What follows belongs to an exercise in optimizing a design on an open flow for small area and a short achievable clock period; a production flow would make more cautious choices.
RTL that was checked went through simulation tests only; none was proved equivalent to the original.
Some runs may be left out. An edit can pass the tests and still lose a function that they never use.
Function not checked in runs 2 to 8: the RTL went through the layout flow alone.
The clock cells of run 8 come from the design's own scripts or RTL, not from TritonCTS.
The flow treats the clock pin as an ideal source. Dropping or thinning the clock tree relies on that and would not hold on a real chip.

**config.mk**
```make
export PLATFORM = sky130hd
export DESIGN_NAME = BC_FIR
export DESIGN_NICKNAME = BC_FIR
export VERILOG_FILES = /design/flow/design.v
export SDC_FILE = /design/flow/constraint.sdc
export NUM_CORES = 4
export LEC_CHECK = 0
export CAP_MARGIN = 20
export CORE_MARGIN = 2
export CORE_UTILIZATION = 40
export SLEW_MARGIN = 20
```
**constraint.sdc**
```tcl
create_clock -name core_clock -period 16.0 [get_ports {clock_s}]
set_input_delay 3.2000 -clock core_clock [delete_from_list [all_inputs] [get_ports {clock_s}]]
set_output_delay 3.2000 -clock core_clock [all_outputs]
set_load 0.01 [all_outputs]
```
**design.v**
```verilog
module BC_FIR(
    input [12:0]                in, 
    input                       clock_s, 
    output logic [12:0]         out 
);
localparam [12*19-1:0] b = {12'd3,12'd0,12'd4075,12'd0,12'd78,12'd0,12'd3859,12'd0,12'd943,12'd1533,12'd943,12'd0,12'd3859,12'd0,12'd78,12'd0,12'd4075,12'd0,12'd3};
logic [12-1:0]       mux_in_large [2*19-1:0];
logic [12-1:0]       next_mux_in_large [2*19-1:0];  
logic [12-1:0]       mux_in [19-1:0];  
always_comb begin
    for (int i = 1; i < 2*19; i = i + 1)
        next_mux_in_large[i] = mux_in_large[i-1];
    next_mux_in_large[0] = in[12-1:0];
end
genvar gi;
for (gi=0; gi<19; gi=gi+1) begin : genbit
    assign mux_in[gi] = mux_in_large[(gi+1)*2-1];
end
    always_comb begin
        out = b[0 +: 12]*mux_in[0];
        for(int i = 1; i < 18/2; i=i+1) begin
            out = out + b[i*12 +: 12]*(mux_in[i]+mux_in[18-i]);
        end
        out = out + b[9*12 +: 12]*mux_in[9];
    end
always_ff @(posedge clock_s) begin
    for (int i = 0; i < 2*19; i = i + 1)
        mux_in_large[i] <= next_mux_in_large[i];
end
endmodule
```
**run.sh**
```bash
#!/bin/bash
# synth_recipe.tcl (not shown) runs the flow's synth.tcl, then flattens the netlist and writes it again
# the make line also repeats each setting of config.mk as NAME=value (left out here)
make -C /OpenROAD-flow-scripts/flow DESIGN_CONFIG=/design/flow/config.mk WORK_HOME=/design/flow/orfs CLKGATE_MAP_FILE= SYNTH_SCRIPT=/design/flow/synth_recipe.tcl finish
```
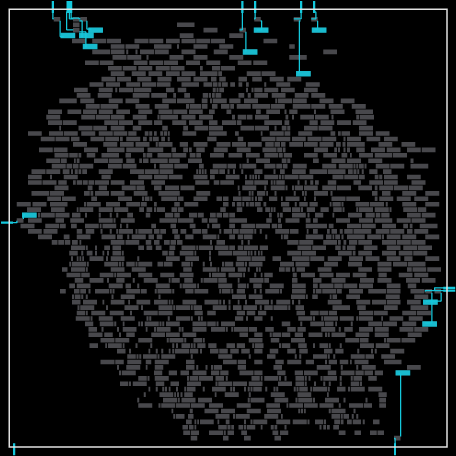
run_1/io_fan.png
Scale: 2 px per um.
cyan -> `in`  # bits 13, direction input, end cells 12, buffers 12, wire 238 um

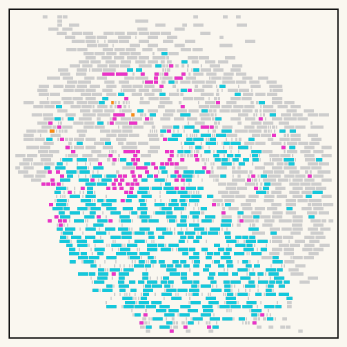
run_1/logic_types.png
Scale: 1.5 px per um.
orange -> AND and OR gates  # cells 3
magenta -> XOR/XNOR gates  # cells 121
cyan -> adder and majority cells  # cells 424
most common cell after layout, fill and taps aside: sky130_fd_sc_hd__dfxtp_1
Finished Layout Cells: 2146
fraction of area in multi-input gates: 0.431

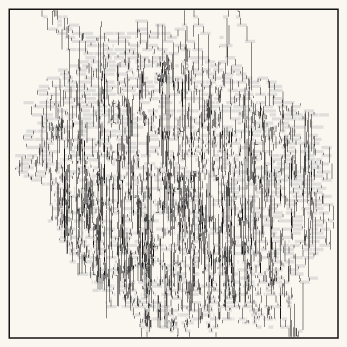
run_1/layer_met2.png
Scale: 1.5 px per um. Cells faint in the background.
nets with wire on the layer = 1650
wire length on this layer = 16400 um

run 1: cell usage after synthesis (5+ instances only):
library cell / count / share of area
sky130_fd_sc_hd__dfxtp_1: 408 / 0.45
sky130_fd_sc_hd__inv_1: 341 / 0.070
sky130_fd_sc_hd__ha_1: 215 / 0.15
sky130_fd_sc_hd__fa_1: 209 / 0.23
sky130_fd_sc_hd__xnor2_1: 84 / 0.040
sky130_fd_sc_hd__a21oi_1: 34 / 0.0093
sky130_fd_sc_hd__xor2_1: 30 / 0.014
sky130_fd_sc_hd__a21o_1: 18 / 0.0074
sky130_fd_sc_hd__nor2_1: 18 / 0.0037
sky130_fd_sc_hd__o21ai_0: 11 / 0.0030
sky130_fd_sc_hd__nand2_1: 10 / 0.0020
sky130_fd_sc_hd__o21a_1: 9 / 0.0037
sky130_fd_sc_hd__o21bai_1: 8 / 0.0033
sky130_fd_sc_hd__nor2b_1: 7 / 0.0024
sky130_fd_sc_hd__nor3_1: 5 / 0.0014
run 1: logic make-up (layout without fill, tap and decap cells):
| kind of cell | count (synthesis) | in the layout | share of synthesized area |
|---|---|---|---|
| AO/OA/AOI/OAI | 98 | 98 | 0.0340 |
| AND/OR/NAND/NOR | 51 | 51 | 0.0133 |
| flip-flops | 408 | 408 | 0.445 |
| buffers and inverters | 341 | 443 | 0.0698 |
| adder cells (fa/ha/maj) | 424 | 424 | 0.375 |
| XOR/XNOR | 121 | 121 | 0.0624 |
| multiplexers | 1 | 1 | 0.000546 |
run 1: per-layer routing:
layer,vias to the layer above,GRT usage
li1,4528,-
met3,44,0.0260
met2,87,0.252
met4,0,0.0383
met5,-,0
met1,4490,0.212
run 1: stage by stage:
stage / hold WS (ps) / setup slack [ps]
4_1_cts: 320 / 83.8
6_report: 310 / 668
3_3_place_gp: 310 / 753
2_1_floorplan: 310 / 2360
5_1_grt: 321 / 98.7
3_5_place_dp: 312 / 684
run 1: worst max-delay path, delay by kind of cell (launching register included):
kind / cells / cell delay (ps)
xor+xnor: 13 / 2620
simple gates: 2 / 180
flops: 1 / 340
compound gates: 7 / 1050
buf+inv: 13 / 1280
fa+ha+maj: 14 / 6100
run 1: final cells by class:
type	instances	area, um2	share of cell area
clock buffers	54	1090	0.0529
flip-flops and latches	408	8170	0.395
inverters	341	1280	0.0619
multi-input cells	695	8920	0.431
well taps	600	751	0.0363
clock inverters	15	161	0.00780
repair buffers	33	310	0.0150
run 1: worst max-delay path by stage:
stage	start	endpoint	slack [ps]	cells after the start
floorplan	mux_in_large[9][0]	out[12]	2360	48
global placement	mux_in_large[9][0]	out[12]	750	43
detailed placement	mux_in_large[29][0]	out[12]	680	43
CTS	mux_in_large[9][0]	out[12]	80	43
global route	mux_in_large[29][0]	out[12]	100	49
finish	mux_in_large[9][0]	out[12]	670	49
run 1: what timing repair did:
action / CTS / global route
setup endpoints to repair: 0 / 1
gates resized for setup: 0 / 5
setup buffers: 0 / 3
==> run_results.csv, run 1 <==
group,metric,value,unit
run_status,run_status,"timing/DRC/antenna clean",
clocking,clock_tree_from_tritoncts,"done",
timing,worstMarginPinSlew,956,ps
global_route,grt_start_max_net_pins,16,
critical_path,timing.critical_path.fanout_max,3,
drt,met2_wirelength,16.4,mm
critical_path,crit_top_cell,"sky130_fd_sc_hd__inv_1",
global_route,overflow,0,
synth,postSynthAreaPerCell,12.7,um2
worst_hold_path,hp-class,"reg -> reg",
final_layout,n_antenna_cell,0,
critical_path,critical_path_rt,12800,ps
drt,met3RoutedLength,1.04,mm
timing,maxClockFrequency,65.2,MHz
clocking,clock-sinks,408,
worst_hold_path,hold-path-endpoint,"mux_in_large[33][2]",
critical_path,timing.critical_path.arrival,12130,ps
clocking,h_tree_levels,2,
global_route,grt_pass1_wl,54.8,mm
timing,slew_headroom,0.361,
critical_path,reg2reg_slack,15120,ps
clocking,clockBufferDepth,3,
drt,routed_wl,34.3,mm
die,placementRows,78,
drt,route.antenna.remaining_nets,0,
critical_path,timing.reg2reg.worst_path_depth,0,
timing,report.final.slew_viol_count,0,
timing,final.setup.tns,0,ps
critical_path,regToRegStartpoint,"mux_in_large[19][0]",
final_layout,largest_registers,"mux_in_large x408",
synth,synth_cell_type_count,35,
drt,drt_first_pass_iters,4,
place,dpl_cell_area,19400,um2
final_layout,finish.instance_area,20700,um2
die,initial_utilization,0.405,
timing,final_hold_fails,0,
final_layout,fraction_of_layout_cells_with_a_size_suffix_above_1,0.0511,
critical_path,critPathMaxStageDelay,550,ps
clocking,cts_made_buffers,39,
drt,dr_total_vias,9149,
run_1/clock_tree.png
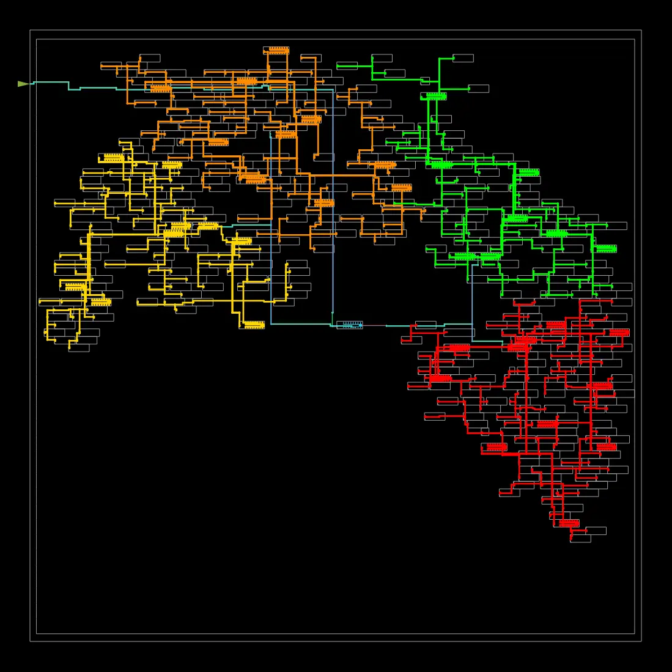

==> inputs of run 2 (changes only) <==
==> design.v (replaced) <==
module BC_FIR(
    input  [12:0]      in,
    input              clock_s,
    output logic [12:0] out
);
    logic [11:0] d [0:32];
    always_ff @(posedge clock_s) begin
        d[0] <= in[11:0];
        for (int j = 1; j < 33; j++) d[j] <= d[j-1];
        out <= 13'd3*d[0] + 13'd4075*({1'b0,d[4]}+{1'b0,d[32]}) + 13'd78*({1'b0,d[8]}+{1'b0,d[28]})
             + 13'd3859*({1'b0,d[12]}+{1'b0,d[24]}) + 13'd943*({1'b0,d[16]}+{1'b0,d[20]}) + 13'd1533*d[18];
    end
endmodule
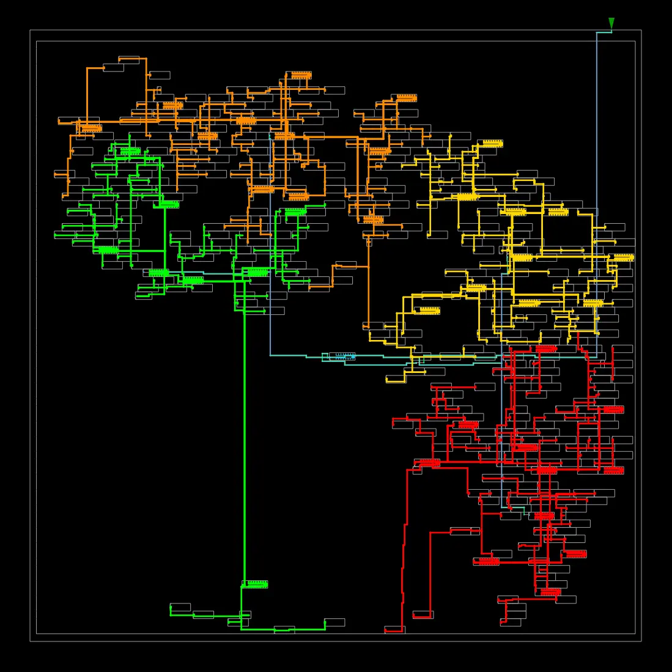
run_2/clock_tree.png
H-tree levels: 2
buffer cell driving the clock tree root: sky130_fd_sc_hd__clkbuf_16
TritonCTS Sinks: 409

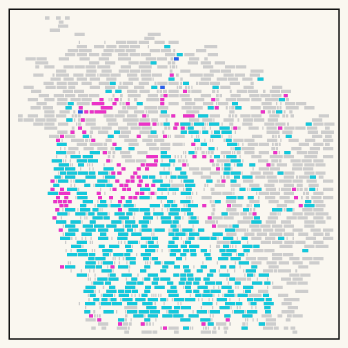
run_2/logic_types.png
Scale: 1.5 px per um.
blue -> multiplexers  # cells 3
magenta -> XOR/XNOR gates  # cells 118
cyan -> adder and majority cells  # cells 424

==> run_results.csv, run 2 <==
group,metric,value,unit
run_status,run_status,"timing/DRC/antenna clean",
drt,drt_first_pass_iters,4,
final_layout,final_cell_count_no_fill,2154,
critical_path,timing.critical_path.fanout_max,4,
timing,final.setup.tns,0,ps
final_layout,largest_registers,"d x396, out x13",
synth,synth_top_area_share,0.443,
clocking,clockBufferDepth,3,
final_layout,nFillCells,4173,
global_route,grt_start_max_net_pins,16,
global_route,grt_pass1_wl,57.0,mm
timing,worstMarginPinSlew,1090,ps
synth,postSynthAreaPerCell,12.7,um2
clocking,cts_repair_resize_count,0,
worst_hold_path,hp-class,"reg -> reg",
clocking,clock_tree_from_tritoncts,"done",
final_layout,layout.cells.most_common,"sky130_fd_sc_hd__dfxtp_1",
global_route,overflow,0,
timing,final_hold_fails,0,
die,placementRows,78,
clocking,cts_made_buffers,41,
synth,yosysTopAreaCell,"sky130_fd_sc_hd__dfxtp_1",
timing,finalHoldWorstSlack,316,ps
synth,netlist_top_cells_count,"sky130_fd_sc_hd__dfxtp_1, sky130_fd_sc_hd__inv_1, sky130_fd_sc_hd__ha_1, sky130_fd_sc_hd__fa_1, sky130_fd_sc_hd__xnor2_1",
critical_path,critPathMaxStageDelay,550,ps
timing,timing.final.crit_period,11360,ps
synth,synth_cell_type_count,42,
place,dp_slack,4550,ps
synth,synth.area.top_cells,"sky130_fd_sc_hd__dfxtp_1, sky130_fd_sc_hd__fa_1, sky130_fd_sc_hd__ha_1",
final_layout,fraction_of_layout_cells_with_a_size_suffix_above_1,0.0495,
timing,worst_slack,4640,ps
synth,post-synth-top-count-cell,"sky130_fd_sc_hd__dfxtp_1",
critical_path,critical_path_rt,16430,ps
die,initial_utilization,0.406,
clocking,post_cts.repair.setup_buffers,0,
timing,slew_headroom,0.273,
timing,maxClockFrequency,88.0,MHz
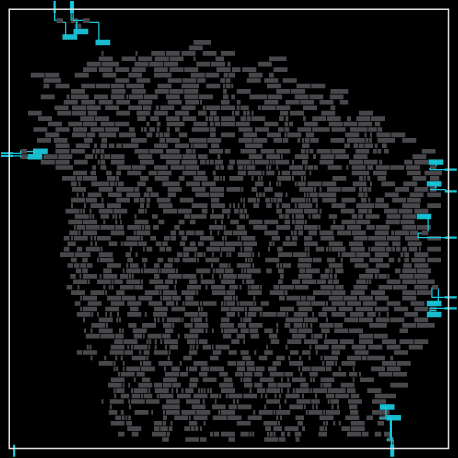
run_2/io_fan.png
Scale: 2 px per um.
cyan -> `in`  # bits 13, direction input, end cells 12, buffers 12, wire 207 um

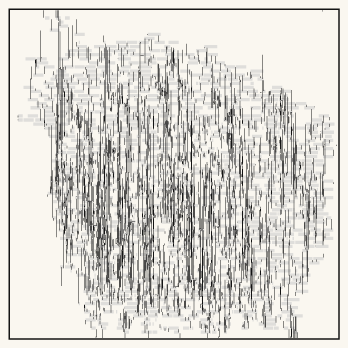
run_2/layer_met2.png
Scale: 1.5 px per um. Cells faint in the background.
share of all routed wire = 45%
nets with wire on the layer = 1652
longest straight run = 83.3 um
main direction = vertical
wire length on this layer = 16300 um
total number of vias: 9379
WL final: 35.9 mm
met2 demand-to-capacity share in global routing: 0.254

run 2: area by class of cell:
| class | count | area (um2) | share of cell area |
|---|---|---|---|
| Clock buffer | 54 | 1150 | 0.0551 |
| Clock inverter | 20 | 198 | 0.00950 |
| Inverter | 330 | 1240 | 0.0595 |
| Multi-Input combinational cell | 715 | 9040 | 0.434 |
| Sequential cell | 409 | 8190 | 0.393 |
| Tap cell | 600 | 751 | 0.0361 |
| Timing Repair Buffer | 26 | 258 | 0.0124 |
run 2: per-layer routing:
metal | global-route usage | wire [um] | vias up
li1 | - | - | 4591
met1 | 0.228 | 16900 | 4599
met2 | 0.254 | 16300 | 141
met3 | 0.0263 | 1660 | 48
met4 | 0.0563 | 979 | 0
met5 | 0 | 0 | -
run 2: per-stage QoR:
step,util,area [um2]
after floorplan,-,18500
after global placement,0.428,19500
after detailed placement,0.428,19500
after CTS,0.458,20800
after global routing,0.458,20800
final,0.458,20800
run 2: worst paths after layout:
kind	startpoint	endpoint	slack, ps	depth (start not counted)
worst max-delay path	d[8][0]	out[12]	4640	44
worst min-delay path	d[14][11]	d[15][11]	320	0
worst max register to register	d[8][0]	out[12]	4640	44
worst min register to register	d[14][11]	d[15][11]	320	0
run 2: cell families (layout without fill, tap and decap cells):
kind of cell	Yosys count	count (layout)	share of synthesized area
simple gates	73	73	0.0209
flops	409	409	0.443
compound gates	97	97	0.0327
buf+inv	330	430	0.0671
mux	3	3	0.00163
xor+xnor	118	118	0.0620
fa+ha+maj	424	424	0.372
run 2: critical path: cells and delay by family, from the launching register on:
family,cells,cell delay [ps]
adders and majority gates,14,5960
AOI/OAI and AO/OA,6,1150
and+or+nand+nor,2,500
DFF,1,310
buffers and inverters,11,600
xor gates and xnor gates,11,2690
run_2/layer_met3.png
Scale: 1.5 px per um. Cells faint in the background.
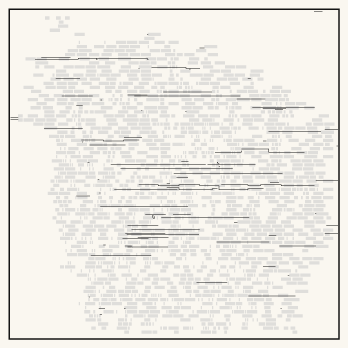

## Run 3: files that changed since run 2, shown whole
==> design.v <==
module BC_FIR(
    input  [12:0] in,
    input         clock_s,
    output [12:0] out
);
    reg [11:0] d0;
    reg [11:0] d1;
    reg [11:0] d2;
    reg [11:0] d3;
    reg [11:0] d4;
    reg [11:0] d5;
    reg [11:0] d6;
    reg [11:0] d7;
    reg [11:0] d8;
    reg [11:0] d9;
    reg [11:0] d10;
    reg [11:0] d11;
    reg [11:0] d12;
    reg [11:0] d13;
    reg [11:0] d14;
    reg [11:0] d15;
    reg [11:0] d16;
    reg [11:0] d17;
    reg [11:0] d18;
    reg [11:0] d19;
    reg [11:0] d20;
    reg [11:0] d21;
    reg [11:0] d22;
    reg [11:0] d23;
    reg [11:0] d24;
    reg [11:0] d25;
    reg [11:0] d26;
    reg [11:0] d27;
    reg [11:0] d28;
    reg r4_0;
    reg r4_1;
    reg r4_2;
    reg r4_3;
    reg r4_4;
    reg r4_5;
    reg r4_6;
    reg r4_7;
    reg r4_8;
    reg r4_9;
    reg r4_10;
    reg r4_11;
    reg r4_12;
    reg r4_13;
    reg r4_14;
    reg r3_0;
    reg r3_1;
    reg r3_2;
    reg r3_3;
    reg r3_4;
    reg r3_5;
    reg r3_6;
    reg r3_7;
    reg r3_8;
    reg r3_9;
    reg r3_10;
    reg r3_11;
    reg r3_12;
    reg r2_0;
    reg r2_1;
    reg r2_2;
    reg r2_3;
    reg r2_4;
    reg r2_5;
    reg r2_6;
    reg r2_7;
    reg r2_8;
    reg r2_9;
    reg r2_10;
    reg r2_11;
    reg r2_12;
    reg r2_13;
    reg r1_0;
    reg r1_1;
    reg r1_2;
    reg r1_3;
    reg r1_4;
    reg r1_5;
    reg r1_6;
    reg r1_7;
    reg r1_8;
    reg r1_9;
    reg r1_10;
    reg r1_11;
    reg r1_12;
    reg [12:0] y;
    wire w1;
    wire w2;
    wire w3;
    wire w4;
    wire w5;
    wire w6;
    wire w7;
    wire w8;
    wire w9;
    wire w10;
    wire w11;
    wire w12;
    wire w13;
    wire w14;
    wire w15;
    wire w16;
    wire w17;
    wire w18;
    wire w19;
    wire w20;
    wire w21;
    wire w22;
    wire w23;
    wire w24;
    wire w25;
    wire w26;
    wire w27;
    wire w28;
    wire w29;
    wire w30;
    wire w31;
    wire w32;
    wire w33;
    wire w34;
    wire w35;
    wire w36;
    wire w37;
    wire w38;
    wire w39;
    wire w40;
    wire w41;
    wire w42;
    wire w43;
    wire w44;
    wire w45;
    wire w46;
    wire w47;
    wire w48;
    wire w49;
    wire w50;
    wire w51;
    wire w52;
    wire w53;
    wire w54;
    wire w55;
    wire w56;
    wire w57;
    wire w58;
    wire w59;
    wire w60;
    wire w61;
    wire w62;
    wire w63;
    wire w64;
    wire w65;
    wire w66;
    wire w67;
    wire w68;
    wire w69;
    wire w70;
    wire w71;
    wire w72;
    wire w73;
    wire w74;
    wire w75;
    wire w76;
    wire w77;
    wire w78;
    wire w79;
    wire w80;
    wire w81;
    wire w82;
    wire w83;
    wire w84;
    wire w85;
    wire w86;
    wire w87;
    wire w88;
    wire w89;
    wire w90;
    wire w91;
    wire w92;
    wire w93;
    wire w94;
    wire w95;
    wire w96;
    wire w97;
    wire w98;
    wire w99;
    wire w100;
    wire w101;
    wire w102;
    wire w103;
    wire w104;
    wire w105;
    wire w106;
    wire w107;
    wire w108;
    wire w109;
    wire w110;
    wire w111;
    wire w112;
    wire w113;
    wire w114;
    wire w115;
    wire w116;
    wire w117;
    wire w118;
    wire w119;
    wire w120;
    wire w121;
    wire w122;
    wire w123;
    wire w124;
    wire w125;
    wire w126;
    wire w127;
    wire w128;
    wire w129;
    wire w130;
    wire w131;
    wire w132;
    wire w133;
    wire w134;
    wire w135;
    wire w136;
    wire w137;
    wire w138;
    wire w139;
    wire w140;
    wire w141;
    wire w142;
    wire w143;
    wire w144;
    wire w145;
    wire w146;
    wire w147;
    wire w148;
    wire w149;
    wire w150;
    wire w151;
    wire w152;
    wire w153;
    wire w154;
    wire w155;
    wire w156;
    wire w157;
    wire w158;
    wire w159;
    wire w160;
    wire w161;
    wire w162;
    wire w163;
    wire w164;
    wire w165;
    wire w166;
    wire w167;
    wire w168;
    wire w169;
    wire w170;
    wire w171;
    wire w172;
    wire w173;
    wire w174;
    wire w175;
    wire w176;
    wire w177;
    wire w178;
    wire w179;
    wire w180;
    wire w181;
    wire w182;
    wire w183;
    wire w184;
    wire w185;
    wire w186;
    wire w187;
    wire w188;
    wire w189;
    wire w190;
    wire w191;
    wire w192;
    wire w193;
    wire w194;
    wire w195;
    wire w196;
    wire w197;
    wire w198;
    wire w199;
    wire w200;
    wire w201;
    wire w202;
    wire w203;
    wire w204;
    wire w205;
    wire w206;
    wire w207;
    wire w208;
    wire w209;
    wire w210;
    wire w211;
    wire w212;
    wire w213;
    wire w214;
    wire w215;
    wire w216;
    wire w217;
    wire w218;
    wire w219;
    wire w220;
    wire w221;
    wire w222;
    wire w223;
    wire w224;
    wire w225;
    wire w226;
    wire w227;
    wire w228;
    wire w229;
    wire w230;
    wire w231;
    wire w232;
    wire w233;
    wire w234;
    wire w235;
    wire w236;
    wire w237;
    wire w238;
    wire w239;
    wire w240;
    wire w241;
    wire w242;
    wire w243;
    wire w244;
    wire w245;
    wire w246;
    wire w247;
    wire w248;
    wire w249;
    wire w250;
    wire w251;
    wire w252;
    wire w253;
    wire w254;
    wire w255;
    wire w256;
    wire w257;
    wire w258;
    wire w259;
    wire w260;
    wire w261;
    wire w262;
    wire w263;
    wire w264;
    wire w265;
    wire w266;
    wire w267;
    wire w268;
    wire w269;
    wire w270;
    wire w271;
    wire w272;
    wire w273;
    wire w274;
    wire w275;
    wire w276;
    wire w277;
    wire w278;
    wire w279;
    wire w280;
    wire w281;
    wire w282;
    wire w283;
    wire w284;
    wire w285;
    wire w286;
    wire w287;
    wire w288;
    wire w289;
    wire w290;
    wire w291;
    wire w292;
    wire w293;
    wire w294;
    wire w295;
    wire w296;
    wire w297;
    wire w298;
    wire w299;
    wire w300;
    wire w301;
    wire w302;
    wire w303;
    wire w304;
    wire w305;
    wire w306;
    wire w307;
    wire w308;
    wire w309;
    wire w310;
    wire w311;
    wire w312;
    wire w313;
    wire w314;
    wire w315;
    wire w316;
    wire w317;
    wire w318;
    wire w319;
    wire w320;
    wire w321;
    wire w322;
    wire w323;
    wire w324;
    wire w325;
    wire w326;
    wire w327;
    wire w328;
    wire w329;
    wire w330;
    wire w331;
    wire w332;
    wire w333;
    wire w334;
    wire w335;
    wire w336;
    wire w337;
    wire w338;
    wire w339;
    wire w340;
    wire w341;
    wire w342;
    wire w343;
    wire w344;
    wire w345;
    wire w346;
    wire w347;
    wire w348;
    wire w349;
    wire w350;
    wire w351;
    wire w352;
    wire w353;
    wire w354;
    wire w355;
    wire w356;
    wire w357;
    wire w358;
    wire w359;
    wire w360;
    wire w361;
    wire w362;
    wire w363;
    wire w364;
    wire w365;
    wire w366;
    wire w367;
    wire w368;
    wire w369;
    wire w370;
    wire w371;
    wire w372;
    wire w373;
    wire w374;
    wire w375;
    wire w376;
    wire w377;
    wire w378;
    wire w379;
    wire w380;
    wire w381;
    wire w382;
    wire w383;
    wire w384;
    wire w385;
    wire w386;
    wire w387;
    wire w388;
    wire w389;
    wire w390;
    wire w391;
    wire w392;
    wire w393;
    wire w394;
    wire w395;
    wire w396;
    wire w397;
    wire w398;
    wire w399;
    wire w400;
    wire w401;
    wire w402;
    wire w403;
    wire w404;
    wire w405;
    wire w406;
    wire w407;
    wire w408;
    wire w409;
    wire w410;
    wire w411;
    wire w412;
    wire w413;
    wire w414;
    wire w415;
    wire w416;
    wire w417;
    wire w418;
    wire w419;
    wire w420;
    wire w421;
    wire w422;
    wire w423;
    wire w424;
    wire w425;
    wire w426;
    wire w427;
    wire w428;
    wire w429;
    wire w430;
    wire w431;
    wire w432;
    wire w433;
    wire w434;
    wire w435;
    wire w436;
    wire w437;
    wire w438;
    wire w439;
    wire w440;
    wire w441;
    wire w442;
    wire w443;
    wire w444;
    wire w445;
    wire w446;
    wire w447;
    wire w448;
    wire w449;
    wire w450;
    wire w451;
    wire w452;
    wire w453;
    wire w454;
    wire w455;
    wire w456;
    wire w457;
    wire w458;
    wire w459;
    wire w460;
    wire w461;
    wire w462;
    wire w463;
    wire w464;
    wire w465;
    wire w466;
    wire w467;
    wire w468;
    wire w469;
    wire w470;
    wire w471;
    wire w472;
    wire w473;
    wire w474;
    wire w475;
    wire w476;
    wire w477;
    wire w478;
    wire w479;
    wire w480;
    wire w481;
    wire w482;
    wire w483;
    wire w484;
    wire w485;
    wire w486;
    wire w487;
    wire w488;
    wire w489;
    wire w490;
    wire w491;
    wire w492;
    wire w493;
    wire w494;
    wire w495;
    wire w496;
    wire w497;
    wire w498;
    wire w499;
    wire w500;
    wire w501;
    wire w502;
    wire w503;
    wire w504;
    wire w505;
    wire w506;
    wire w507;
    wire w508;
    wire w509;
    wire w510;
    wire w511;
    wire w512;
    wire w513;
    wire w514;
    wire w515;
    wire w516;
    wire w517;
    wire w518;
    wire w519;
    wire w520;
    wire w521;
    wire w522;
    wire w523;
    wire w524;
    wire w525;
    fa1 u1 (.a(d14[0]), .b(d16[0]), .c(d12[0]), .s(w1), .co(w2));
    fa1 u2 (.a(d8[0]), .b(d28[0]), .c(w1), .s(w3), .co(w4));
    fa1 u3 (.a(d14[1]), .b(d16[1]), .c(d4[0]), .s(w5), .co(w6));
    fa1 u4 (.a(d12[1]), .b(d8[0]), .c(d8[1]), .s(w7), .co(w8));
    fa1 u5 (.a(d28[1]), .b(w2), .c(w5), .s(w9), .co(w10));
    fa1 u6 (.a(w7), .b(w4), .c(w9), .s(w11), .co(w12));
    fa1 u7 (.a(d14[2]), .b(d16[2]), .c(d4[1]), .s(w13), .co(w14));
    fa1 u8 (.a(d12[2]), .b(d8[1]), .c(d8[2]), .s(w15), .co(w16));
    fa1 u9 (.a(d28[0]), .b(d28[2]), .c(w6), .s(w17), .co(w18));
    fa1 u10 (.a(w8), .b(w13), .c(w15), .s(w19), .co(w20));
    fa1 u11 (.a(w10), .b(w17), .c(w19), .s(w21), .co(w22));
    ha1 u12 (.a(w12), .b(w21), .s(w23), .co(w24));
    fa1 u13 (.a(d14[3]), .b(d16[3]), .c(d4[2]), .s(w25), .co(w26));
    fa1 u14 (.a(d12[3]), .b(d8[2]), .c(d8[3]), .s(w27), .co(w28));
    fa1 u15 (.a(d28[1]), .b(d28[3]), .c(w14), .s(w29), .co(w30));
    fa1 u16 (.a(w16), .b(w25), .c(w27), .s(w31), .co(w32));
    fa1 u17 (.a(w18), .b(w29), .c(w20), .s(w33), .co(w34));
    fa1 u18 (.a(w31), .b(w22), .c(w33), .s(w35), .co(w36));
    ha1 u19 (.a(w24), .b(w35), .s(w37), .co(w38));
    fa1 u20 (.a(d14[4]), .b(d16[4]), .c(d4[3]), .s(w39), .co(w40));
    fa1 u21 (.a(d12[0]), .b(d12[4]), .c(d24[0]), .s(w41), .co(w42));
    fa1 u22 (.a(d8[0]), .b(d8[3]), .c(d8[4]), .s(w43), .co(w44));
    fa1 u23 (.a(d28[0]), .b(d28[2]), .c(d28[4]), .s(w45), .co(w46));
    fa1 u24 (.a(w26), .b(w28), .c(w39), .s(w47), .co(w48));
    fa1 u25 (.a(w41), .b(w43), .c(w45), .s(w49), .co(w50));
    fa1 u26 (.a(w30), .b(w32), .c(w47), .s(w51), .co(w52));
    fa1 u27 (.a(w49), .b(w34), .c(w51), .s(w53), .co(w54));
    fa1 u28 (.a(w36), .b(w53), .c(w38), .s(w55), .co(w56));
    fa1 u29 (.a(d14[5]), .b(d16[5]), .c(d4[4]), .s(w57), .co(w58));
    fa1 u30 (.a(d12[1]), .b(d12[5]), .c(d24[1]), .s(w59), .co(w60));
    fa1 u31 (.a(d8[1]), .b(d8[4]), .c(d8[5]), .s(w61), .co(w62));
    fa1 u32 (.a(d28[1]), .b(d28[3]), .c(d28[5]), .s(w63), .co(w64));
    fa1 u33 (.a(w40), .b(w42), .c(w44), .s(w65), .co(w66));
    fa1 u34 (.a(w46), .b(w57), .c(w59), .s(w67), .co(w68));
    fa1 u35 (.a(w61), .b(w63), .c(w48), .s(w69), .co(w70));
    fa1 u36 (.a(w65), .b(w50), .c(w67), .s(w71), .co(w72));
    fa1 u37 (.a(w69), .b(w52), .c(w71), .s(w73), .co(w74));
    fa1 u38 (.a(w54), .b(w73), .c(w56), .s(w75), .co(w76));
    fa1 u39 (.a(d14[6]), .b(d16[6]), .c(d4[5]), .s(w77), .co(w78));
    fa1 u40 (.a(d12[2]), .b(d12[6]), .c(d24[0]), .s(w79), .co(w80));
    fa1 u41 (.a(d24[2]), .b(d8[2]), .c(d8[5]), .s(w81), .co(w82));
    fa1 u42 (.a(d8[6]), .b(d28[2]), .c(d28[4]), .s(w83), .co(w84));
    fa1 u43 (.a(d28[6]), .b(w58), .c(w60), .s(w85), .co(w86));
    fa1 u44 (.a(w62), .b(w64), .c(w77), .s(w87), .co(w88));
    fa1 u45 (.a(w79), .b(w81), .c(w83), .s(w89), .co(w90));
    fa1 u46 (.a(w66), .b(w68), .c(w85), .s(w91), .co(w92));
    fa1 u47 (.a(w87), .b(w89), .c(w70), .s(w93), .co(w94));
    fa1 u48 (.a(w72), .b(w91), .c(w93), .s(w95), .co(w96));
    fa1 u49 (.a(w74), .b(w95), .c(w76), .s(w97), .co(w98));
    fa1 u50 (.a(d14[7]), .b(d16[7]), .c(d4[6]), .s(w99), .co(w100));
    fa1 u51 (.a(d12[3]), .b(d12[7]), .c(d24[1]), .s(w101), .co(w102));
    fa1 u52 (.a(d24[3]), .b(d8[3]), .c(d8[6]), .s(w103), .co(w104));
    fa1 u53 (.a(d8[7]), .b(d28[3]), .c(d28[5]), .s(w105), .co(w106));
    fa1 u54 (.a(d28[7]), .b(w78), .c(w80), .s(w107), .co(w108));
    fa1 u55 (.a(w82), .b(w84), .c(w99), .s(w109), .co(w110));
    fa1 u56 (.a(w101), .b(w103), .c(w105), .s(w111), .co(w112));
    fa1 u57 (.a(w86), .b(w88), .c(w107), .s(w113), .co(w114));
    fa1 u58 (.a(w90), .b(w109), .c(w111), .s(w115), .co(w116));
    fa1 u59 (.a(w92), .b(w113), .c(w115), .s(w117), .co(w118));
    fa1 u60 (.a(w94), .b(w117), .c(w96), .s(w119), .co(w120));
    fa1 u62 (.a(d14[8]), .b(d16[8]), .c(d20[0]), .s(w123), .co(w124));
    fa1 u63 (.a(d4[7]), .b(d12[4]), .c(d12[8]), .s(w125), .co(w126));
    fa1 u64 (.a(d24[2]), .b(d24[4]), .c(d8[4]), .s(w127), .co(w128));
    fa1 u65 (.a(d8[7]), .b(d8[8]), .c(d28[4]), .s(w129), .co(w130));
    fa1 u66 (.a(d28[6]), .b(d28[8]), .c(w100), .s(w131), .co(w132));
    fa1 u67 (.a(w102), .b(w104), .c(w106), .s(w133), .co(w134));
    fa1 u68 (.a(w123), .b(w125), .c(w127), .s(w135), .co(w136));
    fa1 u69 (.a(w129), .b(w108), .c(w110), .s(w137), .co(w138));
    fa1 u70 (.a(w131), .b(w112), .c(w133), .s(w139), .co(w140));
    fa1 u71 (.a(w135), .b(w114), .c(w137), .s(w141), .co(w142));
    fa1 u72 (.a(w116), .b(w139), .c(w141), .s(w143), .co(w144));
    fa1 u73 (.a(w118), .b(w143), .c(w120), .s(w145), .co(w146));
    fa1 u74 (.a(d14[0]), .b(d14[9]), .c(d16[9]), .s(w147), .co(w148));
    fa1 u75 (.a(d20[1]), .b(d4[8]), .c(d12[5]), .s(w149), .co(w150));
    fa1 u76 (.a(d12[9]), .b(d24[3]), .c(d24[5]), .s(w151), .co(w152));
    fa1 u77 (.a(d8[5]), .b(d8[8]), .c(d8[9]), .s(w153), .co(w154));
    fa1 u78 (.a(d28[5]), .b(d28[7]), .c(d28[9]), .s(w155), .co(w156));
    fa1 u79 (.a(w124), .b(w126), .c(w128), .s(w157), .co(w158));
    fa1 u80 (.a(w130), .b(w147), .c(w149), .s(w159), .co(w160));
    fa1 u81 (.a(w151), .b(w153), .c(w155), .s(w161), .co(w162));
    fa1 u82 (.a(w132), .b(w134), .c(w136), .s(w163), .co(w164));
    fa1 u83 (.a(w157), .b(w159), .c(w161), .s(w165), .co(w166));
    fa1 u84 (.a(w138), .b(w140), .c(w163), .s(w167), .co(w168));
    fa1 u85 (.a(w165), .b(w142), .c(w167), .s(w169), .co(w170));
    fa1 u86 (.a(w144), .b(w169), .c(w146), .s(w171), .co(w172));
    fa1 u87 (.a(d14[1]), .b(d14[10]), .c(d16[10]), .s(w173), .co(w174));
    fa1 u88 (.a(d20[2]), .b(d4[9]), .c(d12[6]), .s(w175), .co(w176));
    fa1 u89 (.a(d12[10]), .b(d24[4]), .c(d24[6]), .s(w177), .co(w178));
    fa1 u90 (.a(d8[6]), .b(d8[9]), .c(d8[10]), .s(w179), .co(w180));
    fa1 u91 (.a(d28[6]), .b(d28[8]), .c(d28[10]), .s(w181), .co(w182));
    fa1 u92 (.a(w148), .b(w150), .c(w152), .s(w183), .co(w184));
    fa1 u93 (.a(w154), .b(w156), .c(w173), .s(w185), .co(w186));
    fa1 u94 (.a(w175), .b(w177), .c(w179), .s(w187), .co(w188));
    fa1 u95 (.a(w181), .b(w158), .c(w160), .s(w189), .co(w190));
    fa1 u96 (.a(w183), .b(w162), .c(w185), .s(w191), .co(w192));
    fa1 u97 (.a(w187), .b(w164), .c(w189), .s(w193), .co(w194));
    fa1 u98 (.a(w166), .b(w191), .c(w168), .s(w195), .co(w196));
    fa1 u99 (.a(w193), .b(w170), .c(w195), .s(w197), .co(w198));
    ha1 u100 (.a(w197), .b(w172), .s(w199), .co(w200));
    fa1 u101 (.a(d14[2]), .b(d14[11]), .c(d16[11]), .s(w201), .co(w202));
    fa1 u102 (.a(d20[3]), .b(d4[10]), .c(d12[0]), .s(w203), .co(w204));
    fa1 u103 (.a(d12[7]), .b(d12[11]), .c(d24[5]), .s(w205), .co(w206));
    fa1 u104 (.a(d24[7]), .b(d8[7]), .c(d8[10]), .s(w207), .co(w208));
    fa1 u105 (.a(d8[11]), .b(d28[7]), .c(d28[9]), .s(w209), .co(w210));
    fa1 u106 (.a(d28[11]), .b(w174), .c(w176), .s(w211), .co(w212));
    fa1 u107 (.a(w178), .b(w180), .c(w182), .s(w213), .co(w214));
    fa1 u108 (.a(w201), .b(w203), .c(w205), .s(w215), .co(w216));
    fa1 u109 (.a(w207), .b(w209), .c(w184), .s(w217), .co(w218));
    fa1 u110 (.a(w186), .b(w211), .c(w188), .s(w219), .co(w220));
    fa1 u111 (.a(w213), .b(w215), .c(w190), .s(w221), .co(w222));
    fa1 u112 (.a(w217), .b(w192), .c(w219), .s(w223), .co(w224));
    fa1 u113 (.a(w194), .b(w221), .c(w223), .s(w225), .co(w226));
    fa1 u114 (.a(w196), .b(w225), .c(w198), .s(w227), .co(w228));
    assign w231 = d14[3] ^ d20[4] ^ d4[11];
    assign w232 = d12[1] ^ d12[8] ^ d24[6];
    assign w233 = d24[8] ^ d8[0] ^ d8[8];
    assign w234 = d8[11] ^ d28[0] ^ d28[8];
    assign w235 = d28[10] ^ w231 ^ w202;
    assign w236 = w232 ^ w204 ^ w206;
    assign w237 = w233 ^ w234 ^ w208;
    assign w238 = w210 ^ w235 ^ w212;
    assign w239 = w236 ^ w237 ^ w214;
    assign w240 = w216 ^ w218 ^ w238;
    assign w241 = w239 ^ w220 ^ w240;
    assign w242 = w222 ^ w224 ^ w241;
    assign w243 = w226 ^ w242 ^ w228;
    fa1 u116 (.a(r4_6), .b(d5[0]), .c(d17[0]), .s(w244), .co(w245));
    fa1 u117 (.a(r4_7), .b(r4_8), .c(d5[1]), .s(w246), .co(w247));
    fa1 u118 (.a(d17[1]), .b(w245), .c(w246), .s(w248), .co(w249));
    fa1 u119 (.a(r4_9), .b(d5[2]), .c(d17[2]), .s(w250), .co(w251));
    fa1 u120 (.a(w247), .b(w250), .c(w249), .s(w252), .co(w253));
    fa1 u121 (.a(r4_10), .b(d5[3]), .c(d17[3]), .s(w254), .co(w255));
    fa1 u122 (.a(w251), .b(w254), .c(w253), .s(w256), .co(w257));
    fa1 u123 (.a(r4_11), .b(d5[4]), .c(d17[4]), .s(w258), .co(w259));
    fa1 u124 (.a(w255), .b(w258), .c(w257), .s(w260), .co(w261));
    fa1 u125 (.a(r4_12), .b(r4_13), .c(d5[5]), .s(w262), .co(w263));
    fa1 u126 (.a(d17[5]), .b(d15[0]), .c(w259), .s(w264), .co(w265));
    fa1 u127 (.a(w262), .b(w264), .c(w261), .s(w266), .co(w267));
    assign w268 = r4_14 ^ d5[6] ^ d17[6];
    assign w269 = d15[1] ^ w263 ^ w268;
    assign w270 = w265 ^ w269 ^ w267;
    fa1 u128 (.a(r3_0), .b(d2[0]), .c(d22[0]), .s(w271), .co(w272));
    fa1 u129 (.a(r3_1), .b(d2[1]), .c(d26[0]), .s(w273), .co(w274));
    fa1 u130 (.a(d22[0]), .b(d22[1]), .c(w272), .s(w275), .co(w276));
    ha1 u131 (.a(w273), .b(w275), .s(w277), .co(w278));
    fa1 u132 (.a(r3_2), .b(d2[2]), .c(d26[1]), .s(w279), .co(w280));
    fa1 u133 (.a(d22[1]), .b(d22[2]), .c(w274), .s(w281), .co(w282));
    fa1 u134 (.a(w279), .b(w276), .c(w281), .s(w283), .co(w284));
    ha1 u135 (.a(w278), .b(w283), .s(w285), .co(w286));
    fa1 u136 (.a(r3_3), .b(d2[3]), .c(d26[2]), .s(w287), .co(w288));
    fa1 u137 (.a(d22[2]), .b(d22[3]), .c(w280), .s(w289), .co(w290));
    fa1 u138 (.a(w287), .b(w282), .c(w289), .s(w291), .co(w292));
    fa1 u139 (.a(w284), .b(w291), .c(w286), .s(w293), .co(w294));
    fa1 u140 (.a(r3_4), .b(d2[4]), .c(d26[3]), .s(w295), .co(w296));
    fa1 u141 (.a(d22[3]), .b(d22[4]), .c(w288), .s(w297), .co(w298));
    fa1 u142 (.a(w295), .b(w290), .c(w297), .s(w299), .co(w300));
    fa1 u143 (.a(w292), .b(w299), .c(w294), .s(w301), .co(w302));
    fa1 u144 (.a(r3_5), .b(d2[5]), .c(d26[4]), .s(w303), .co(w304));
    fa1 u145 (.a(d22[4]), .b(d22[5]), .c(w296), .s(w305), .co(w306));
    fa1 u146 (.a(w303), .b(w298), .c(w305), .s(w307), .co(w308));
    fa1 u147 (.a(w300), .b(w307), .c(w302), .s(w309), .co(w310));
    fa1 u148 (.a(r3_6), .b(d2[6]), .c(d26[5]), .s(w311), .co(w312));
    fa1 u149 (.a(d22[5]), .b(d22[6]), .c(w304), .s(w313), .co(w314));
    fa1 u150 (.a(w311), .b(w306), .c(w313), .s(w315), .co(w316));
    fa1 u151 (.a(w308), .b(w315), .c(w310), .s(w317), .co(w318));
    fa1 u152 (.a(r3_7), .b(d2[7]), .c(d26[6]), .s(w319), .co(w320));
    fa1 u153 (.a(d22[6]), .b(d22[7]), .c(w312), .s(w321), .co(w322));
    fa1 u154 (.a(w319), .b(w314), .c(w321), .s(w323), .co(w324));
    fa1 u155 (.a(w316), .b(w323), .c(w318), .s(w325), .co(w326));
    fa1 u156 (.a(r3_8), .b(d2[8]), .c(d26[7]), .s(w327), .co(w328));
    fa1 u157 (.a(d22[7]), .b(d22[8]), .c(w320), .s(w329), .co(w330));
    fa1 u158 (.a(w327), .b(w322), .c(w329), .s(w331), .co(w332));
    ha1 u160 (.a(w324), .b(w331), .s(w335), .co(w336));
    fa1 u162 (.a(r3_9), .b(d2[9]), .c(d26[8]), .s(w339), .co(w340));
    fa1 u163 (.a(d22[8]), .b(d22[9]), .c(w328), .s(w341), .co(w342));
    fa1 u164 (.a(w339), .b(w330), .c(w341), .s(w343), .co(w344));
    fa1 u165 (.a(w332), .b(w343), .c(w336), .s(w345), .co(w346));
    fa1 u166 (.a(r3_10), .b(d2[10]), .c(d26[9]), .s(w347), .co(w348));
    fa1 u167 (.a(d22[9]), .b(d22[10]), .c(w340), .s(w349), .co(w350));
    fa1 u168 (.a(w347), .b(w342), .c(w349), .s(w351), .co(w352));
    fa1 u169 (.a(w344), .b(w351), .c(w346), .s(w353), .co(w354));
    fa1 u170 (.a(r3_11), .b(d2[11]), .c(d26[10]), .s(w355), .co(w356));
    fa1 u171 (.a(d22[10]), .b(d22[11]), .c(d18[0]), .s(w357), .co(w358));
    fa1 u172 (.a(w348), .b(w355), .c(w357), .s(w359), .co(w360));
    fa1 u173 (.a(w350), .b(w359), .c(w352), .s(w361), .co(w362));
    ha1 u174 (.a(w361), .b(w354), .s(w363), .co(w364));
    assign w365 = r3_12 ^ d26[11] ^ d22[11];
    assign w366 = d18[1] ^ w356 ^ w365;
    assign w367 = w358 ^ w366 ^ w360;
    assign w368 = w367 ^ w362 ^ w364;
    fa1 u175 (.a(r2_4), .b(d3[0]), .c(d7[0]), .s(w369), .co(w370));
    fa1 u176 (.a(d23[0]), .b(d19[0]), .c(w369), .s(w371), .co(w372));
    fa1 u177 (.a(r2_5), .b(d3[1]), .c(d7[1]), .s(w373), .co(w374));
    fa1 u178 (.a(d23[1]), .b(d19[1]), .c(w370), .s(w375), .co(w376));
    fa1 u179 (.a(w373), .b(w372), .c(w375), .s(w377), .co(w378));
    fa1 u180 (.a(r2_6), .b(d3[2]), .c(d7[2]), .s(w379), .co(w380));
    fa1 u181 (.a(d23[2]), .b(d19[2]), .c(d15[0]), .s(w381), .co(w382));
    fa1 u182 (.a(w374), .b(w379), .c(w381), .s(w383), .co(w384));
    fa1 u183 (.a(w376), .b(w383), .c(w378), .s(w385), .co(w386));
    fa1 u184 (.a(r2_7), .b(d3[3]), .c(d7[3]), .s(w387), .co(w388));
    fa1 u185 (.a(d23[3]), .b(d19[3]), .c(d15[1]), .s(w389), .co(w390));
    fa1 u186 (.a(w380), .b(w382), .c(w387), .s(w391), .co(w392));
    fa1 u187 (.a(w389), .b(w384), .c(w391), .s(w393), .co(w394));
    ha1 u188 (.a(w393), .b(w386), .s(w395), .co(w396));
    fa1 u189 (.a(r2_8), .b(r2_9), .c(d3[4]), .s(w397), .co(w398));
    fa1 u190 (.a(d7[4]), .b(d11[0]), .c(d23[4]), .s(w399), .co(w400));
    fa1 u191 (.a(d19[4]), .b(d15[2]), .c(w388), .s(w401), .co(w402));
    fa1 u192 (.a(w390), .b(w397), .c(w399), .s(w403), .co(w404));
    fa1 u193 (.a(w392), .b(w401), .c(w403), .s(w405), .co(w406));
    fa1 u194 (.a(w394), .b(w405), .c(w396), .s(w407), .co(w408));
    fa1 u195 (.a(r2_10), .b(d3[5]), .c(d7[5]), .s(w409), .co(w410));
    fa1 u196 (.a(d11[1]), .b(d23[5]), .c(d19[5]), .s(w411), .co(w412));
    fa1 u197 (.a(d15[3]), .b(w398), .c(w400), .s(w413), .co(w414));
    fa1 u198 (.a(w409), .b(w411), .c(w402), .s(w415), .co(w416));
    fa1 u199 (.a(w404), .b(w413), .c(w415), .s(w417), .co(w418));
    fa1 u200 (.a(w406), .b(w417), .c(w408), .s(w419), .co(w420));
    fa1 u201 (.a(r2_11), .b(d3[6]), .c(d7[6]), .s(w421), .co(w422));
    fa1 u202 (.a(d11[2]), .b(d23[6]), .c(d19[0]), .s(w423), .co(w424));
    fa1 u203 (.a(d19[6]), .b(d15[0]), .c(d15[4]), .s(w425), .co(w426));
    fa1 u204 (.a(w410), .b(w412), .c(w421), .s(w427), .co(w428));
    fa1 u205 (.a(w423), .b(w425), .c(w414), .s(w429), .co(w430));
    fa1 u206 (.a(w427), .b(w416), .c(w429), .s(w431), .co(w432));
    fa1 u207 (.a(w418), .b(w431), .c(w420), .s(w433), .co(w434));
    fa1 u208 (.a(r2_12), .b(d3[7]), .c(d7[7]), .s(w435), .co(w436));
    fa1 u209 (.a(d11[3]), .b(d23[7]), .c(d19[1]), .s(w437), .co(w438));
    fa1 u210 (.a(d19[7]), .b(d15[1]), .c(d15[5]), .s(w439), .co(w440));
    fa1 u211 (.a(w422), .b(w424), .c(w426), .s(w441), .co(w442));
    fa1 u212 (.a(w435), .b(w437), .c(w439), .s(w443), .co(w444));
    fa1 u213 (.a(w428), .b(w441), .c(w443), .s(w445), .co(w446));
    fa1 u214 (.a(w430), .b(w445), .c(w432), .s(w447), .co(w448));
    ha1 u215 (.a(w447), .b(w434), .s(w449), .co(w450));
    assign w451 = r2_13 ^ d3[8] ^ d7[8];
    assign w452 = d11[4] ^ d23[8] ^ d19[2];
    assign w453 = d19[8] ^ d15[2] ^ d15[6];
    assign w454 = w436 ^ w438 ^ w451;
    assign w455 = w452 ^ w453 ^ w440;
    assign w456 = w454 ^ w442 ^ w455;
    assign w457 = w444 ^ w456 ^ w446;
    assign w459 = w457 ^ w448;
    assign w460 = w459 ^ w450;
    fa1 u216 (.a(r1_1), .b(d0[0]), .c(d0[1]), .s(w461), .co(w462));
    fa1 u217 (.a(r1_2), .b(d0[1]), .c(d0[2]), .s(w463), .co(w464));
    fa1 u218 (.a(d4[0]), .b(d18[1]), .c(w462), .s(w465), .co(w466));
    fa1 u219 (.a(r1_3), .b(d0[2]), .c(d0[3]), .s(w467), .co(w468));
    fa1 u220 (.a(d4[1]), .b(d18[2]), .c(w464), .s(w469), .co(w470));
    fa1 u221 (.a(w467), .b(w466), .c(w469), .s(w471), .co(w472));
    fa1 u222 (.a(r1_4), .b(d0[3]), .c(d0[4]), .s(w473), .co(w474));
    fa1 u223 (.a(d4[2]), .b(d18[3]), .c(w468), .s(w475), .co(w476));
    fa1 u224 (.a(w473), .b(w470), .c(w475), .s(w477), .co(w478));
    fa1 u225 (.a(r1_5), .b(d0[4]), .c(d0[5]), .s(w479), .co(w480));
    fa1 u226 (.a(d4[3]), .b(d18[4]), .c(w474), .s(w481), .co(w482));
    fa1 u227 (.a(w479), .b(w476), .c(w481), .s(w483), .co(w484));
    fa1 u228 (.a(r1_6), .b(d0[5]), .c(d0[6]), .s(w485), .co(w486));
    fa1 u229 (.a(d4[4]), .b(d18[5]), .c(w480), .s(w487), .co(w488));
    fa1 u230 (.a(w485), .b(w482), .c(w487), .s(w489), .co(w490));
    fa1 u231 (.a(r1_7), .b(d0[6]), .c(d0[7]), .s(w491), .co(w492));
    fa1 u232 (.a(d4[5]), .b(d18[6]), .c(w486), .s(w493), .co(w494));
    fa1 u233 (.a(w491), .b(w488), .c(w493), .s(w495), .co(w496));
    fa1 u234 (.a(r1_8), .b(d0[7]), .c(d0[8]), .s(w497), .co(w498));
    fa1 u235 (.a(d4[6]), .b(d18[7]), .c(w492), .s(w499), .co(w500));
    fa1 u236 (.a(w497), .b(w494), .c(w499), .s(w501), .co(w502));
    fa1 u237 (.a(r1_9), .b(d0[8]), .c(d0[9]), .s(w503), .co(w504));
    fa1 u238 (.a(d4[7]), .b(d18[8]), .c(w498), .s(w505), .co(w506));
    fa1 u239 (.a(w503), .b(w500), .c(w505), .s(w507), .co(w508));
    fa1 u240 (.a(r1_10), .b(d0[9]), .c(d0[10]), .s(w509), .co(w510));
    fa1 u241 (.a(d4[8]), .b(d18[9]), .c(w504), .s(w511), .co(w512));
    fa1 u242 (.a(w509), .b(w506), .c(w511), .s(w513), .co(w514));
    fa1 u243 (.a(r1_11), .b(d0[10]), .c(d0[11]), .s(w515), .co(w516));
    fa1 u244 (.a(d4[9]), .b(d18[10]), .c(w510), .s(w517), .co(w518));
    fa1 u245 (.a(w515), .b(w512), .c(w517), .s(w519), .co(w520));
    assign w521 = r1_12 ^ d0[11] ^ d16[0];
    assign w522 = d20[0] ^ d4[0] ^ d4[10];
    assign w523 = d18[0] ^ d18[11] ^ d24[0];
    assign w524 = w521 ^ w516 ^ w522;
    assign w525 = w523 ^ w518 ^ w524;
    wire [12:0] ra = {w520, w514, w508, w502, w496, w490, w484, w478, w472, w471, w463, d18[0], r1_0};
    wire [12:0] rb = {w525, w519, w513, w507, w501, w495, w489, w483, w477, 1'b0, w465, w461, d0[0]};
    wire [12:0] ysum = ra + rb + 13'd1235;
    always @(posedge clock_s) begin
        d0 <= in[11:0];
        d1 <= ~d0;
        d2 <= d1;
        d3 <= d2;
        d4 <= d3;
        d5 <= ~d4;
        d6 <= d5;
        d7 <= d6;
        d8 <= d7;
        d9 <= ~d8;
        d10 <= d9;
        d11 <= d10;
        d12 <= d11;
        d13 <= d12;
        d14 <= d13;
        d15 <= d14;
        d16 <= d15;
        d17 <= d16;
        d18 <= d17;
        d19 <= d18;
        d20 <= d19;
        d21 <= ~d20;
        d22 <= d21;
        d23 <= d22;
        d24 <= d23;
        d25 <= ~d24;
        d26 <= d25;
        d27 <= d26;
        d28 <= d27;
        r4_0 <= w3;
        r4_1 <= w11;
        r4_2 <= w23;
        r4_3 <= w37;
        r4_4 <= w55;
        r4_5 <= w75;
        r4_6 <= w97;
        r4_7 <= w119;
        r4_8 <= w98;
        r4_9 <= w145;
        r4_10 <= w171;
        r4_11 <= w199;
        r4_12 <= w227;
        r4_13 <= w200;
        r4_14 <= w243;
        r3_0 <= r4_0;
        r3_1 <= r4_1;
        r3_2 <= r4_2;
        r3_3 <= r4_3;
        r3_4 <= r4_4;
        r3_5 <= r4_5;
        r3_6 <= w244;
        r3_7 <= w248;
        r3_8 <= w252;
        r3_9 <= w256;
        r3_10 <= w260;
        r3_11 <= w266;
        r3_12 <= w270;
        r2_0 <= w271;
        r2_1 <= w277;
        r2_2 <= w285;
        r2_3 <= w293;
        r2_4 <= w301;
        r2_5 <= w309;
        r2_6 <= w317;
        r2_7 <= w325;
        r2_8 <= w335;
        r2_9 <= w326;
        r2_10 <= w345;
        r2_11 <= w353;
        r2_12 <= w363;
        r2_13 <= w368;
        r1_0 <= r2_0;
        r1_1 <= r2_1;
        r1_2 <= r2_2;
        r1_3 <= r2_3;
        r1_4 <= w371;
        r1_5 <= w377;
        r1_6 <= w385;
        r1_7 <= w395;
        r1_8 <= w407;
        r1_9 <= w419;
        r1_10 <= w433;
        r1_11 <= w449;
        r1_12 <= w460;
        y <= ysum;
    end
    assign out = y;
endmodule
module fa1(input a, input b, input c, output s, output co);
    assign {co, s} = a + b + c;
endmodule
module ha1(input a, input b, output s, output co);
    assign {co, s} = a + b;
endmodule
==> config.mk <==
export PLATFORM = sky130hd
export DESIGN_NAME = BC_FIR
export DESIGN_NICKNAME = BC_FIR
export VERILOG_FILES = /design/flow/design.v
export SDC_FILE = /design/flow/constraint.sdc
export NUM_CORES = 4
export LEC_CHECK = 0
export CAP_MARGIN = 20
export CORE_MARGIN = 2
export CORE_UTILIZATION = 40
export SLEW_MARGIN = 20
export SYNTH_HIERARCHICAL = 1
export SYNTH_MINIMUM_KEEP_SIZE = 0
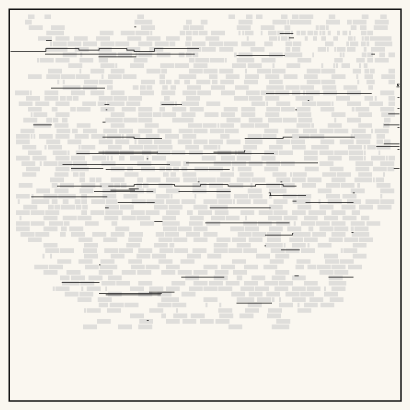
run_3/layer_met3.png
Scale: 2 px per um. Cells faint in the background.
share of all routed wire = 4.7%
nets with wire on the layer = 37
longest straight run = 98.4 um
main direction = horizontal
wire length on this layer = 1330 um
total number of vias: 6073
global-route met3 utilization: 0.0273

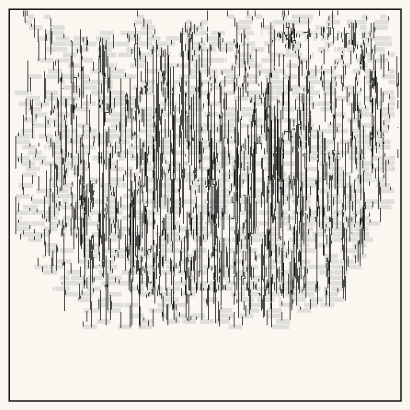
run_3/layer_met2.png
Scale: 2 px per um. Cells faint in the background.
share of all routed wire = 48%
wire length on this layer = 13700 um
main direction = vertical
nets with wire on the layer = 1048

==> run_results.csv, run 3 <==
group,metric,value,unit
run_status,run_status,"timing/DRC/antenna clean",
final_layout,nNetsFinal,1222,
timing,maxClockFrequency,215,MHz
clocking,clockBufferDepth,3,
worst_hold_path,hp-class,"reg -> reg",
synth,synth-seq-cells,416,
final_layout,multiInputGateArea,5960,um2
global_route,overflow,0,
final_layout,registers.top_by_ff_count,"y",
synth,async_flop_share,0,
drt,drt_first_pass_iters,4,
drt,routed_wl,28.3,mm
drt,route.antenna.remaining_nets,0,
critical_path,crit_top_cell,"sky130_fd_sc_hd__fa_1",
synth,synth.yosys.seq_area_share,0.570,
global_route,groute.usage.overall,0.163,
timing,timing.final.crit_period,4650,ps
clocking,clock_tree_from_tritoncts,"done",
timing,finalHoldWorstSlack,316,ps
die,design.portCount,27,
final_layout,ff_latch_area,8330,um2
synth,synth_edf_count,0,
final_layout,final_cell_count_no_fill,1444,
place,dp_slack,11410,ps
critical_path,critPathMaxStageDelay,620,ps
die,placeableCoreArea,36300,um2
synth,post-synth-top-count-cell,"sky130_fd_sc_hd__dfxtp_1",
critical_path,timing.critical_path.fanout_max,4,
die,placementRows,70,
critical_path,worst-setup-path-type,"reg -> reg",
drt,drtIter0Drc,253,
timing,slew_headroom,0.611,
die,initial_utilization,0.403,
clocking,h_tree_levels,2,
synth,yosysTopAreaCell,"sky130_fd_sc_hd__dfxtp_1",
synth,syn_area,14600,um2
final_layout,most_frequent_cells_in_the_layout,"sky130_fd_sc_hd__dfxtp_1, sky130_fd_sc_hd__fa_1, sky130_fd_sc_hd__inv_1",
synth,syn_inst,879,
final_layout,number_of_flip_flops_under_the_largest_register_name,13,
global_route,grt_pass1_vias,7297,
place,placed_cells_incl_taps,1371,
critical_path,start_kind,"flop",
worst_hold_path,worst_hold_start,"d15[10]",
timing,report.final.slew_viol_count,0,
critical_path,timing.critical_path.cells,"fa_1 > fa_1 > fa_1 > fa_1 > fa_1 > fa_1 > fa_1 > xnor2_1 > xnor2_1 > xnor2_1 > xnor2_1 > xnor2_1",
synth,synth_top_area_share,0.570,
timing,grt_setup_unrepaired,"no",
timing,setup_viol,0,
clocking,cts.root.buffer_cell,"sky130_fd_sc_hd__clkbuf_16",
clocking,cts_made_buffers,40,
critical_path,regToRegStartpoint,"d8[3]",
drt,topRoutingLayerUsed,"met4",
global_route,grt_start_max_net_pins,16,
clocking,clock-sinks,416,
job,max_cap_violations,0,
synth,synth-main-ff-cell,"sky130_fd_sc_hd__dfxtp_1",
timing,fin_worst_skew,18.8,ps
place,post-dp-hpwl,22.3,mm
clocking,holdBufCountCts,0,
die,fp.dieArea,38100,um2
die,fp.dieW,195,um
synth,synth_nets,1156,
critical_path,worst-path-buf-inv,0,
synth,synth_cell_type_count,30,
critical_path,endpoint_kind,"flop",
final_layout,syn2layout_area_growth,15.1,%
timing,final_hold_fails,0,
drt,wl_per_cell,19.6,um
critical_path,timing.critical_path.arrival,5110,ps
synth,postSynthAreaPerCell,16.6,um2
place,port-buffer-count,25,
clocking,clk_pin_slew_worst_paths,60,ps
place,routabilityCongestion,0.782,
timing,worst_slack,11350,ps
timing,min_period_over_period,0.290,
critical_path,setup.worst_path.start,"d8[3]",
synth,synth.area.top_cells,"sky130_fd_sc_hd__dfxtp_1, sky130_fd_sc_hd__fa_1, sky130_fd_sc_hd__xnor2_1",
drt,post-route-drc-count,0,
timing,final.setup.tns,0,ps
synth,netlist_top_cells_count,"sky130_fd_sc_hd__dfxtp_1, sky130_fd_sc_hd__fa_1, sky130_fd_sc_hd__inv_1, sky130_fd_sc_hd__xnor2_1, sky130_fd_sc_hd__ha_1",
critical_path,critical-path-slowest-cell,"sky130_fd_sc_hd__dfxtp_1",
drt,met1_length,12.7,mm
critical_path,critical_path_rt,16460,ps
drt,met2_wirelength,13.7,mm
synth,synthesis.yosys.warnings,7,
critical_path,cp_top_family,"adder cells",
final_layout,fraction_of_layout_cells_with_a_size_suffix_above_1,0.0697,
global_route,grt_pass1_wl,44.4,mm
drt,met3RoutedLength,1.33,mm
timing,worstMarginPinSlew,583,ps
clocking,cts_repair_resize_count,0,
clocking,clock_latency,540,ps
global_route,grt_antenna_before_repair,0,
drt,avgViaCountPerCell,4.21,
die,floorplan.die.height,195,um
final_layout,layout.cells.most_common,"sky130_fd_sc_hd__dfxtp_1",
clocking,post_cts.repair.setup_buffers,0,
final_layout,nFillCells,3192,
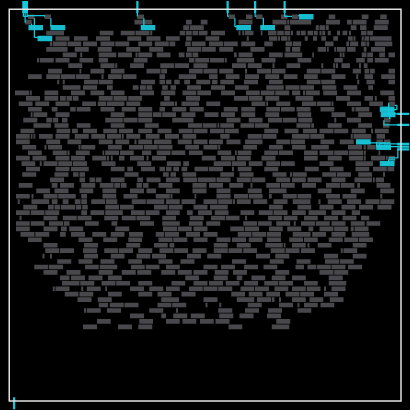
run_3/io_fan.png
Scale: 2 px per um.
cyan -> `in`  # bits 13, direction input, end cells 12, buffers 12, wire 169 um

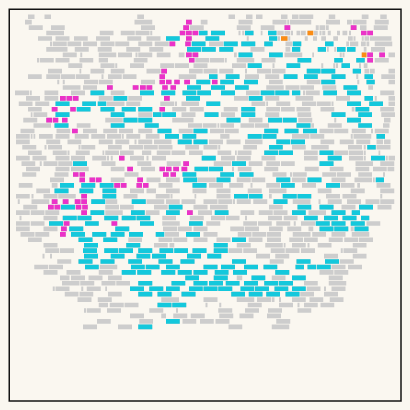
run_3/logic_types.png
Scale: 2 px per um.
cyan -> adder and majority cells  # cells 263
magenta -> XOR/XNOR gates  # cells 76
orange -> AND and OR gates  # cells 3

## run 3: per-stage QoR
stage	util	area, um2
floorplan	-	14600
global placement	0.426	15400
detailed placement	0.426	15400
CTS	0.464	16800
global route	0.464	16800
finish	0.464	16800
## run 3: routing by layer
layer,up-vias,track usage
met3,46,0.0273
met2,100,0.272
li1,2813,-
met1,3114,0.223
met4,0,0.0410
met5,-,0
## run 3: final cells by class
type,instances,share of cell area
diodes,1,0.000149
clock buffers,54,0.0687
clock inverters,18,0.0131
inverters,84,0.0187
multi-input cells,378,0.355
flip-flops and latches,416,0.495
well taps,468,0.0348
repair buffers,25,0.0149
## run 3: final timing paths
| path | depth (start not counted) | slack [ps] | to |
|---|---|---|---|
| worst min-delay path | 0 | 320 | d16[10] |
| worst min register to register | 0 | 320 | d16[10] |
| worst max register to register | 12 | 11350 | r4_14 |
| worst max-delay path | 12 | 11350 | r4_14 |
## run 3: Yosys stat by module, one instance, submodules excluded
module	cell area, um2	times used	cells	flip-flops and latches
BC_FIR	9850	1	638	416
fa1	20.0	232	1	0
ha1	12.5	9	1	0
## run 3: cells by family (layout without fill, tap and decap cells)
family / after synthesis / in the layout / share of synthesized area
compound gates: 19 / 19 / 0.00925
xor+xnor: 76 / 76 / 0.0456
fa+ha+maj: 263 / 263 / 0.345
buf+inv: 85 / 181 / 0.0218
flops: 416 / 416 / 0.570
mux: 2 / 2 / 0.00137
other cells: 0 / 1 / 0
simple gates: 18 / 18 / 0.00711
run_3/clock_tree.png
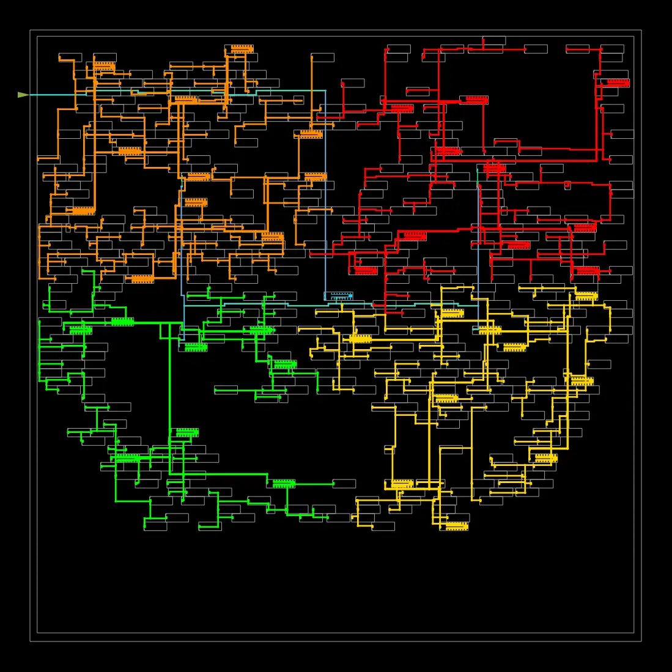

==> inputs of run 4 (changes only) <==
--- a/config.mk
+++ b/config.mk
@@ -8,6 +8,7 @@
 export CAP_MARGIN = 20
 export CORE_MARGIN = 2
 export CORE_UTILIZATION = 40
+export CTS_BUF_LIST = sky130_fd_sc_hd__clkbuf_4
 export SLEW_MARGIN = 20
 export SYNTH_HIERARCHICAL = 1
 export SYNTH_MINIMUM_KEEP_SIZE = 0
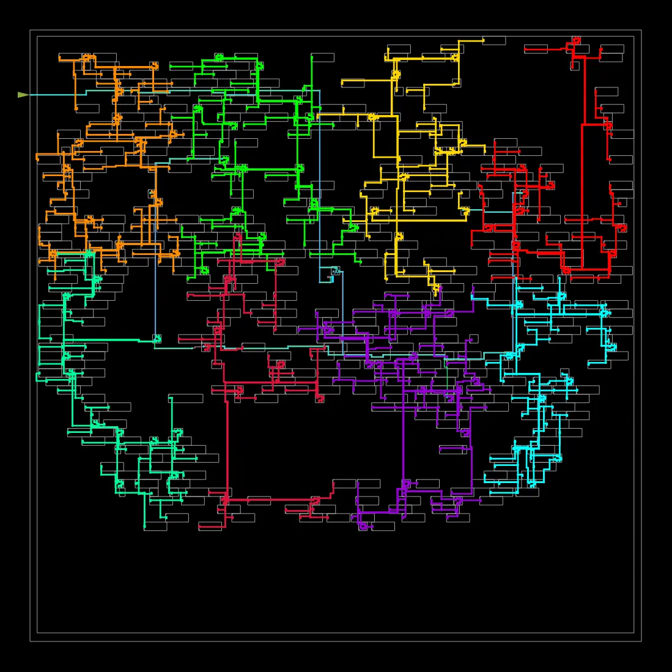
run_4/clock_tree.png
TritonCTS Sinks: 416
buffer cell driving the clock tree root: sky130_fd_sc_hd__clkbuf_4
sequential cell count of the final layout: 416
cts bufs inserted: 99

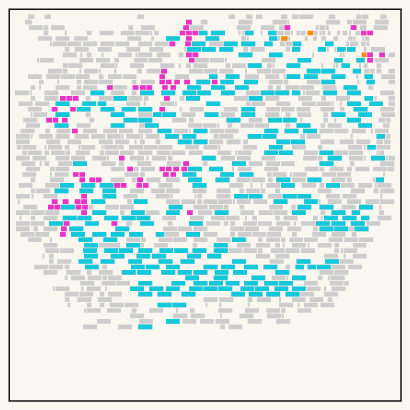
run_4/logic_types.png
Scale: 2 px per um.
orange -> AND and OR gates  # cells 3
cyan -> adder and majority cells  # cells 263
magenta -> XOR/XNOR gates  # cells 76

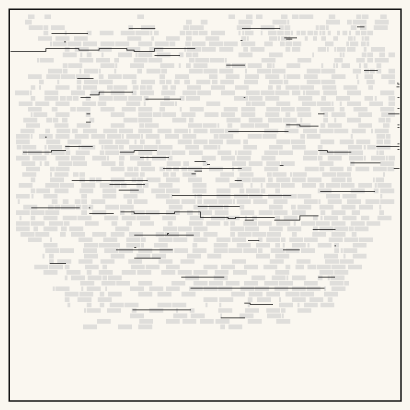
run_4/layer_met3.png
Scale: 2 px per um. Cells faint in the background.
wire length on this layer = 1050 um
longest straight run = 66.7 um

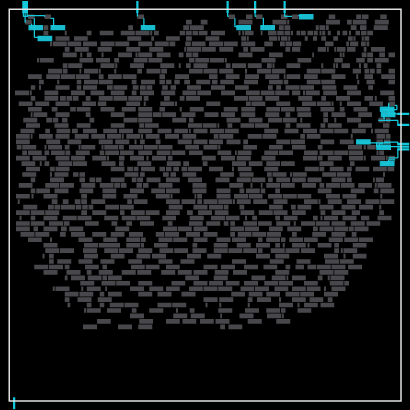
run_4/io_fan.png
Scale: 2 px per um.
cyan -> `in`  # bits 13, direction input, end cells 12, buffers 12, wire 169 um
PortBufs: 25
number of top-level pins: 27

==> run_results.csv, run 4 <==
group,metric,value,unit
drt,route.antenna.remaining_nets,0,
drt,routed_wl,28.7,mm
timing,finalHoldWorstSlack,309,ps
final_layout,nNetsFinal,1281,
synth,synth-main-ff-cell,"sky130_fd_sc_hd__dfxtp_1",
clocking,clk_pin_slew_worst_paths,70,ps
synth,post-synth-top-count-cell,"sky130_fd_sc_hd__dfxtp_1",
timing,final_hold_fails,0,
clocking,h_tree_levels,3,
critical_path,timing.reg2reg.worst_path_depth,12,
worst_hold_path,hold_depth,0,
timing,slew_headroom,0.615,
critical_path,critPathMaxStageDelay,550,ps
clocking,clockBufferDepth,3,
drt,met3RoutedLength,1.05,mm
place,dp_slack,11410,ps
final_layout,fraction_of_layout_cells_with_a_size_suffix_above_1,0.137,
critical_path,worst-path-buf-inv,1,
final_layout,registers.top_by_ff_count,"y",
synth,postSynthAreaPerCell,16.6,um2
run_status,run_status,"timing/DRC/antenna clean",
critical_path,endpoint_kind,"primary output",
critical_path,timing.critical_path.arrival,1600,ps
timing,final.setup.tns,0,ps
timing,grt_setup_unrepaired,"no",
clocking,clock_tree_from_tritoncts,"done",
job,max_cap_violations,0,
synth,syn_inst,879,
synth,synth.area.top_cells,"sky130_fd_sc_hd__dfxtp_1, sky130_fd_sc_hd__fa_1, sky130_fd_sc_hd__xnor2_1",
drt,avgViaCountPerCell,4.16,
critical_path,critical_path_rt,12800,ps
synth,async_flop_share,0,
synth,yosysTopAreaCell,"sky130_fd_sc_hd__dfxtp_1",
die,placeableCoreArea,36300,um2
timing,timing.final.crit_period,4800,ps
global_route,grt_pass1_vias,7778,
critical_path,critical-path-slowest-cell,"sky130_fd_sc_hd__clkdlybuf4s50_1",
drt,wl_per_cell,18.6,um
global_route,overflow,0,
global_route,grt_start_max_net_pins,15,
clocking,post_cts.repair.setup_buffers,0,
final_layout,final_cell_count_no_fill,1541,
critical_path,r2r_end,"r4_14",
synth,synth-seq-cells,416,
drt,post-route-drc-count,0,
synth,synthesis.yosys.warnings,7,
global_route,groute.usage.overall,0.167,
timing,worst_slack,11200,ps
timing,min_period_over_period,0.300,
synth,synth_edf_count,0,
die,placementRows,70,
global_route,grt_antenna_before_repair,1,
timing,worstMarginPinSlew,577,ps
die,fp.dieArea,38100,um2
synth,netlist_top_cells_count,"sky130_fd_sc_hd__dfxtp_1, sky130_fd_sc_hd__fa_1, sky130_fd_sc_hd__inv_1, sky130_fd_sc_hd__xnor2_1, sky130_fd_sc_hd__ha_1",
## run 4: cell count changes in the layout (fill, tap and decap cells not counted), sizes merged
cell / previous run / this run
clkbuf: 54 / 136
clkinv: 9 / 29
bufinv: 4 / 1
inv: 86 / 84
## run 4: final cells by class
| cell class | instances | area (um2) |
|---|---|---|
| diodes | 1 | 2.50 |
| clock buffers | 136 | 1020 |
| clock inverters | 33 | 171 |
| fillers | 3271 | 19600 |
| inverters | 84 | 315 |
| multi-input cells | 378 | 5960 |
| flip-flops and latches | 416 | 8330 |
| well taps | 468 | 586 |
| repair buffers | 25 | 250 |
## run 4: per-layer routing
metal  global-route usage  up-vias
li1                     -     2990
met1                0.222     3260
met4               0.0560        0
met2                0.272      118
met3               0.0375       37
met5                    0        -
## run 4: cells by family (layout without fill, tap and decap cells)
kind of cell / after synthesis / in the layout / share of synthesized area
flip-flops: 416 / 416 / 0.570
adder cells (fa/ha/maj): 263 / 263 / 0.345
buffers and inverters: 85 / 278 / 0.0218
XOR/XNOR: 76 / 76 / 0.0456
AO/OA/AOI/OAI: 19 / 19 / 0.00925
AND/OR/NAND/NOR: 18 / 18 / 0.00711
multiplexers: 2 / 2 / 0.00137
other: 0 / 1 / 0
## run 4: how the worst max path moves through the flow
stage | start | end
3_3_place_gp | d8[3] | r4_14
4_1_cts | y[8] | out[8]
6_report | y[8] | out[8]
3_5_place_dp | d8[3] | r4_14
2_1_floorplan | r2_4 | r1_12
5_1_grt | y[12] | out[12]
## run 4: worst register-to-register path: cells and delay by family (launching register included)
kind / cells / cell delay (ps)
xor+xnor: 5 / 800
fa+ha+maj: 7 / 3090
flops: 1 / 590
## run 4: modules after synthesis (local to each module, per instance)
module / times used / cells / flip-flops and latches
fa1: 232 / 1 / 0
BC_FIR: 1 / 638 / 416
ha1: 9 / 1 / 0
## run 4: per-stage QoR
stage	util	instance area, um2
after floorplan	-	14600
after global placement	0.426	15400
after detailed placement	0.426	15400
after CTS	0.459	16600
after global routing	0.459	16600
final	0.459	16600
run_4/layer_met2.png
Scale: 2 px per um. Cells faint in the background.
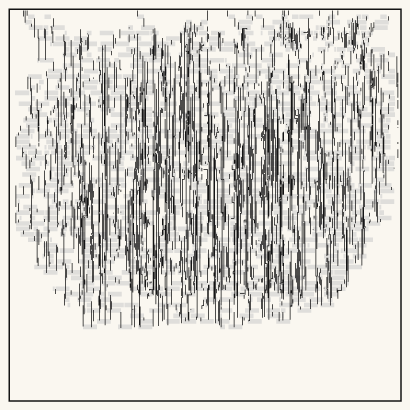

==> inputs of run 5 (changes only) <==
--- a/config.mk
+++ b/config.mk
@@ -8,7 +8,9 @@
 export CAP_MARGIN = 20
 export CORE_MARGIN = 2
 export CORE_UTILIZATION = 40
-export CTS_BUF_LIST = sky130_fd_sc_hd__clkbuf_4
+export CTS_BUF_LIST = sky130_fd_sc_hd__clkbuf_8
+export CTS_CLUSTER_DIAMETER = 60
+export CTS_CLUSTER_SIZE = 20
 export SLEW_MARGIN = 20
 export SYNTH_HIERARCHICAL = 1
 export SYNTH_MINIMUM_KEEP_SIZE = 0
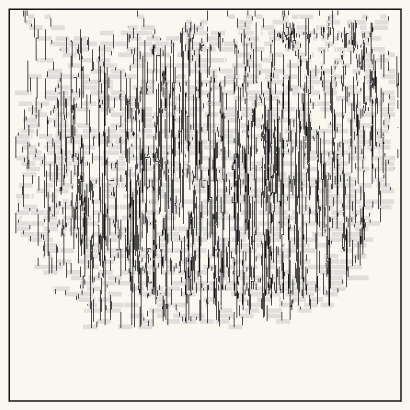
run_5/layer_met2.png
Scale: 2 px per um. Cells faint in the background.
longest straight run = 111 um
wire length on this layer = 13500 um
main direction = vertical
nets with wire on the layer = 1035

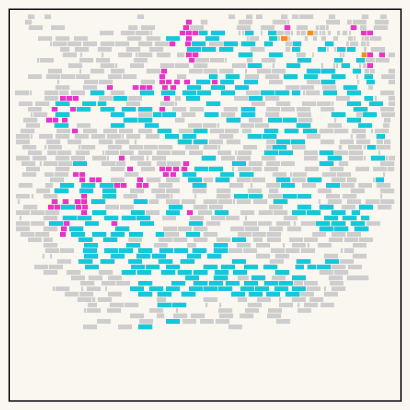
run_5/logic_types.png
Scale: 2 px per um.
orange -> AND and OR gates  # cells 3
cyan -> adder and majority cells  # cells 263
magenta -> XOR/XNOR gates  # cells 76
fraction of area in multi-input gates: 0.373
Finished Layout Cells: 1413

==> run_results.csv, run 5 <==
group,metric,value,unit
place,post-dp-hpwl,22.3,mm
job,max_cap_violations,0,
clocking,clock_latency,600,ps
clocking,cts_repair_resize_count,0,
synth,async_flop_share,0,
critical_path,start_kind,"flop",
place,dpl_cell_area,15400,um2
final_layout,ff_latch_area,8330,um2
timing,report.final.slew_viol_count,0,
synth,syn_area,14600,um2
clocking,post_cts.repair.setup_buffers,0,
run_status,run_status,"timing/DRC/antenna clean",
clocking,holdBufCountCts,0,
die,fp.dieArea,38100,um2
global_route,grt_pass1_wl,43.6,mm
place,port-buffer-count,25,
critical_path,cp_top_family,"buffers and inverters",
final_layout,syn2layout_area_growth,9.50,%
final_layout,n_antenna_cell,0,
synth,postSynthAreaPerCell,16.6,um2
die,floorplan.die.height,195,um
timing,grt_setup_unrepaired,"no",
timing,fin_worst_skew,24.1,ps
timing,finalHoldWorstSlack,319,ps
critical_path,critPathMaxStageDelay,550,ps
clocking,cts_made_buffers,29,
final_layout,finish.instance_area,16000,um2
final_layout,layout.cells.most_common,"sky130_fd_sc_hd__dfxtp_1",
synth,synth.yosys.seq_area_share,0.570,
timing,maxClockFrequency,215,MHz
critical_path,worst-path-buf-inv,1,
die,placementRows,70,
critical_path,timing.critical_path.fanout_max,1,
synth,synth-seq-cells,416,
critical_path,critical_path_rt,12800,ps
die,placeableCoreArea,36300,um2
drt,post-route-drc-count,0,
timing,worstMarginPinSlew,585,ps
global_route,grt_pass1_vias,7102,
timing,slew_headroom,0.609,
final_layout,fraction_of_layout_cells_with_a_size_suffix_above_1,0.0466,
critical_path,critical-path-slowest-cell,"sky130_fd_sc_hd__clkdlybuf4s50_1",
final_layout,registers.top_by_ff_count,"y",
timing,final_hold_fails,0,
final_layout,multiInputGateArea,5960,um2
place,placed_cells_incl_taps,1371,
synth,synth_cell_type_count,30,
clocking,cts.root.buffer_cell,"sky130_fd_sc_hd__clkbuf_8",
clocking,clock-sinks,416,
global_route,grt_start_max_net_pins,21,
critical_path,endpoint,"out[10]",
final_layout,nNetsFinal,1211,
clocking,h_tree_levels,1,
final_layout,nFillCells,3271,
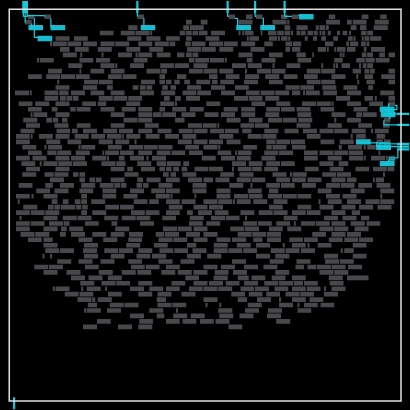
run_5/io_fan.png
Scale: 2 px per um.
cyan -> `in`  # bits 13, direction input, end cells 12, buffers 12, wire 170 um

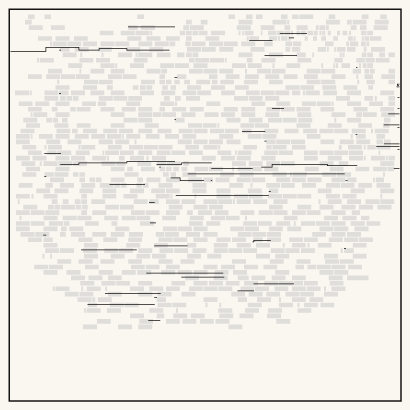
run_5/layer_met3.png
Scale: 2 px per um. Cells faint in the background.
wire length on this layer = 753 um
main direction = horizontal
longest straight run = 78.2 um
WL final: 27.8 mm
total number of vias: 5955

-- run 5: per-layer routing --
layer | GRT usage | part of all wire | vias to the layer above
met5 | 0 | 0 | -
li1 | - | - | 2764
met3 | 0.0192 | 0.027 | 41
met2 | 0.267 | 0.48 | 68
met4 | 0.0348 | 0.022 | 0
met1 | 0.222 | 0.47 | 3082
-- run 5: Yosys stat by module, one instance, submodules excluded --
| module | flip-flops and latches | times used | cell area (um2) | cells |
|---|---|---|---|---|
| BC_FIR | 416 | 1 | 9850 | 638 |
| fa1 | 0 | 232 | 20.0 | 1 |
| ha1 | 0 | 9 | 12.5 | 1 |
-- run 5: cells by family (layout without fill, tap and decap cells) --
kind of cell | Yosys count | count (layout) | synth area share
mux | 2 | 2 | 0.00137
compound gates | 19 | 19 | 0.00925
xor+xnor | 76 | 76 | 0.0456
fa+ha+maj | 263 | 263 | 0.345
buf+inv | 85 | 151 | 0.0218
flops | 416 | 416 | 0.570
simple gates | 18 | 18 | 0.00711
-- run 5: metrics by stage --
step,worst slack (ps),utilization
floorplan,11750,-
global placement,11390,0.426
detailed placement,11410,0.426
CTS,11300,0.441
global route,11170,0.441
finish,11340,0.441
-- run 5: area by class of cell --
| class | instances | share of cell area |
|---|---|---|
| Clock buffer | 29 | 0.0249 |
| Clock inverter | 13 | 0.00985 |
| Inverter | 84 | 0.0197 |
| Multi-Input combinational cell | 378 | 0.373 |
| Sequential cell | 416 | 0.520 |
| Tap cell | 468 | 0.0366 |
| Timing Repair Buffer | 25 | 0.0156 |
-- run 5: worst min-delay path by stage --
stage,startpoint,endpoint,cells after the start
after floorplan,d9[0],d10[0],0
after global placement,d6[1],d7[1],0
after detailed placement,d9[9],d10[9],0
after CTS,d10[0],d11[0],0
after global routing,d13[2],d14[2],0
final,d13[8],d14[8],0
run_5/clock_tree.png
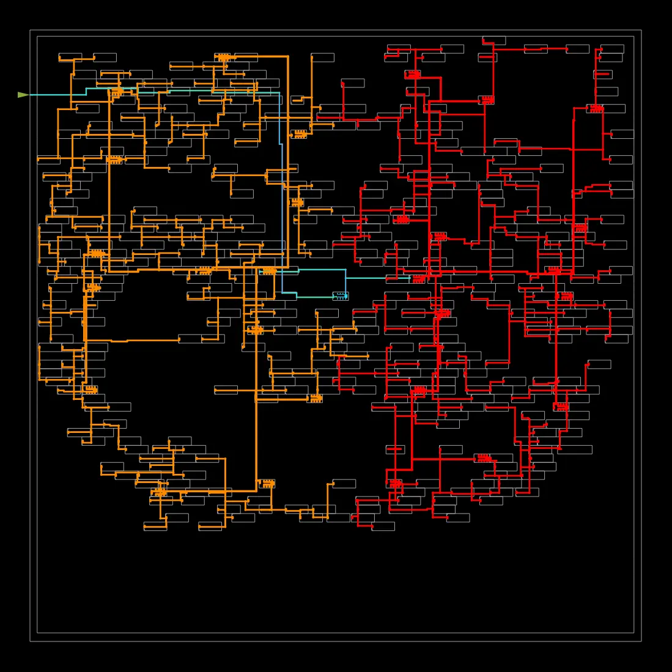

==> inputs of run 6 (changes only) <==
==> flow/run.sh (new file) <==
#!/bin/bash
# Standard ORFS layout, with the port buffers made from a plain buffer cell.
set -euo pipefail
bash standard.sh "BUFFER_PORTS_ARGS=-buffer_cell sky130_fd_sc_hd__buf_2" finish > standard_flow.log 2>&1
==> standard.sh (new file) <==
#!/bin/bash
# synth_recipe.tcl (not shown) runs the flow's synth.tcl, then flattens the netlist and writes it again
# the make line also repeats each setting of config.mk as NAME=value (left out here)
make -C /OpenROAD-flow-scripts/flow DESIGN_CONFIG=/design/flow/config.mk WORK_HOME=/design/flow/orfs CLKGATE_MAP_FILE= SYNTH_SCRIPT=/design/flow/synth_recipe.tcl "${@:-finish}"
--- a/config.mk
+++ b/config.mk
@@ -8,9 +8,6 @@
 export CAP_MARGIN = 20
 export CORE_MARGIN = 2
 export CORE_UTILIZATION = 40
-export CTS_BUF_LIST = sky130_fd_sc_hd__clkbuf_8
-export CTS_CLUSTER_DIAMETER = 60
-export CTS_CLUSTER_SIZE = 20
 export SLEW_MARGIN = 20
 export SYNTH_HIERARCHICAL = 1
 export SYNTH_MINIMUM_KEEP_SIZE = 0
removed: run.sh
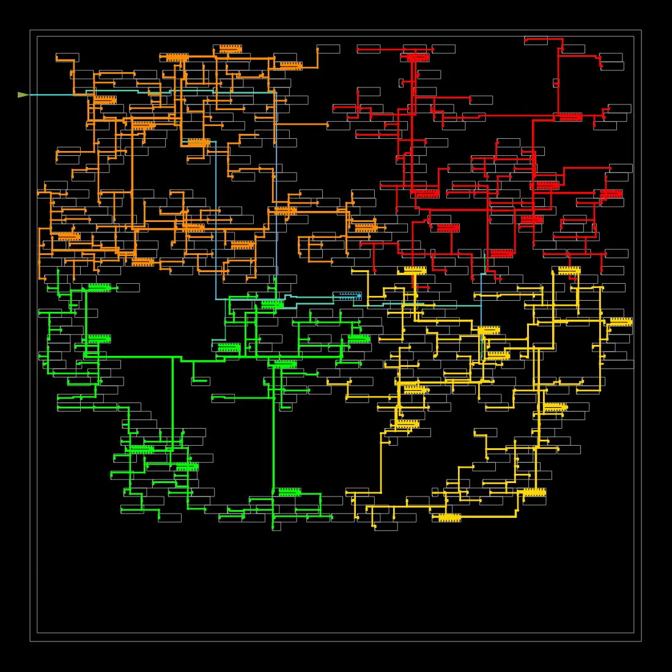
run_6/clock_tree.png
cts bufs inserted: 40
buffer cell driving the clock tree root: sky130_fd_sc_hd__clkbuf_16

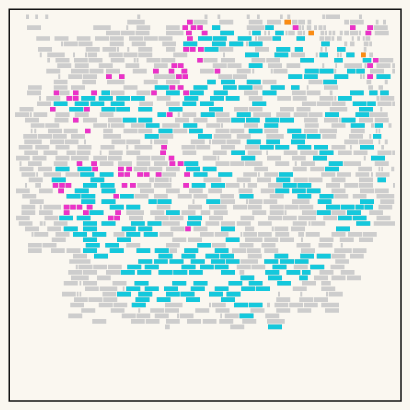
run_6/logic_types.png
Scale: 2 px per um.
cyan -> adder and majority cells  # cells 263
orange -> AND and OR gates  # cells 3
magenta -> XOR/XNOR gates  # cells 76

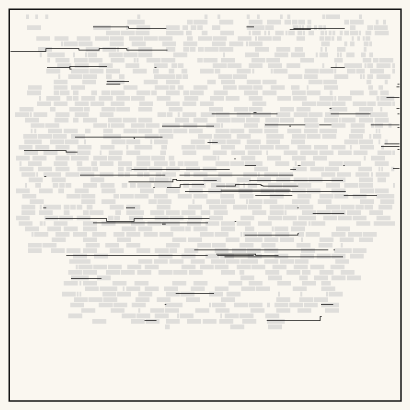
run_6/layer_met3.png
Scale: 2 px per um. Cells faint in the background.
main direction = horizontal
wire length on this layer = 1410 um

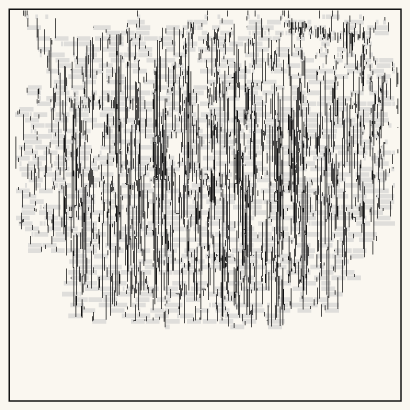
run_6/layer_met2.png
Scale: 2 px per um. Cells faint in the background.
nets with wire on the layer = 1066
main direction = vertical

==> run_results.csv, run 6 <==
group,metric,value,unit
final_layout,syn2layout_area_growth,14.1,%
drt,drt_first_pass_iters,4,
critical_path,timing.reg2reg.worst_path_depth,12,
die,floorplan.die.height,195,um
clocking,clock_latency,540,ps
timing,timing.final.crit_period,4560,ps
timing,final_hold_fails,0,
die,placeableCoreArea,36300,um2
run_status,run_status,"timing/DRC/antenna clean",
clocking,clk_pin_slew_worst_paths,70,ps
die,fp.dieArea,38100,um2
critical_path,critPathMaxStageDelay,610,ps
critical_path,regToRegStartpoint,"d8[6]",
critical_path,worst-setup-path-type,"reg -> reg",
final_layout,fraction_of_layout_cells_with_a_size_suffix_above_1,0.0955,
critical_path,timing.critical_path.fanout_max,4,
timing,setup_viol,0,
final_layout,nFillCells,3191,
clocking,post_cts.repair.setup_buffers,0,
final_layout,registers.top_by_ff_count,"y",
synth,synth_top_area_share,0.570,
synth,synth.yosys.seq_area_share,0.570,
clocking,h_tree_levels,2,
drt,drtIter0Drc,234,
global_route,overflow,0,
final_layout,n_antenna_cell,0,
global_route,grt_start_max_net_pins,17,
synth,syn_area,14600,um2
timing,worstMarginPinSlew,580,ps
timing,final.setup.tns,0,ps
clocking,clock_tree_from_tritoncts,"done",
drt,post-route-drc-count,0,
synth,synth.area.top_cells,"sky130_fd_sc_hd__dfxtp_1, sky130_fd_sc_hd__fa_1, sky130_fd_sc_hd__xnor2_1",
synth,async_flop_share,0,
timing,report.final.slew_viol_count,0,
timing,grt_setup_unrepaired,"no",
clocking,cts_repair_resize_count,0,
final_layout,nNetsFinal,1222,
drt,wl_per_cell,19.5,um
critical_path,timing.critical_path.arrival,4990,ps
timing,slew_headroom,0.613,
worst_hold_path,hold_depth,0,
timing,fin_worst_skew,14.2,ps
die,design.portCount,27,
final_layout,ff_latch_area,8330,um2
place,post-dp-hpwl,22.3,mm
==> run 6: layer usage <==
layer | track usage | part of all wire | wire length (um)
met5 | 0 | 0 | 0
met4 | 0.0483 | 0.025 | 696
met3 | 0.0337 | 0.050 | 1410
met2 | 0.264 | 0.48 | 13600
met1 | 0.217 | 0.44 | 12500
==> run 6: metrics by stage <==
step / hold WS, ps / area [um2] / cells / utilization
final: 323 / 16700 / 1442 / 0.460
after global routing: 323 / 16700 / 1442 / 0.460
after CTS: 323 / 16700 / 1442 / 0.460
after detailed placement: 312 / 15300 / 1371 / 0.422
after global placement: 310 / 15300 / 1371 / 0.422
after floorplan: 310 / 14600 / 879 / -
==> run 6: final cells by class <==
class,count,share of cell area
Clock buffer,55,0.0694
Multi-Input combinational cell,378,0.358
Timing Repair Buffer,25,0.00750
Clock inverter,16,0.0122
Sequential cell,416,0.499
Inverter,84,0.0189
Tap cell,468,0.0351
==> run 6: per-module statistics from Yosys, one instance, submodules excluded <==
| module | copies in the design | flip-flops and latches | cells inside | cell area (um2) |
|---|---|---|---|---|
| BC_FIR | 1 | 416 | 638 | 9850 |
| fa1 | 232 | 0 | 1 | 20.0 |
| ha1 | 9 | 0 | 1 | 12.5 |
==> run 6: worst max path at each step <==
stage / startpoint / end / cells after the start
after floorplan: r2_4 / r1_12 / 14
after CTS: d8[6] / r4_14 / 12
final: d8[6] / r4_14 / 12
after global routing: d8[6] / r4_14 / 12
after global placement: d8[6] / r4_14 / 12
after detailed placement: d8[6] / r4_14 / 12
==> run 6: cell families (layout without fill, tap and decap cells) <==
logic type,Yosys count,after routing,synth area share
AOI/OAI and AO/OA,19,19,0.00925
xor gates and xnor gates,76,76,0.0456
adders and majority gates,263,263,0.345
buffers and inverters,85,180,0.0218
DFF,416,416,0.570
muxes,2,2,0.00137
and+or+nand+nor,18,18,0.00711
run_6/io_fan.png
Scale: 2 px per um.
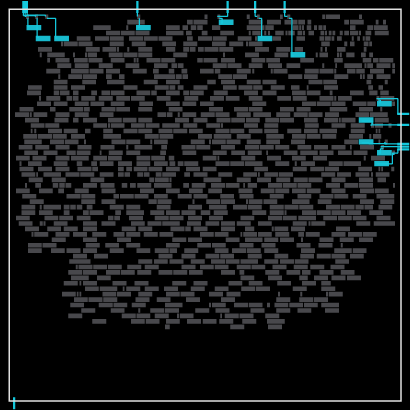

==> run 7: too many edits to list; what changed since run 6 <==
design.v: 988 -> 1043 lines; modules unchanged: 2
  BC_FIR: edited, 982 -> 1037 lines
==> flow/run.sh (replaced) <==
#!/bin/bash
# Standard ORFS layout (standard.sh), with the port buffers made from
# sky130_fd_sc_hd__buf_2 instead of the default delay-buffer cell.
set -euo pipefail
bash standard.sh "BUFFER_PORTS_ARGS=-buffer_cell sky130_fd_sc_hd__buf_2" finish > standard_flow.log 2>&1
--- a/config.mk
+++ b/config.mk
@@ -9,4 +9,7 @@
 export CORE_MARGIN = 2
 export CORE_UTILIZATION = 40
+export CTS_BUF_LIST = sky130_fd_sc_hd__clkbuf_8
+export CTS_CLUSTER_DIAMETER = 60
+export CTS_CLUSTER_SIZE = 20
 export SLEW_MARGIN = 20
 export SYNTH_HIERARCHICAL = 1
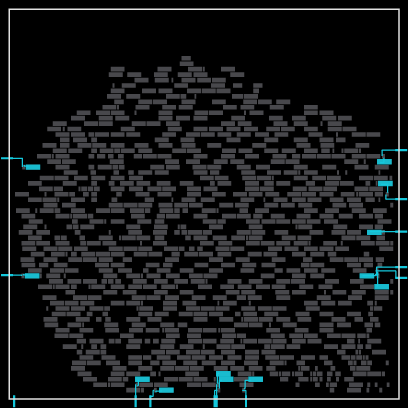
run_7/io_fan.png
Scale: 2 px per um.
cyan -> `in`  # bits 13, direction input, end cells 12, buffers 12, wire 165 um

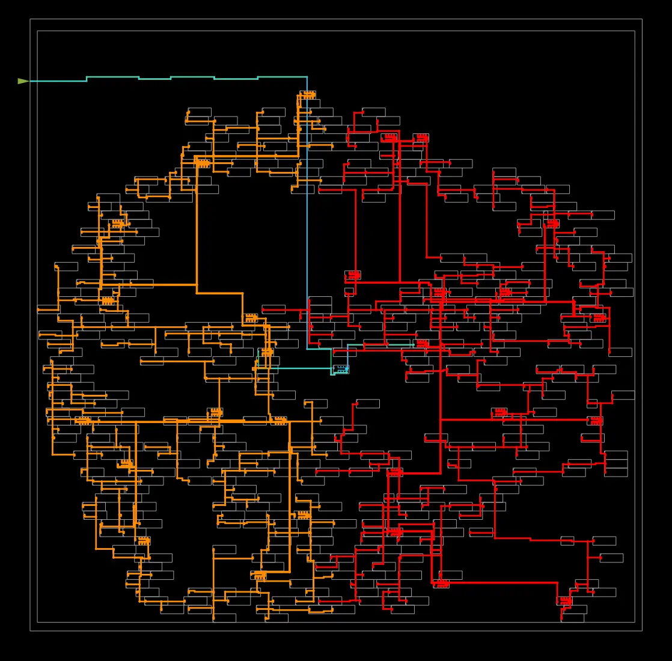
run_7/clock_tree.png
TritonCTS Sinks: 415
H-tree levels: 1

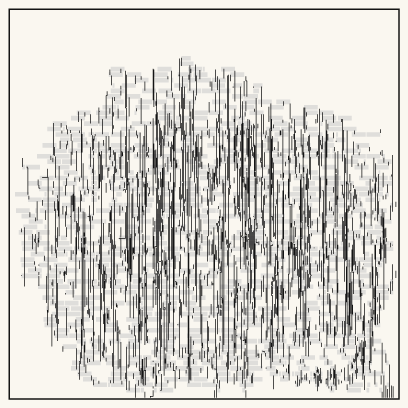
run_7/layer_met2.png
Scale: 2 px per um. Cells faint in the background.
wire length on this layer = 12900 um
nets with wire on the layer = 1028

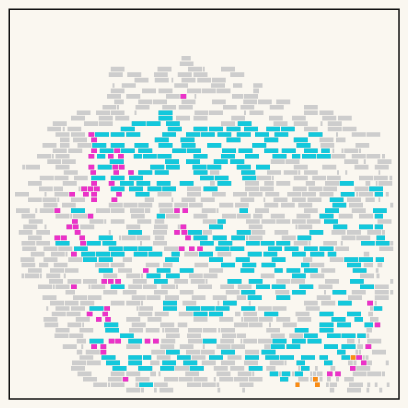
run_7/logic_types.png
Scale: 2 px per um.
cyan -> adder and majority cells  # cells 264
orange -> AND and OR gates  # cells 4, where bottom right
magenta -> XOR/XNOR gates  # cells 71
Finished Layout Cells: 1385
fraction of area in multi-input gates: 0.375

==> run_results.csv, run 7 <==
group,metric,value,unit
drt,dr_total_vias,5844,
critical_path,cp_top_family,"adder cells",
final_layout,number_of_flip_flops_under_the_largest_register_name,13,
place,routabilityCongestion,0.801,
place,dp_slack,11500,ps
timing,timing.final.crit_period,4520,ps
worst_hold_path,hp-class,"reg -> reg",
final_layout,most_frequent_cells_in_the_layout,"sky130_fd_sc_hd__dfxtp_1, sky130_fd_sc_hd__fa_1, sky130_fd_sc_hd__inv_1",
worst_hold_path,hold-path-endpoint,"d9[8]",
synth,synth-adder-area-share,0.349,
synth,syn_inst,853,
global_route,overflow,0,
synth,synth_top_area_share,0.574,
drt,post-route-drc-count,0,
clocking,holdBufCountCts,0,
synth,yosysTopAreaCell,"sky130_fd_sc_hd__dfxtp_1",
final_layout,finish.instance_area,15700,um2
drt,drtIter0Drc,218,
place,dpl_cell_area,15200,um2
critical_path,critical-path-slowest-cell,"sky130_fd_sc_hd__fa_1",
clocking,clock_latency,610,ps
synth,synth-main-ff-cell,"sky130_fd_sc_hd__dfxtp_1",
timing,report.final.slew_viol_count,0,
job,max_cap_violations,0,
worst_hold_path,worst_hold_start,"d8[8]",
synth,synth.area.top_cells,"sky130_fd_sc_hd__dfxtp_1, sky130_fd_sc_hd__fa_1, sky130_fd_sc_hd__xnor2_1",
final_layout,registers.top_by_ff_count,"y",
place,placed_cells_incl_taps,1339,
synth,synth_cell_type_count,26,
synth,netlist_top_cells_count,"sky130_fd_sc_hd__dfxtp_1, sky130_fd_sc_hd__fa_1, sky130_fd_sc_hd__inv_1, sky130_fd_sc_hd__xnor2_1, sky130_fd_sc_hd__ha_1",
critical_path,start_kind,"flop",
synth,postSynthAreaPerCell,17.0,um2
critical_path,r2r_end,"r3_14",
clocking,cts_repair_resize_count,0,
final_layout,nNetsFinal,1186,
synth,synth_edf_count,0,
final_layout,syn2layout_area_growth,8.52,%
run_status,run_status,"timing/DRC/antenna clean",
die,placeableCoreArea,35600,um2
synth,yosys.area_share.simple,0.00381,
die,design.portCount,27,
timing,worstMarginPinSlew,507,ps
timing,grt_setup_unrepaired,"no",
global_route,groute.usage.overall,0.148,
timing,fin_worst_skew,17.9,ps
die,initial_utilization,0.407,
timing,min_period_over_period,0.283,
synth,synth_top_family_by_area,"adder cells",
drt,wl_per_cell,19.1,um
synth,async_flop_share,0,
timing,worst_slack,11480,ps
place,port-buffer-count,25,
global_route,grt_start_max_net_pins,21,
synth,synth_nets,1131,
timing,slew_headroom,0.662,
global_route,grt_antenna_before_repair,0,
die,floorplan.die.height,194,um
global_route,grt_pass1_wl,40.9,mm
drt,drt_first_pass_iters,4,
place,post-dp-hpwl,21.5,mm
critical_path,timing.critical_path.fanout_max,3,
final_layout,layout.cells.most_common,"sky130_fd_sc_hd__dfxtp_1",
synth,synth-seq-cells,415,
synth,synth_xor_area_frac,0.0430,
synth,syn_area,14500,um2
synth,post-synth-top-count-cell,"sky130_fd_sc_hd__dfxtp_1",
timing,final.setup.tns,0,ps
timing,setup_viol,0,
## run 7: cell types whose count changed after synthesis, sizes merged, moves of 2 or more
| cell | before | now |
|---|---|---|
| and3 | 0 | 2 |
| nand2b | 2 | 0 |
| xor2 | 17 | 12 |
| a21oi | 3 | 5 |
| inv | 84 | 73 |
| nand2 | 4 | 0 |
| mux2i | 2 | 0 |
## run 7: routing by layer
layer | share of wire | vias up | global-route usage
met5 | 0 | - | 0
met1 | 0.46 | 3052 | 0.209
met3 | 0.030 | 34 | 0.0204
met2 | 0.49 | 62 | 0.245
met4 | 0.018 | 0 | 0.0311
li1 | - | 2696 | -
## run 7: per-stage QoR
| stage | util |
|---|---|
| after detailed placement | 0.426 |
| after global routing | 0.441 |
| final | 0.441 |
| after CTS | 0.441 |
| after floorplan | - |
| after global placement | 0.426 |
## run 7: final cells by class
class | instances | area [um2]
multi-input combinational | 365 | 5880
clock inverter | 12 | 108
timing repair buffer | 25 | 125
clock buffer | 30 | 413
sequential | 415 | 8310
fill | 3197 | 19900
tap | 461 | 577
inverter | 73 | 274
antenna | 4 | 10.0
## run 7: modules after synthesis, one instance, submodules excluded
| module | flops+latches | cell area (um2) |
|---|---|---|
| ha1 | 0 | 12.5 |
| BC_FIR | 415 | 9680 |
| fa1 | 0 | 20.0 |
## run 7: worst max-delay path by stage
stage / slack [ps] / cells past startpoint / startpoint / end
after floorplan: 11870 / 13 / d25[4] / r3_14
after global placement: 11510 / 13 / d13[1] / r3_14
after detailed placement: 11500 / 13 / d13[1] / r3_14
after CTS: 11480 / 13 / d13[1] / r3_14
after global routing: 11350 / 13 / d13[1] / r3_14
final: 11480 / 13 / d13[1] / r3_14
## run 7: cell families (layout without fill, tap and decap cells)
family,after synthesis,after routing
AO/OA/AOI/OAI,20,20
XOR/XNOR,71,71
adder cells (fa/ha/maj),264,264
buffers and inverters,73,140
flip-flops,415,415
other,0,4
AND/OR/NAND/NOR,10,10
## run 7: worst register-to-register path, delay by kind of cell (launching register included)
family / cells / cell delay, ps
fa+ha+maj: 8 / 3180
flops: 1 / 470
xor+xnor: 5 / 800
run_7/layer_met3.png
Scale: 2 px per um. Cells faint in the background.
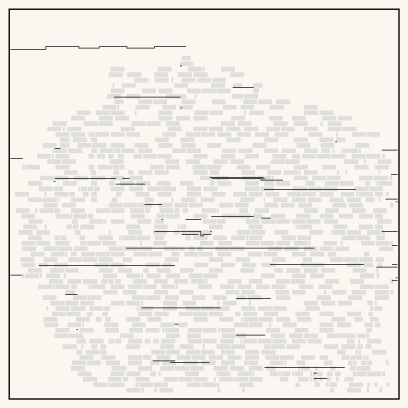

==> run 8: too many edits to list; what changed since run 7 <==
design.v: 1043 -> 1166 lines; modules unchanged: 2
  BC_FIR: edited, 1037 -> 1145 lines
  xn1: new, 3 lines
  or1: new, 3 lines
  x2: new, 3 lines
  ao1: new, 3 lines
  an1: new, 3 lines
==> module ao1 as of run 8 <==
module ao1(input a, input b, input c, output y);
    assign y = a | (b & c);
endmodule
==> module x2 as of run 8 <==
module x2(input a, input b, output y);
    assign y = a ^ b;
endmodule
==> module xn1 as of run 8 <==
module xn1(input a, input b, output y);
    assign y = ~(a ^ b);
endmodule
==> module or1 as of run 8 <==
module or1(input a, input b, output y);
    assign y = a | b;
endmodule
==> module an1 as of run 8 <==
module an1(input a, input b, output y);
    assign y = a & b;
endmodule
==> flow/run.sh (replaced) <==
#!/bin/bash
# Standard ORFS layout (standard.sh) with two changes:
#  - port buffers made from sky130_fd_sc_hd__buf_2 instead of the default delay-buffer cell;
#  - the clock tree built by flow/cts_hook.tcl (PRE_CTS hook): a balanced two-level
#    buffer tree in place of TritonCTS's deeper tree.
# All tool output goes to standard_flow.log here and to the ORFS logs under orfs/logs.
set -euo pipefail
bash standard.sh "BUFFER_PORTS_ARGS=-buffer_cell sky130_fd_sc_hd__buf_2" \
  "PRE_CTS_TCL=$PWD/flow/cts_hook.tcl" \
  finish > standard_flow.log 2>&1
==> flow/cts_hook.tcl (new file) <==
# PRE_CTS hook: builds a two-level clock tree by hand, then makes the flow's
# clock_tree_synthesis call a no-op.
#   clock_s -> NROOT root buffers (clkbuf_16) -> NLEAF leaf buffers (clkbuf_8)
#   -> flip-flop clock pins.
# Flip-flops are split into NLEAF balanced clusters (k-means); each leaf buffer
# sits at its cluster's centre, each root buffer at the centre of its leaves.
# Every flip-flop sees the same two buffer levels.
set ::mct_nleaf 24
set ::mct_nroot 4
set ::mct_leaf sky130_fd_sc_hd__clkbuf_8
set ::mct_root sky130_fd_sc_hd__clkbuf_16

proc mct_kmeans {pts k seed} {
  # balanced k-means (greedy capacity-limited assignment); returns {centres assignment}
  set n [llength $pts]
  set cap [expr {int(ceil(double($n) / $k * 1.15))}]
  expr {srand($seed)}
  set best_cost 1e30
  set best {}
  for {set trial 0} {$trial < 8} {incr trial} {
    # initial centres: random distinct points
    set idx {}
    while {[llength $idx] < $k} {
      set r [expr {int(rand() * $n)}]
      if {[lsearch $idx $r] < 0} { lappend idx $r }
    }
    set cent {}
    foreach i $idx { lappend cent [lindex $pts $i] }
    for {set it 0} {$it < 25} {incr it} {
      set pairs {}
      for {set i 0} {$i < $n} {incr i} {
        lassign [lindex $pts $i] x y
        for {set c 0} {$c < $k} {incr c} {
          lassign [lindex $cent $c] cx cy
          lappend pairs [list [expr {abs($x - $cx) + abs($y - $cy)}] $i $c]
        }
      }
      set pairs [lsort -real -index 0 $pairs]
      set asg [lrepeat $n -1]
      set cnt [lrepeat $k 0]
      foreach p $pairs {
        lassign $p d i c
        if {[lindex $asg $i] < 0 && [lindex $cnt $c] < $cap} {
          lset asg $i $c
          lset cnt $c [expr {[lindex $cnt $c] + 1}]
        }
      }
      set sx [lrepeat $k 0.0]; set sy [lrepeat $k 0.0]
      for {set i 0} {$i < $n} {incr i} {
        set c [lindex $asg $i]
        lassign [lindex $pts $i] x y
        lset sx $c [expr {[lindex $sx $c] + $x}]
        lset sy $c [expr {[lindex $sy $c] + $y}]
      }
      set newc {}
      for {set c 0} {$c < $k} {incr c} {
        set m [lindex $cnt $c]
        if {$m > 0} {
          lappend newc [list [expr {[lindex $sx $c] / $m}] [expr {[lindex $sy $c] / $m}]]
        } else {
          lappend newc [lindex $cent $c]
        }
      }
      set cent $newc
    }
    set cost 0.0
    for {set i 0} {$i < $n} {incr i} {
      lassign [lindex $pts $i] x y
      lassign [lindex $cent [lindex $asg $i]] cx cy
      set cost [expr {$cost + abs($x - $cx) + abs($y - $cy)}]
    }
    if {$cost < $best_cost} {
      set best_cost $cost
      set best [list $cent $asg]
    }
  }
  return $best
}

proc mct_build {} {
  set block [ord::get_db_block]
  set db [ord::get_db]
  set clk [$block findNet clock_s]
  set sinks {}
  set pts {}
  foreach it [$clk getITerms] {
    set inst [$it getInst]
    set bb [$inst getBBox]
    lappend sinks $it
    lappend pts [list [expr {([$bb xMin] + [$bb xMax]) / 2}] [expr {([$bb yMin] + [$bb yMax]) / 2}]]
  }
  puts "manual clock tree: [llength $sinks] clock sinks"
  lassign [mct_kmeans $pts $::mct_nleaf 1] lcent lasg
  lassign [mct_kmeans $lcent $::mct_nroot 2] rcent rasg
  set rootm [$db findMaster $::mct_root]
  set leafm [$db findMaster $::mct_leaf]
  set rnets {}
  for {set r 0} {$r < $::mct_nroot} {incr r} {
    set net [odb::dbNet_create $block clknet_root_$r]
    $net setSigType CLOCK
    set inst [odb::dbInst_create $block $rootm clkbuf_root_$r]
    [$inst findITerm A] connect $clk
    [$inst findITerm X] connect $net
    lassign [lindex $rcent $r] x y
    $inst setLocation [expr {int($x)}] [expr {int($y)}]
    $inst setPlacementStatus PLACED
    lappend rnets $net
  }
  set lnets {}
  for {set l 0} {$l < $::mct_nleaf} {incr l} {
    set net [odb::dbNet_create $block clknet_leaf_$l]
    $net setSigType CLOCK
    set inst [odb::dbInst_create $block $leafm clkbuf_leaf_$l]
    [$inst findITerm A] connect [lindex $rnets [lindex $rasg $l]]
    [$inst findITerm X] connect $net
    lassign [lindex $lcent $l] x y
    $inst setLocation [expr {int($x)}] [expr {int($y)}]
    $inst setPlacementStatus PLACED
    lappend lnets $net
  }
  for {set i 0} {$i < [llength $sinks]} {incr i} {
    set it [lindex $sinks $i]
    $it disconnect
    $it connect [lindex $lnets [lindex $lasg $i]]
  }
  puts "manual clock tree: $::mct_nroot root and $::mct_nleaf leaf buffers"
}

mct_build
rename clock_tree_synthesis mct_unused_clock_tree_synthesis
proc clock_tree_synthesis {args} {
  puts "clock_tree_synthesis skipped: the clock tree was built by the PRE_CTS hook"
}
--- a/config.mk
+++ b/config.mk
@@ -8,8 +8,6 @@
 export CAP_MARGIN = 20
 export CORE_MARGIN = 2
-export CORE_UTILIZATION = 40
-export CTS_BUF_LIST = sky130_fd_sc_hd__clkbuf_8
-export CTS_CLUSTER_DIAMETER = 60
-export CTS_CLUSTER_SIZE = 20
+export CORE_UTILIZATION = 65
+export PLACE_DENSITY = 0.75
 export SLEW_MARGIN = 20
 export SYNTH_HIERARCHICAL = 1
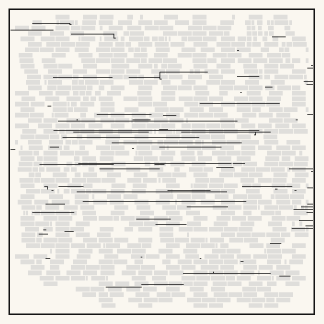
run_8/layer_met3.png
Scale: 2 px per um. Cells faint in the background.
longest straight run = 103 um
main direction = horizontal
wire length on this layer = 1340 um

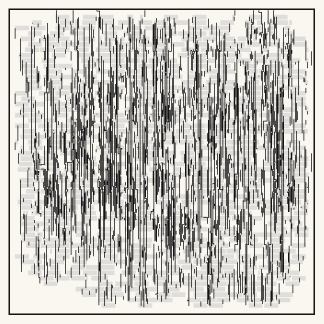
run_8/layer_met2.png
Scale: 2 px per um. Cells faint in the background.
longest straight run = 96.6 um
share of all routed wire = 51%
wire length on this layer = 13100 um
main direction = vertical
met2 demand-to-capacity share in global routing: 0.406
WL final: 25.5 mm

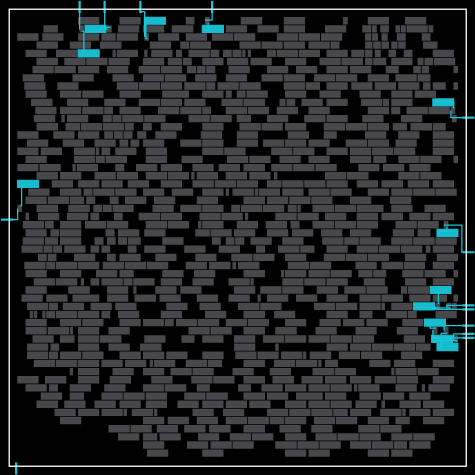
run_8/io_fan.png
Scale: 3 px per um.
cyan -> `in`  # bits 13, direction input, end cells 12, buffers 12, wire 179 um

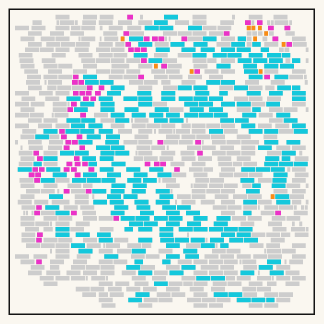
run_8/logic_types.png
Scale: 2 px per um.
cyan -> adder and majority cells  # cells 253, where spread over the die
magenta -> XOR/XNOR gates  # cells 75
orange -> AND and OR gates  # cells 11, where top right
fraction of area in multi-input gates: 0.379
Finished Layout Cells: 1136

==> run_results.csv, run 8 <==
group,metric,value,unit
synth,postSynthAreaPerCell,17.7,um2
place,port-buffer-count,25,
die,placeableCoreArea,21600,um2
place,routabilityCongestion,0.890,
critical_path,worst-setup-path-type,"reg -> reg",
final_layout,fraction_of_layout_cells_with_a_size_suffix_above_1,0.0619,
worst_hold_path,hp-class,"reg -> reg",
die,design.portCount,27,
timing,report.final.slew_viol_count,0,
final_layout,finish.instance_area,15100,um2
drt,wl_per_cell,22.5,um
die,placementRows,54,
final_layout,n_antenna_cell,0,
global_route,groute.usage.overall,0.234,
critical_path,critical-path-slowest-cell,"sky130_fd_sc_hd__dfxtp_1",
timing,slew_headroom,0.636,
synth,synth.area.top_cells,"sky130_fd_sc_hd__dfxtp_1, sky130_fd_sc_hd__fa_1, sky130_fd_sc_hd__xor2_1",
synth,synth_nets,1070,
synth,synth-main-ff-cell,"sky130_fd_sc_hd__dfxtp_1",
final_layout,nNetsFinal,1125,
synth,syn_inst,803,
place,post-dp-hpwl,20.8,mm
timing,maxClockFrequency,245,MHz
timing,fin_worst_skew,51.7,ps
synth,synth-seq-cells,416,
drt,drtIter0Drc,268,
final_layout,ff_latch_area,8330,um2
final_layout,number_of_flip_flops_under_the_largest_register_name,13,
drt,drt_first_pass_iters,4,
critical_path,critPathMaxStageDelay,580,ps
clocking,clk_pin_slew_worst_paths,100,ps
critical_path,timing.critical_path.fanout_max,3,
final_layout,syn2layout_area_growth,6.38,%
place,dpl_cell_area,14700,um2
final_layout,registers.top_by_ff_count,"y",
final_layout,multiInputGateArea,5730,um2
timing,timing.final.crit_period,4080,ps
critical_path,timing.critical_path.cells,"fa_1 > fa_1 > fa_1 > fa_1 > fa_1 > ha_1 > fa_1 > ha_1",
final_layout,layout.cells.most_common,"sky130_fd_sc_hd__dfxtp_1",
synth,yosysTopAreaCell,"sky130_fd_sc_hd__dfxtp_1",
global_route,grt_pass1_vias,6686,
drt,post-route-drc-count,0,
final_layout,nFillCells,1434,
timing,finalHoldWorstSlack,306,ps
timing,setup_viol,0,
run_status,run_status,"timing/DRC/antenna clean",
timing,final_hold_fails,0,
die,initial_utilization,0.657,
clocking,holdBufCountCts,0,
critical_path,timing.critical_path.arrival,4270,ps
synth,synth_cell_type_count,9,
clocking,post_cts.repair.setup_buffers,0,
die,fp.dieW,152,um
critical_path,crit_top_cell,"sky130_fd_sc_hd__fa_1",
critical_path,critical_path_rt,16190,ps
timing,final.setup.tns,0,ps
timing,grt_setup_unrepaired,"no",
drt,avgViaCountPerCell,4.98,
critical_path,start_kind,"flop",
job,max_cap_violations,0,
final_layout,most_frequent_cells_in_the_layout,"sky130_fd_sc_hd__dfxtp_1, sky130_fd_sc_hd__fa_1, sky130_fd_sc_hd__xor2_1",
global_route,grt_start_max_net_pins,21,
clocking,cts_repair_resize_count,0,
critical_path,endpoint_kind,"flop",
synth,synth.yosys.seq_area_share,0.586,
drt,route.antenna.remaining_nets,0,
synth,synth_edf_count,0,
global_route,grt_pass1_wl,39.6,mm
synth,synthesis.yosys.warnings,7,
die,floorplan.die.height,152,um
timing,min_period_over_period,0.255,
[run 8: layer usage]
metal | global-route usage | wire [um] | up-vias
li1 | - | - | 2525
met1 | 0.317 | 10300 | 2981
met2 | 0.406 | 13100 | 109
met3 | 0.0339 | 1340 | 40
met4 | 0.0570 | 746 | 0
met5 | 0 | 0 | -
[run 8: through the flow]
step / util / worst slack [ps] / cells
6_report: 0.699 / 11920 / 1136
5_1_grt: 0.699 / 11810 / 1136
4_1_cts: 0.699 / 11980 / 1136
3_5_place_dp: 0.679 / 11980 / 1108
3_3_place_gp: 0.679 / 12030 / 1108
2_1_floorplan: - / 12440 / 803
[run 8: layout make-up]
cell class | instances | share of cell area
sequential | 416 | 0.551
inverter | 38 | 0.00944
timing repair buffer | 25 | 0.00828
buffer | 28 | 0.0285
multi-input combinational | 349 | 0.379
tap | 280 | 0.0232
[run 8: Yosys stat by module, one instance, submodules excluded, a selection]
module  flops+latches  copies in the design  cells
an1                 0                     6      1
BC_FIR            416                     1    454
ao1                 0                    10      1
xn1                 0                     5      1
fa1                 0                   235      1
x2                  0                    70      1
[run 8: cells by family after synthesis]
kind of cell / share of synthesized area
AO/OA/AOI/OAI: 0.00529
XOR/XNOR: 0.0463
adder cells (fa/ha/maj): 0.347
buffers and inverters: 0.0100
flip-flops: 0.586
AND/OR/NAND/NOR: 0.00485
[run 8: worst max-delay path: cells and delay by family (launching register included)]
kind	cells	cell delay, ps
flip-flops	1	580
adder cells (fa/ha/maj)	8	3350
[run 8: final timing paths]
check        startpoint    end  slack [ps]  cells past startpoint
max               d1[7]  r3_11       11920                      8
min               d5[9]  d6[9]         310                      0
max reg2reg       d1[7]  r3_11       11920                      8
min reg2reg       d5[9]  d6[9]         310                      0

==> re-timing with driven ports <==
In the flow no input, the clock included, has a driving cell. The finished layouts below were timed again as built, in two steps. Step 1 (the two cells are an assumption about what drives the block):
set clk [get_ports {clock_s}]
set_driving_cell -lib_cell sky130_fd_sc_hd__clkbuf_16 $clk
set_driving_cell -lib_cell sky130_fd_sc_hd__buf_2 [delete_from_list [all_inputs] $clk]
Step 2, shift: input delay + t, output delay - t, t = (earliest + latest rising clock arrival at the registers) / 2. This alone moves slack from input paths to output paths. Three values: ideal ports, drivers, drivers and shift; two values: the first two.
| run | t (ns) | setup slack, ns | worst setup path after step 2 | latest minus earliest clock arrival (ns) | pins driven straight from the clock port |
|---|---|---|---|---|---|
| run 1 | 0.575 | 0.668 / 0.616 / 1.190 | register to output | 0.021 / 0.021 | 1 |
| run 2 | 0.609 | 4.635 / 4.635 / 4.635 | register to register | 0.017 / 0.017 | 1 |
| run 3 | 0.583 | 11.353 / 11.350 / 11.353 | register to register | 0.019 / 0.019 | 1 |
| run 4 | 0.777 | 11.196 / 11.148 / 11.422 | register to register | 0.052 / 0.052 | 1 |
| run 5 | 0.637 | 11.340 / 11.292 / 11.411 | register to register | 0.025 / 0.025 | 1 |
| run 6 | 0.587 | 11.445 / 11.445 / 11.445 | register to register | 0.017 / 0.017 | 1 |
| run 7 | 0.647 | 11.479 / 11.479 / 11.479 | register to register | 0.022 / 0.022 | 1 |
| run 8 | 0.412 | 11.922 / 11.922 / 11.922 | register to register | 0.052 / 0.052 | 4 |
After both steps setup and hold are still met in every run listed.
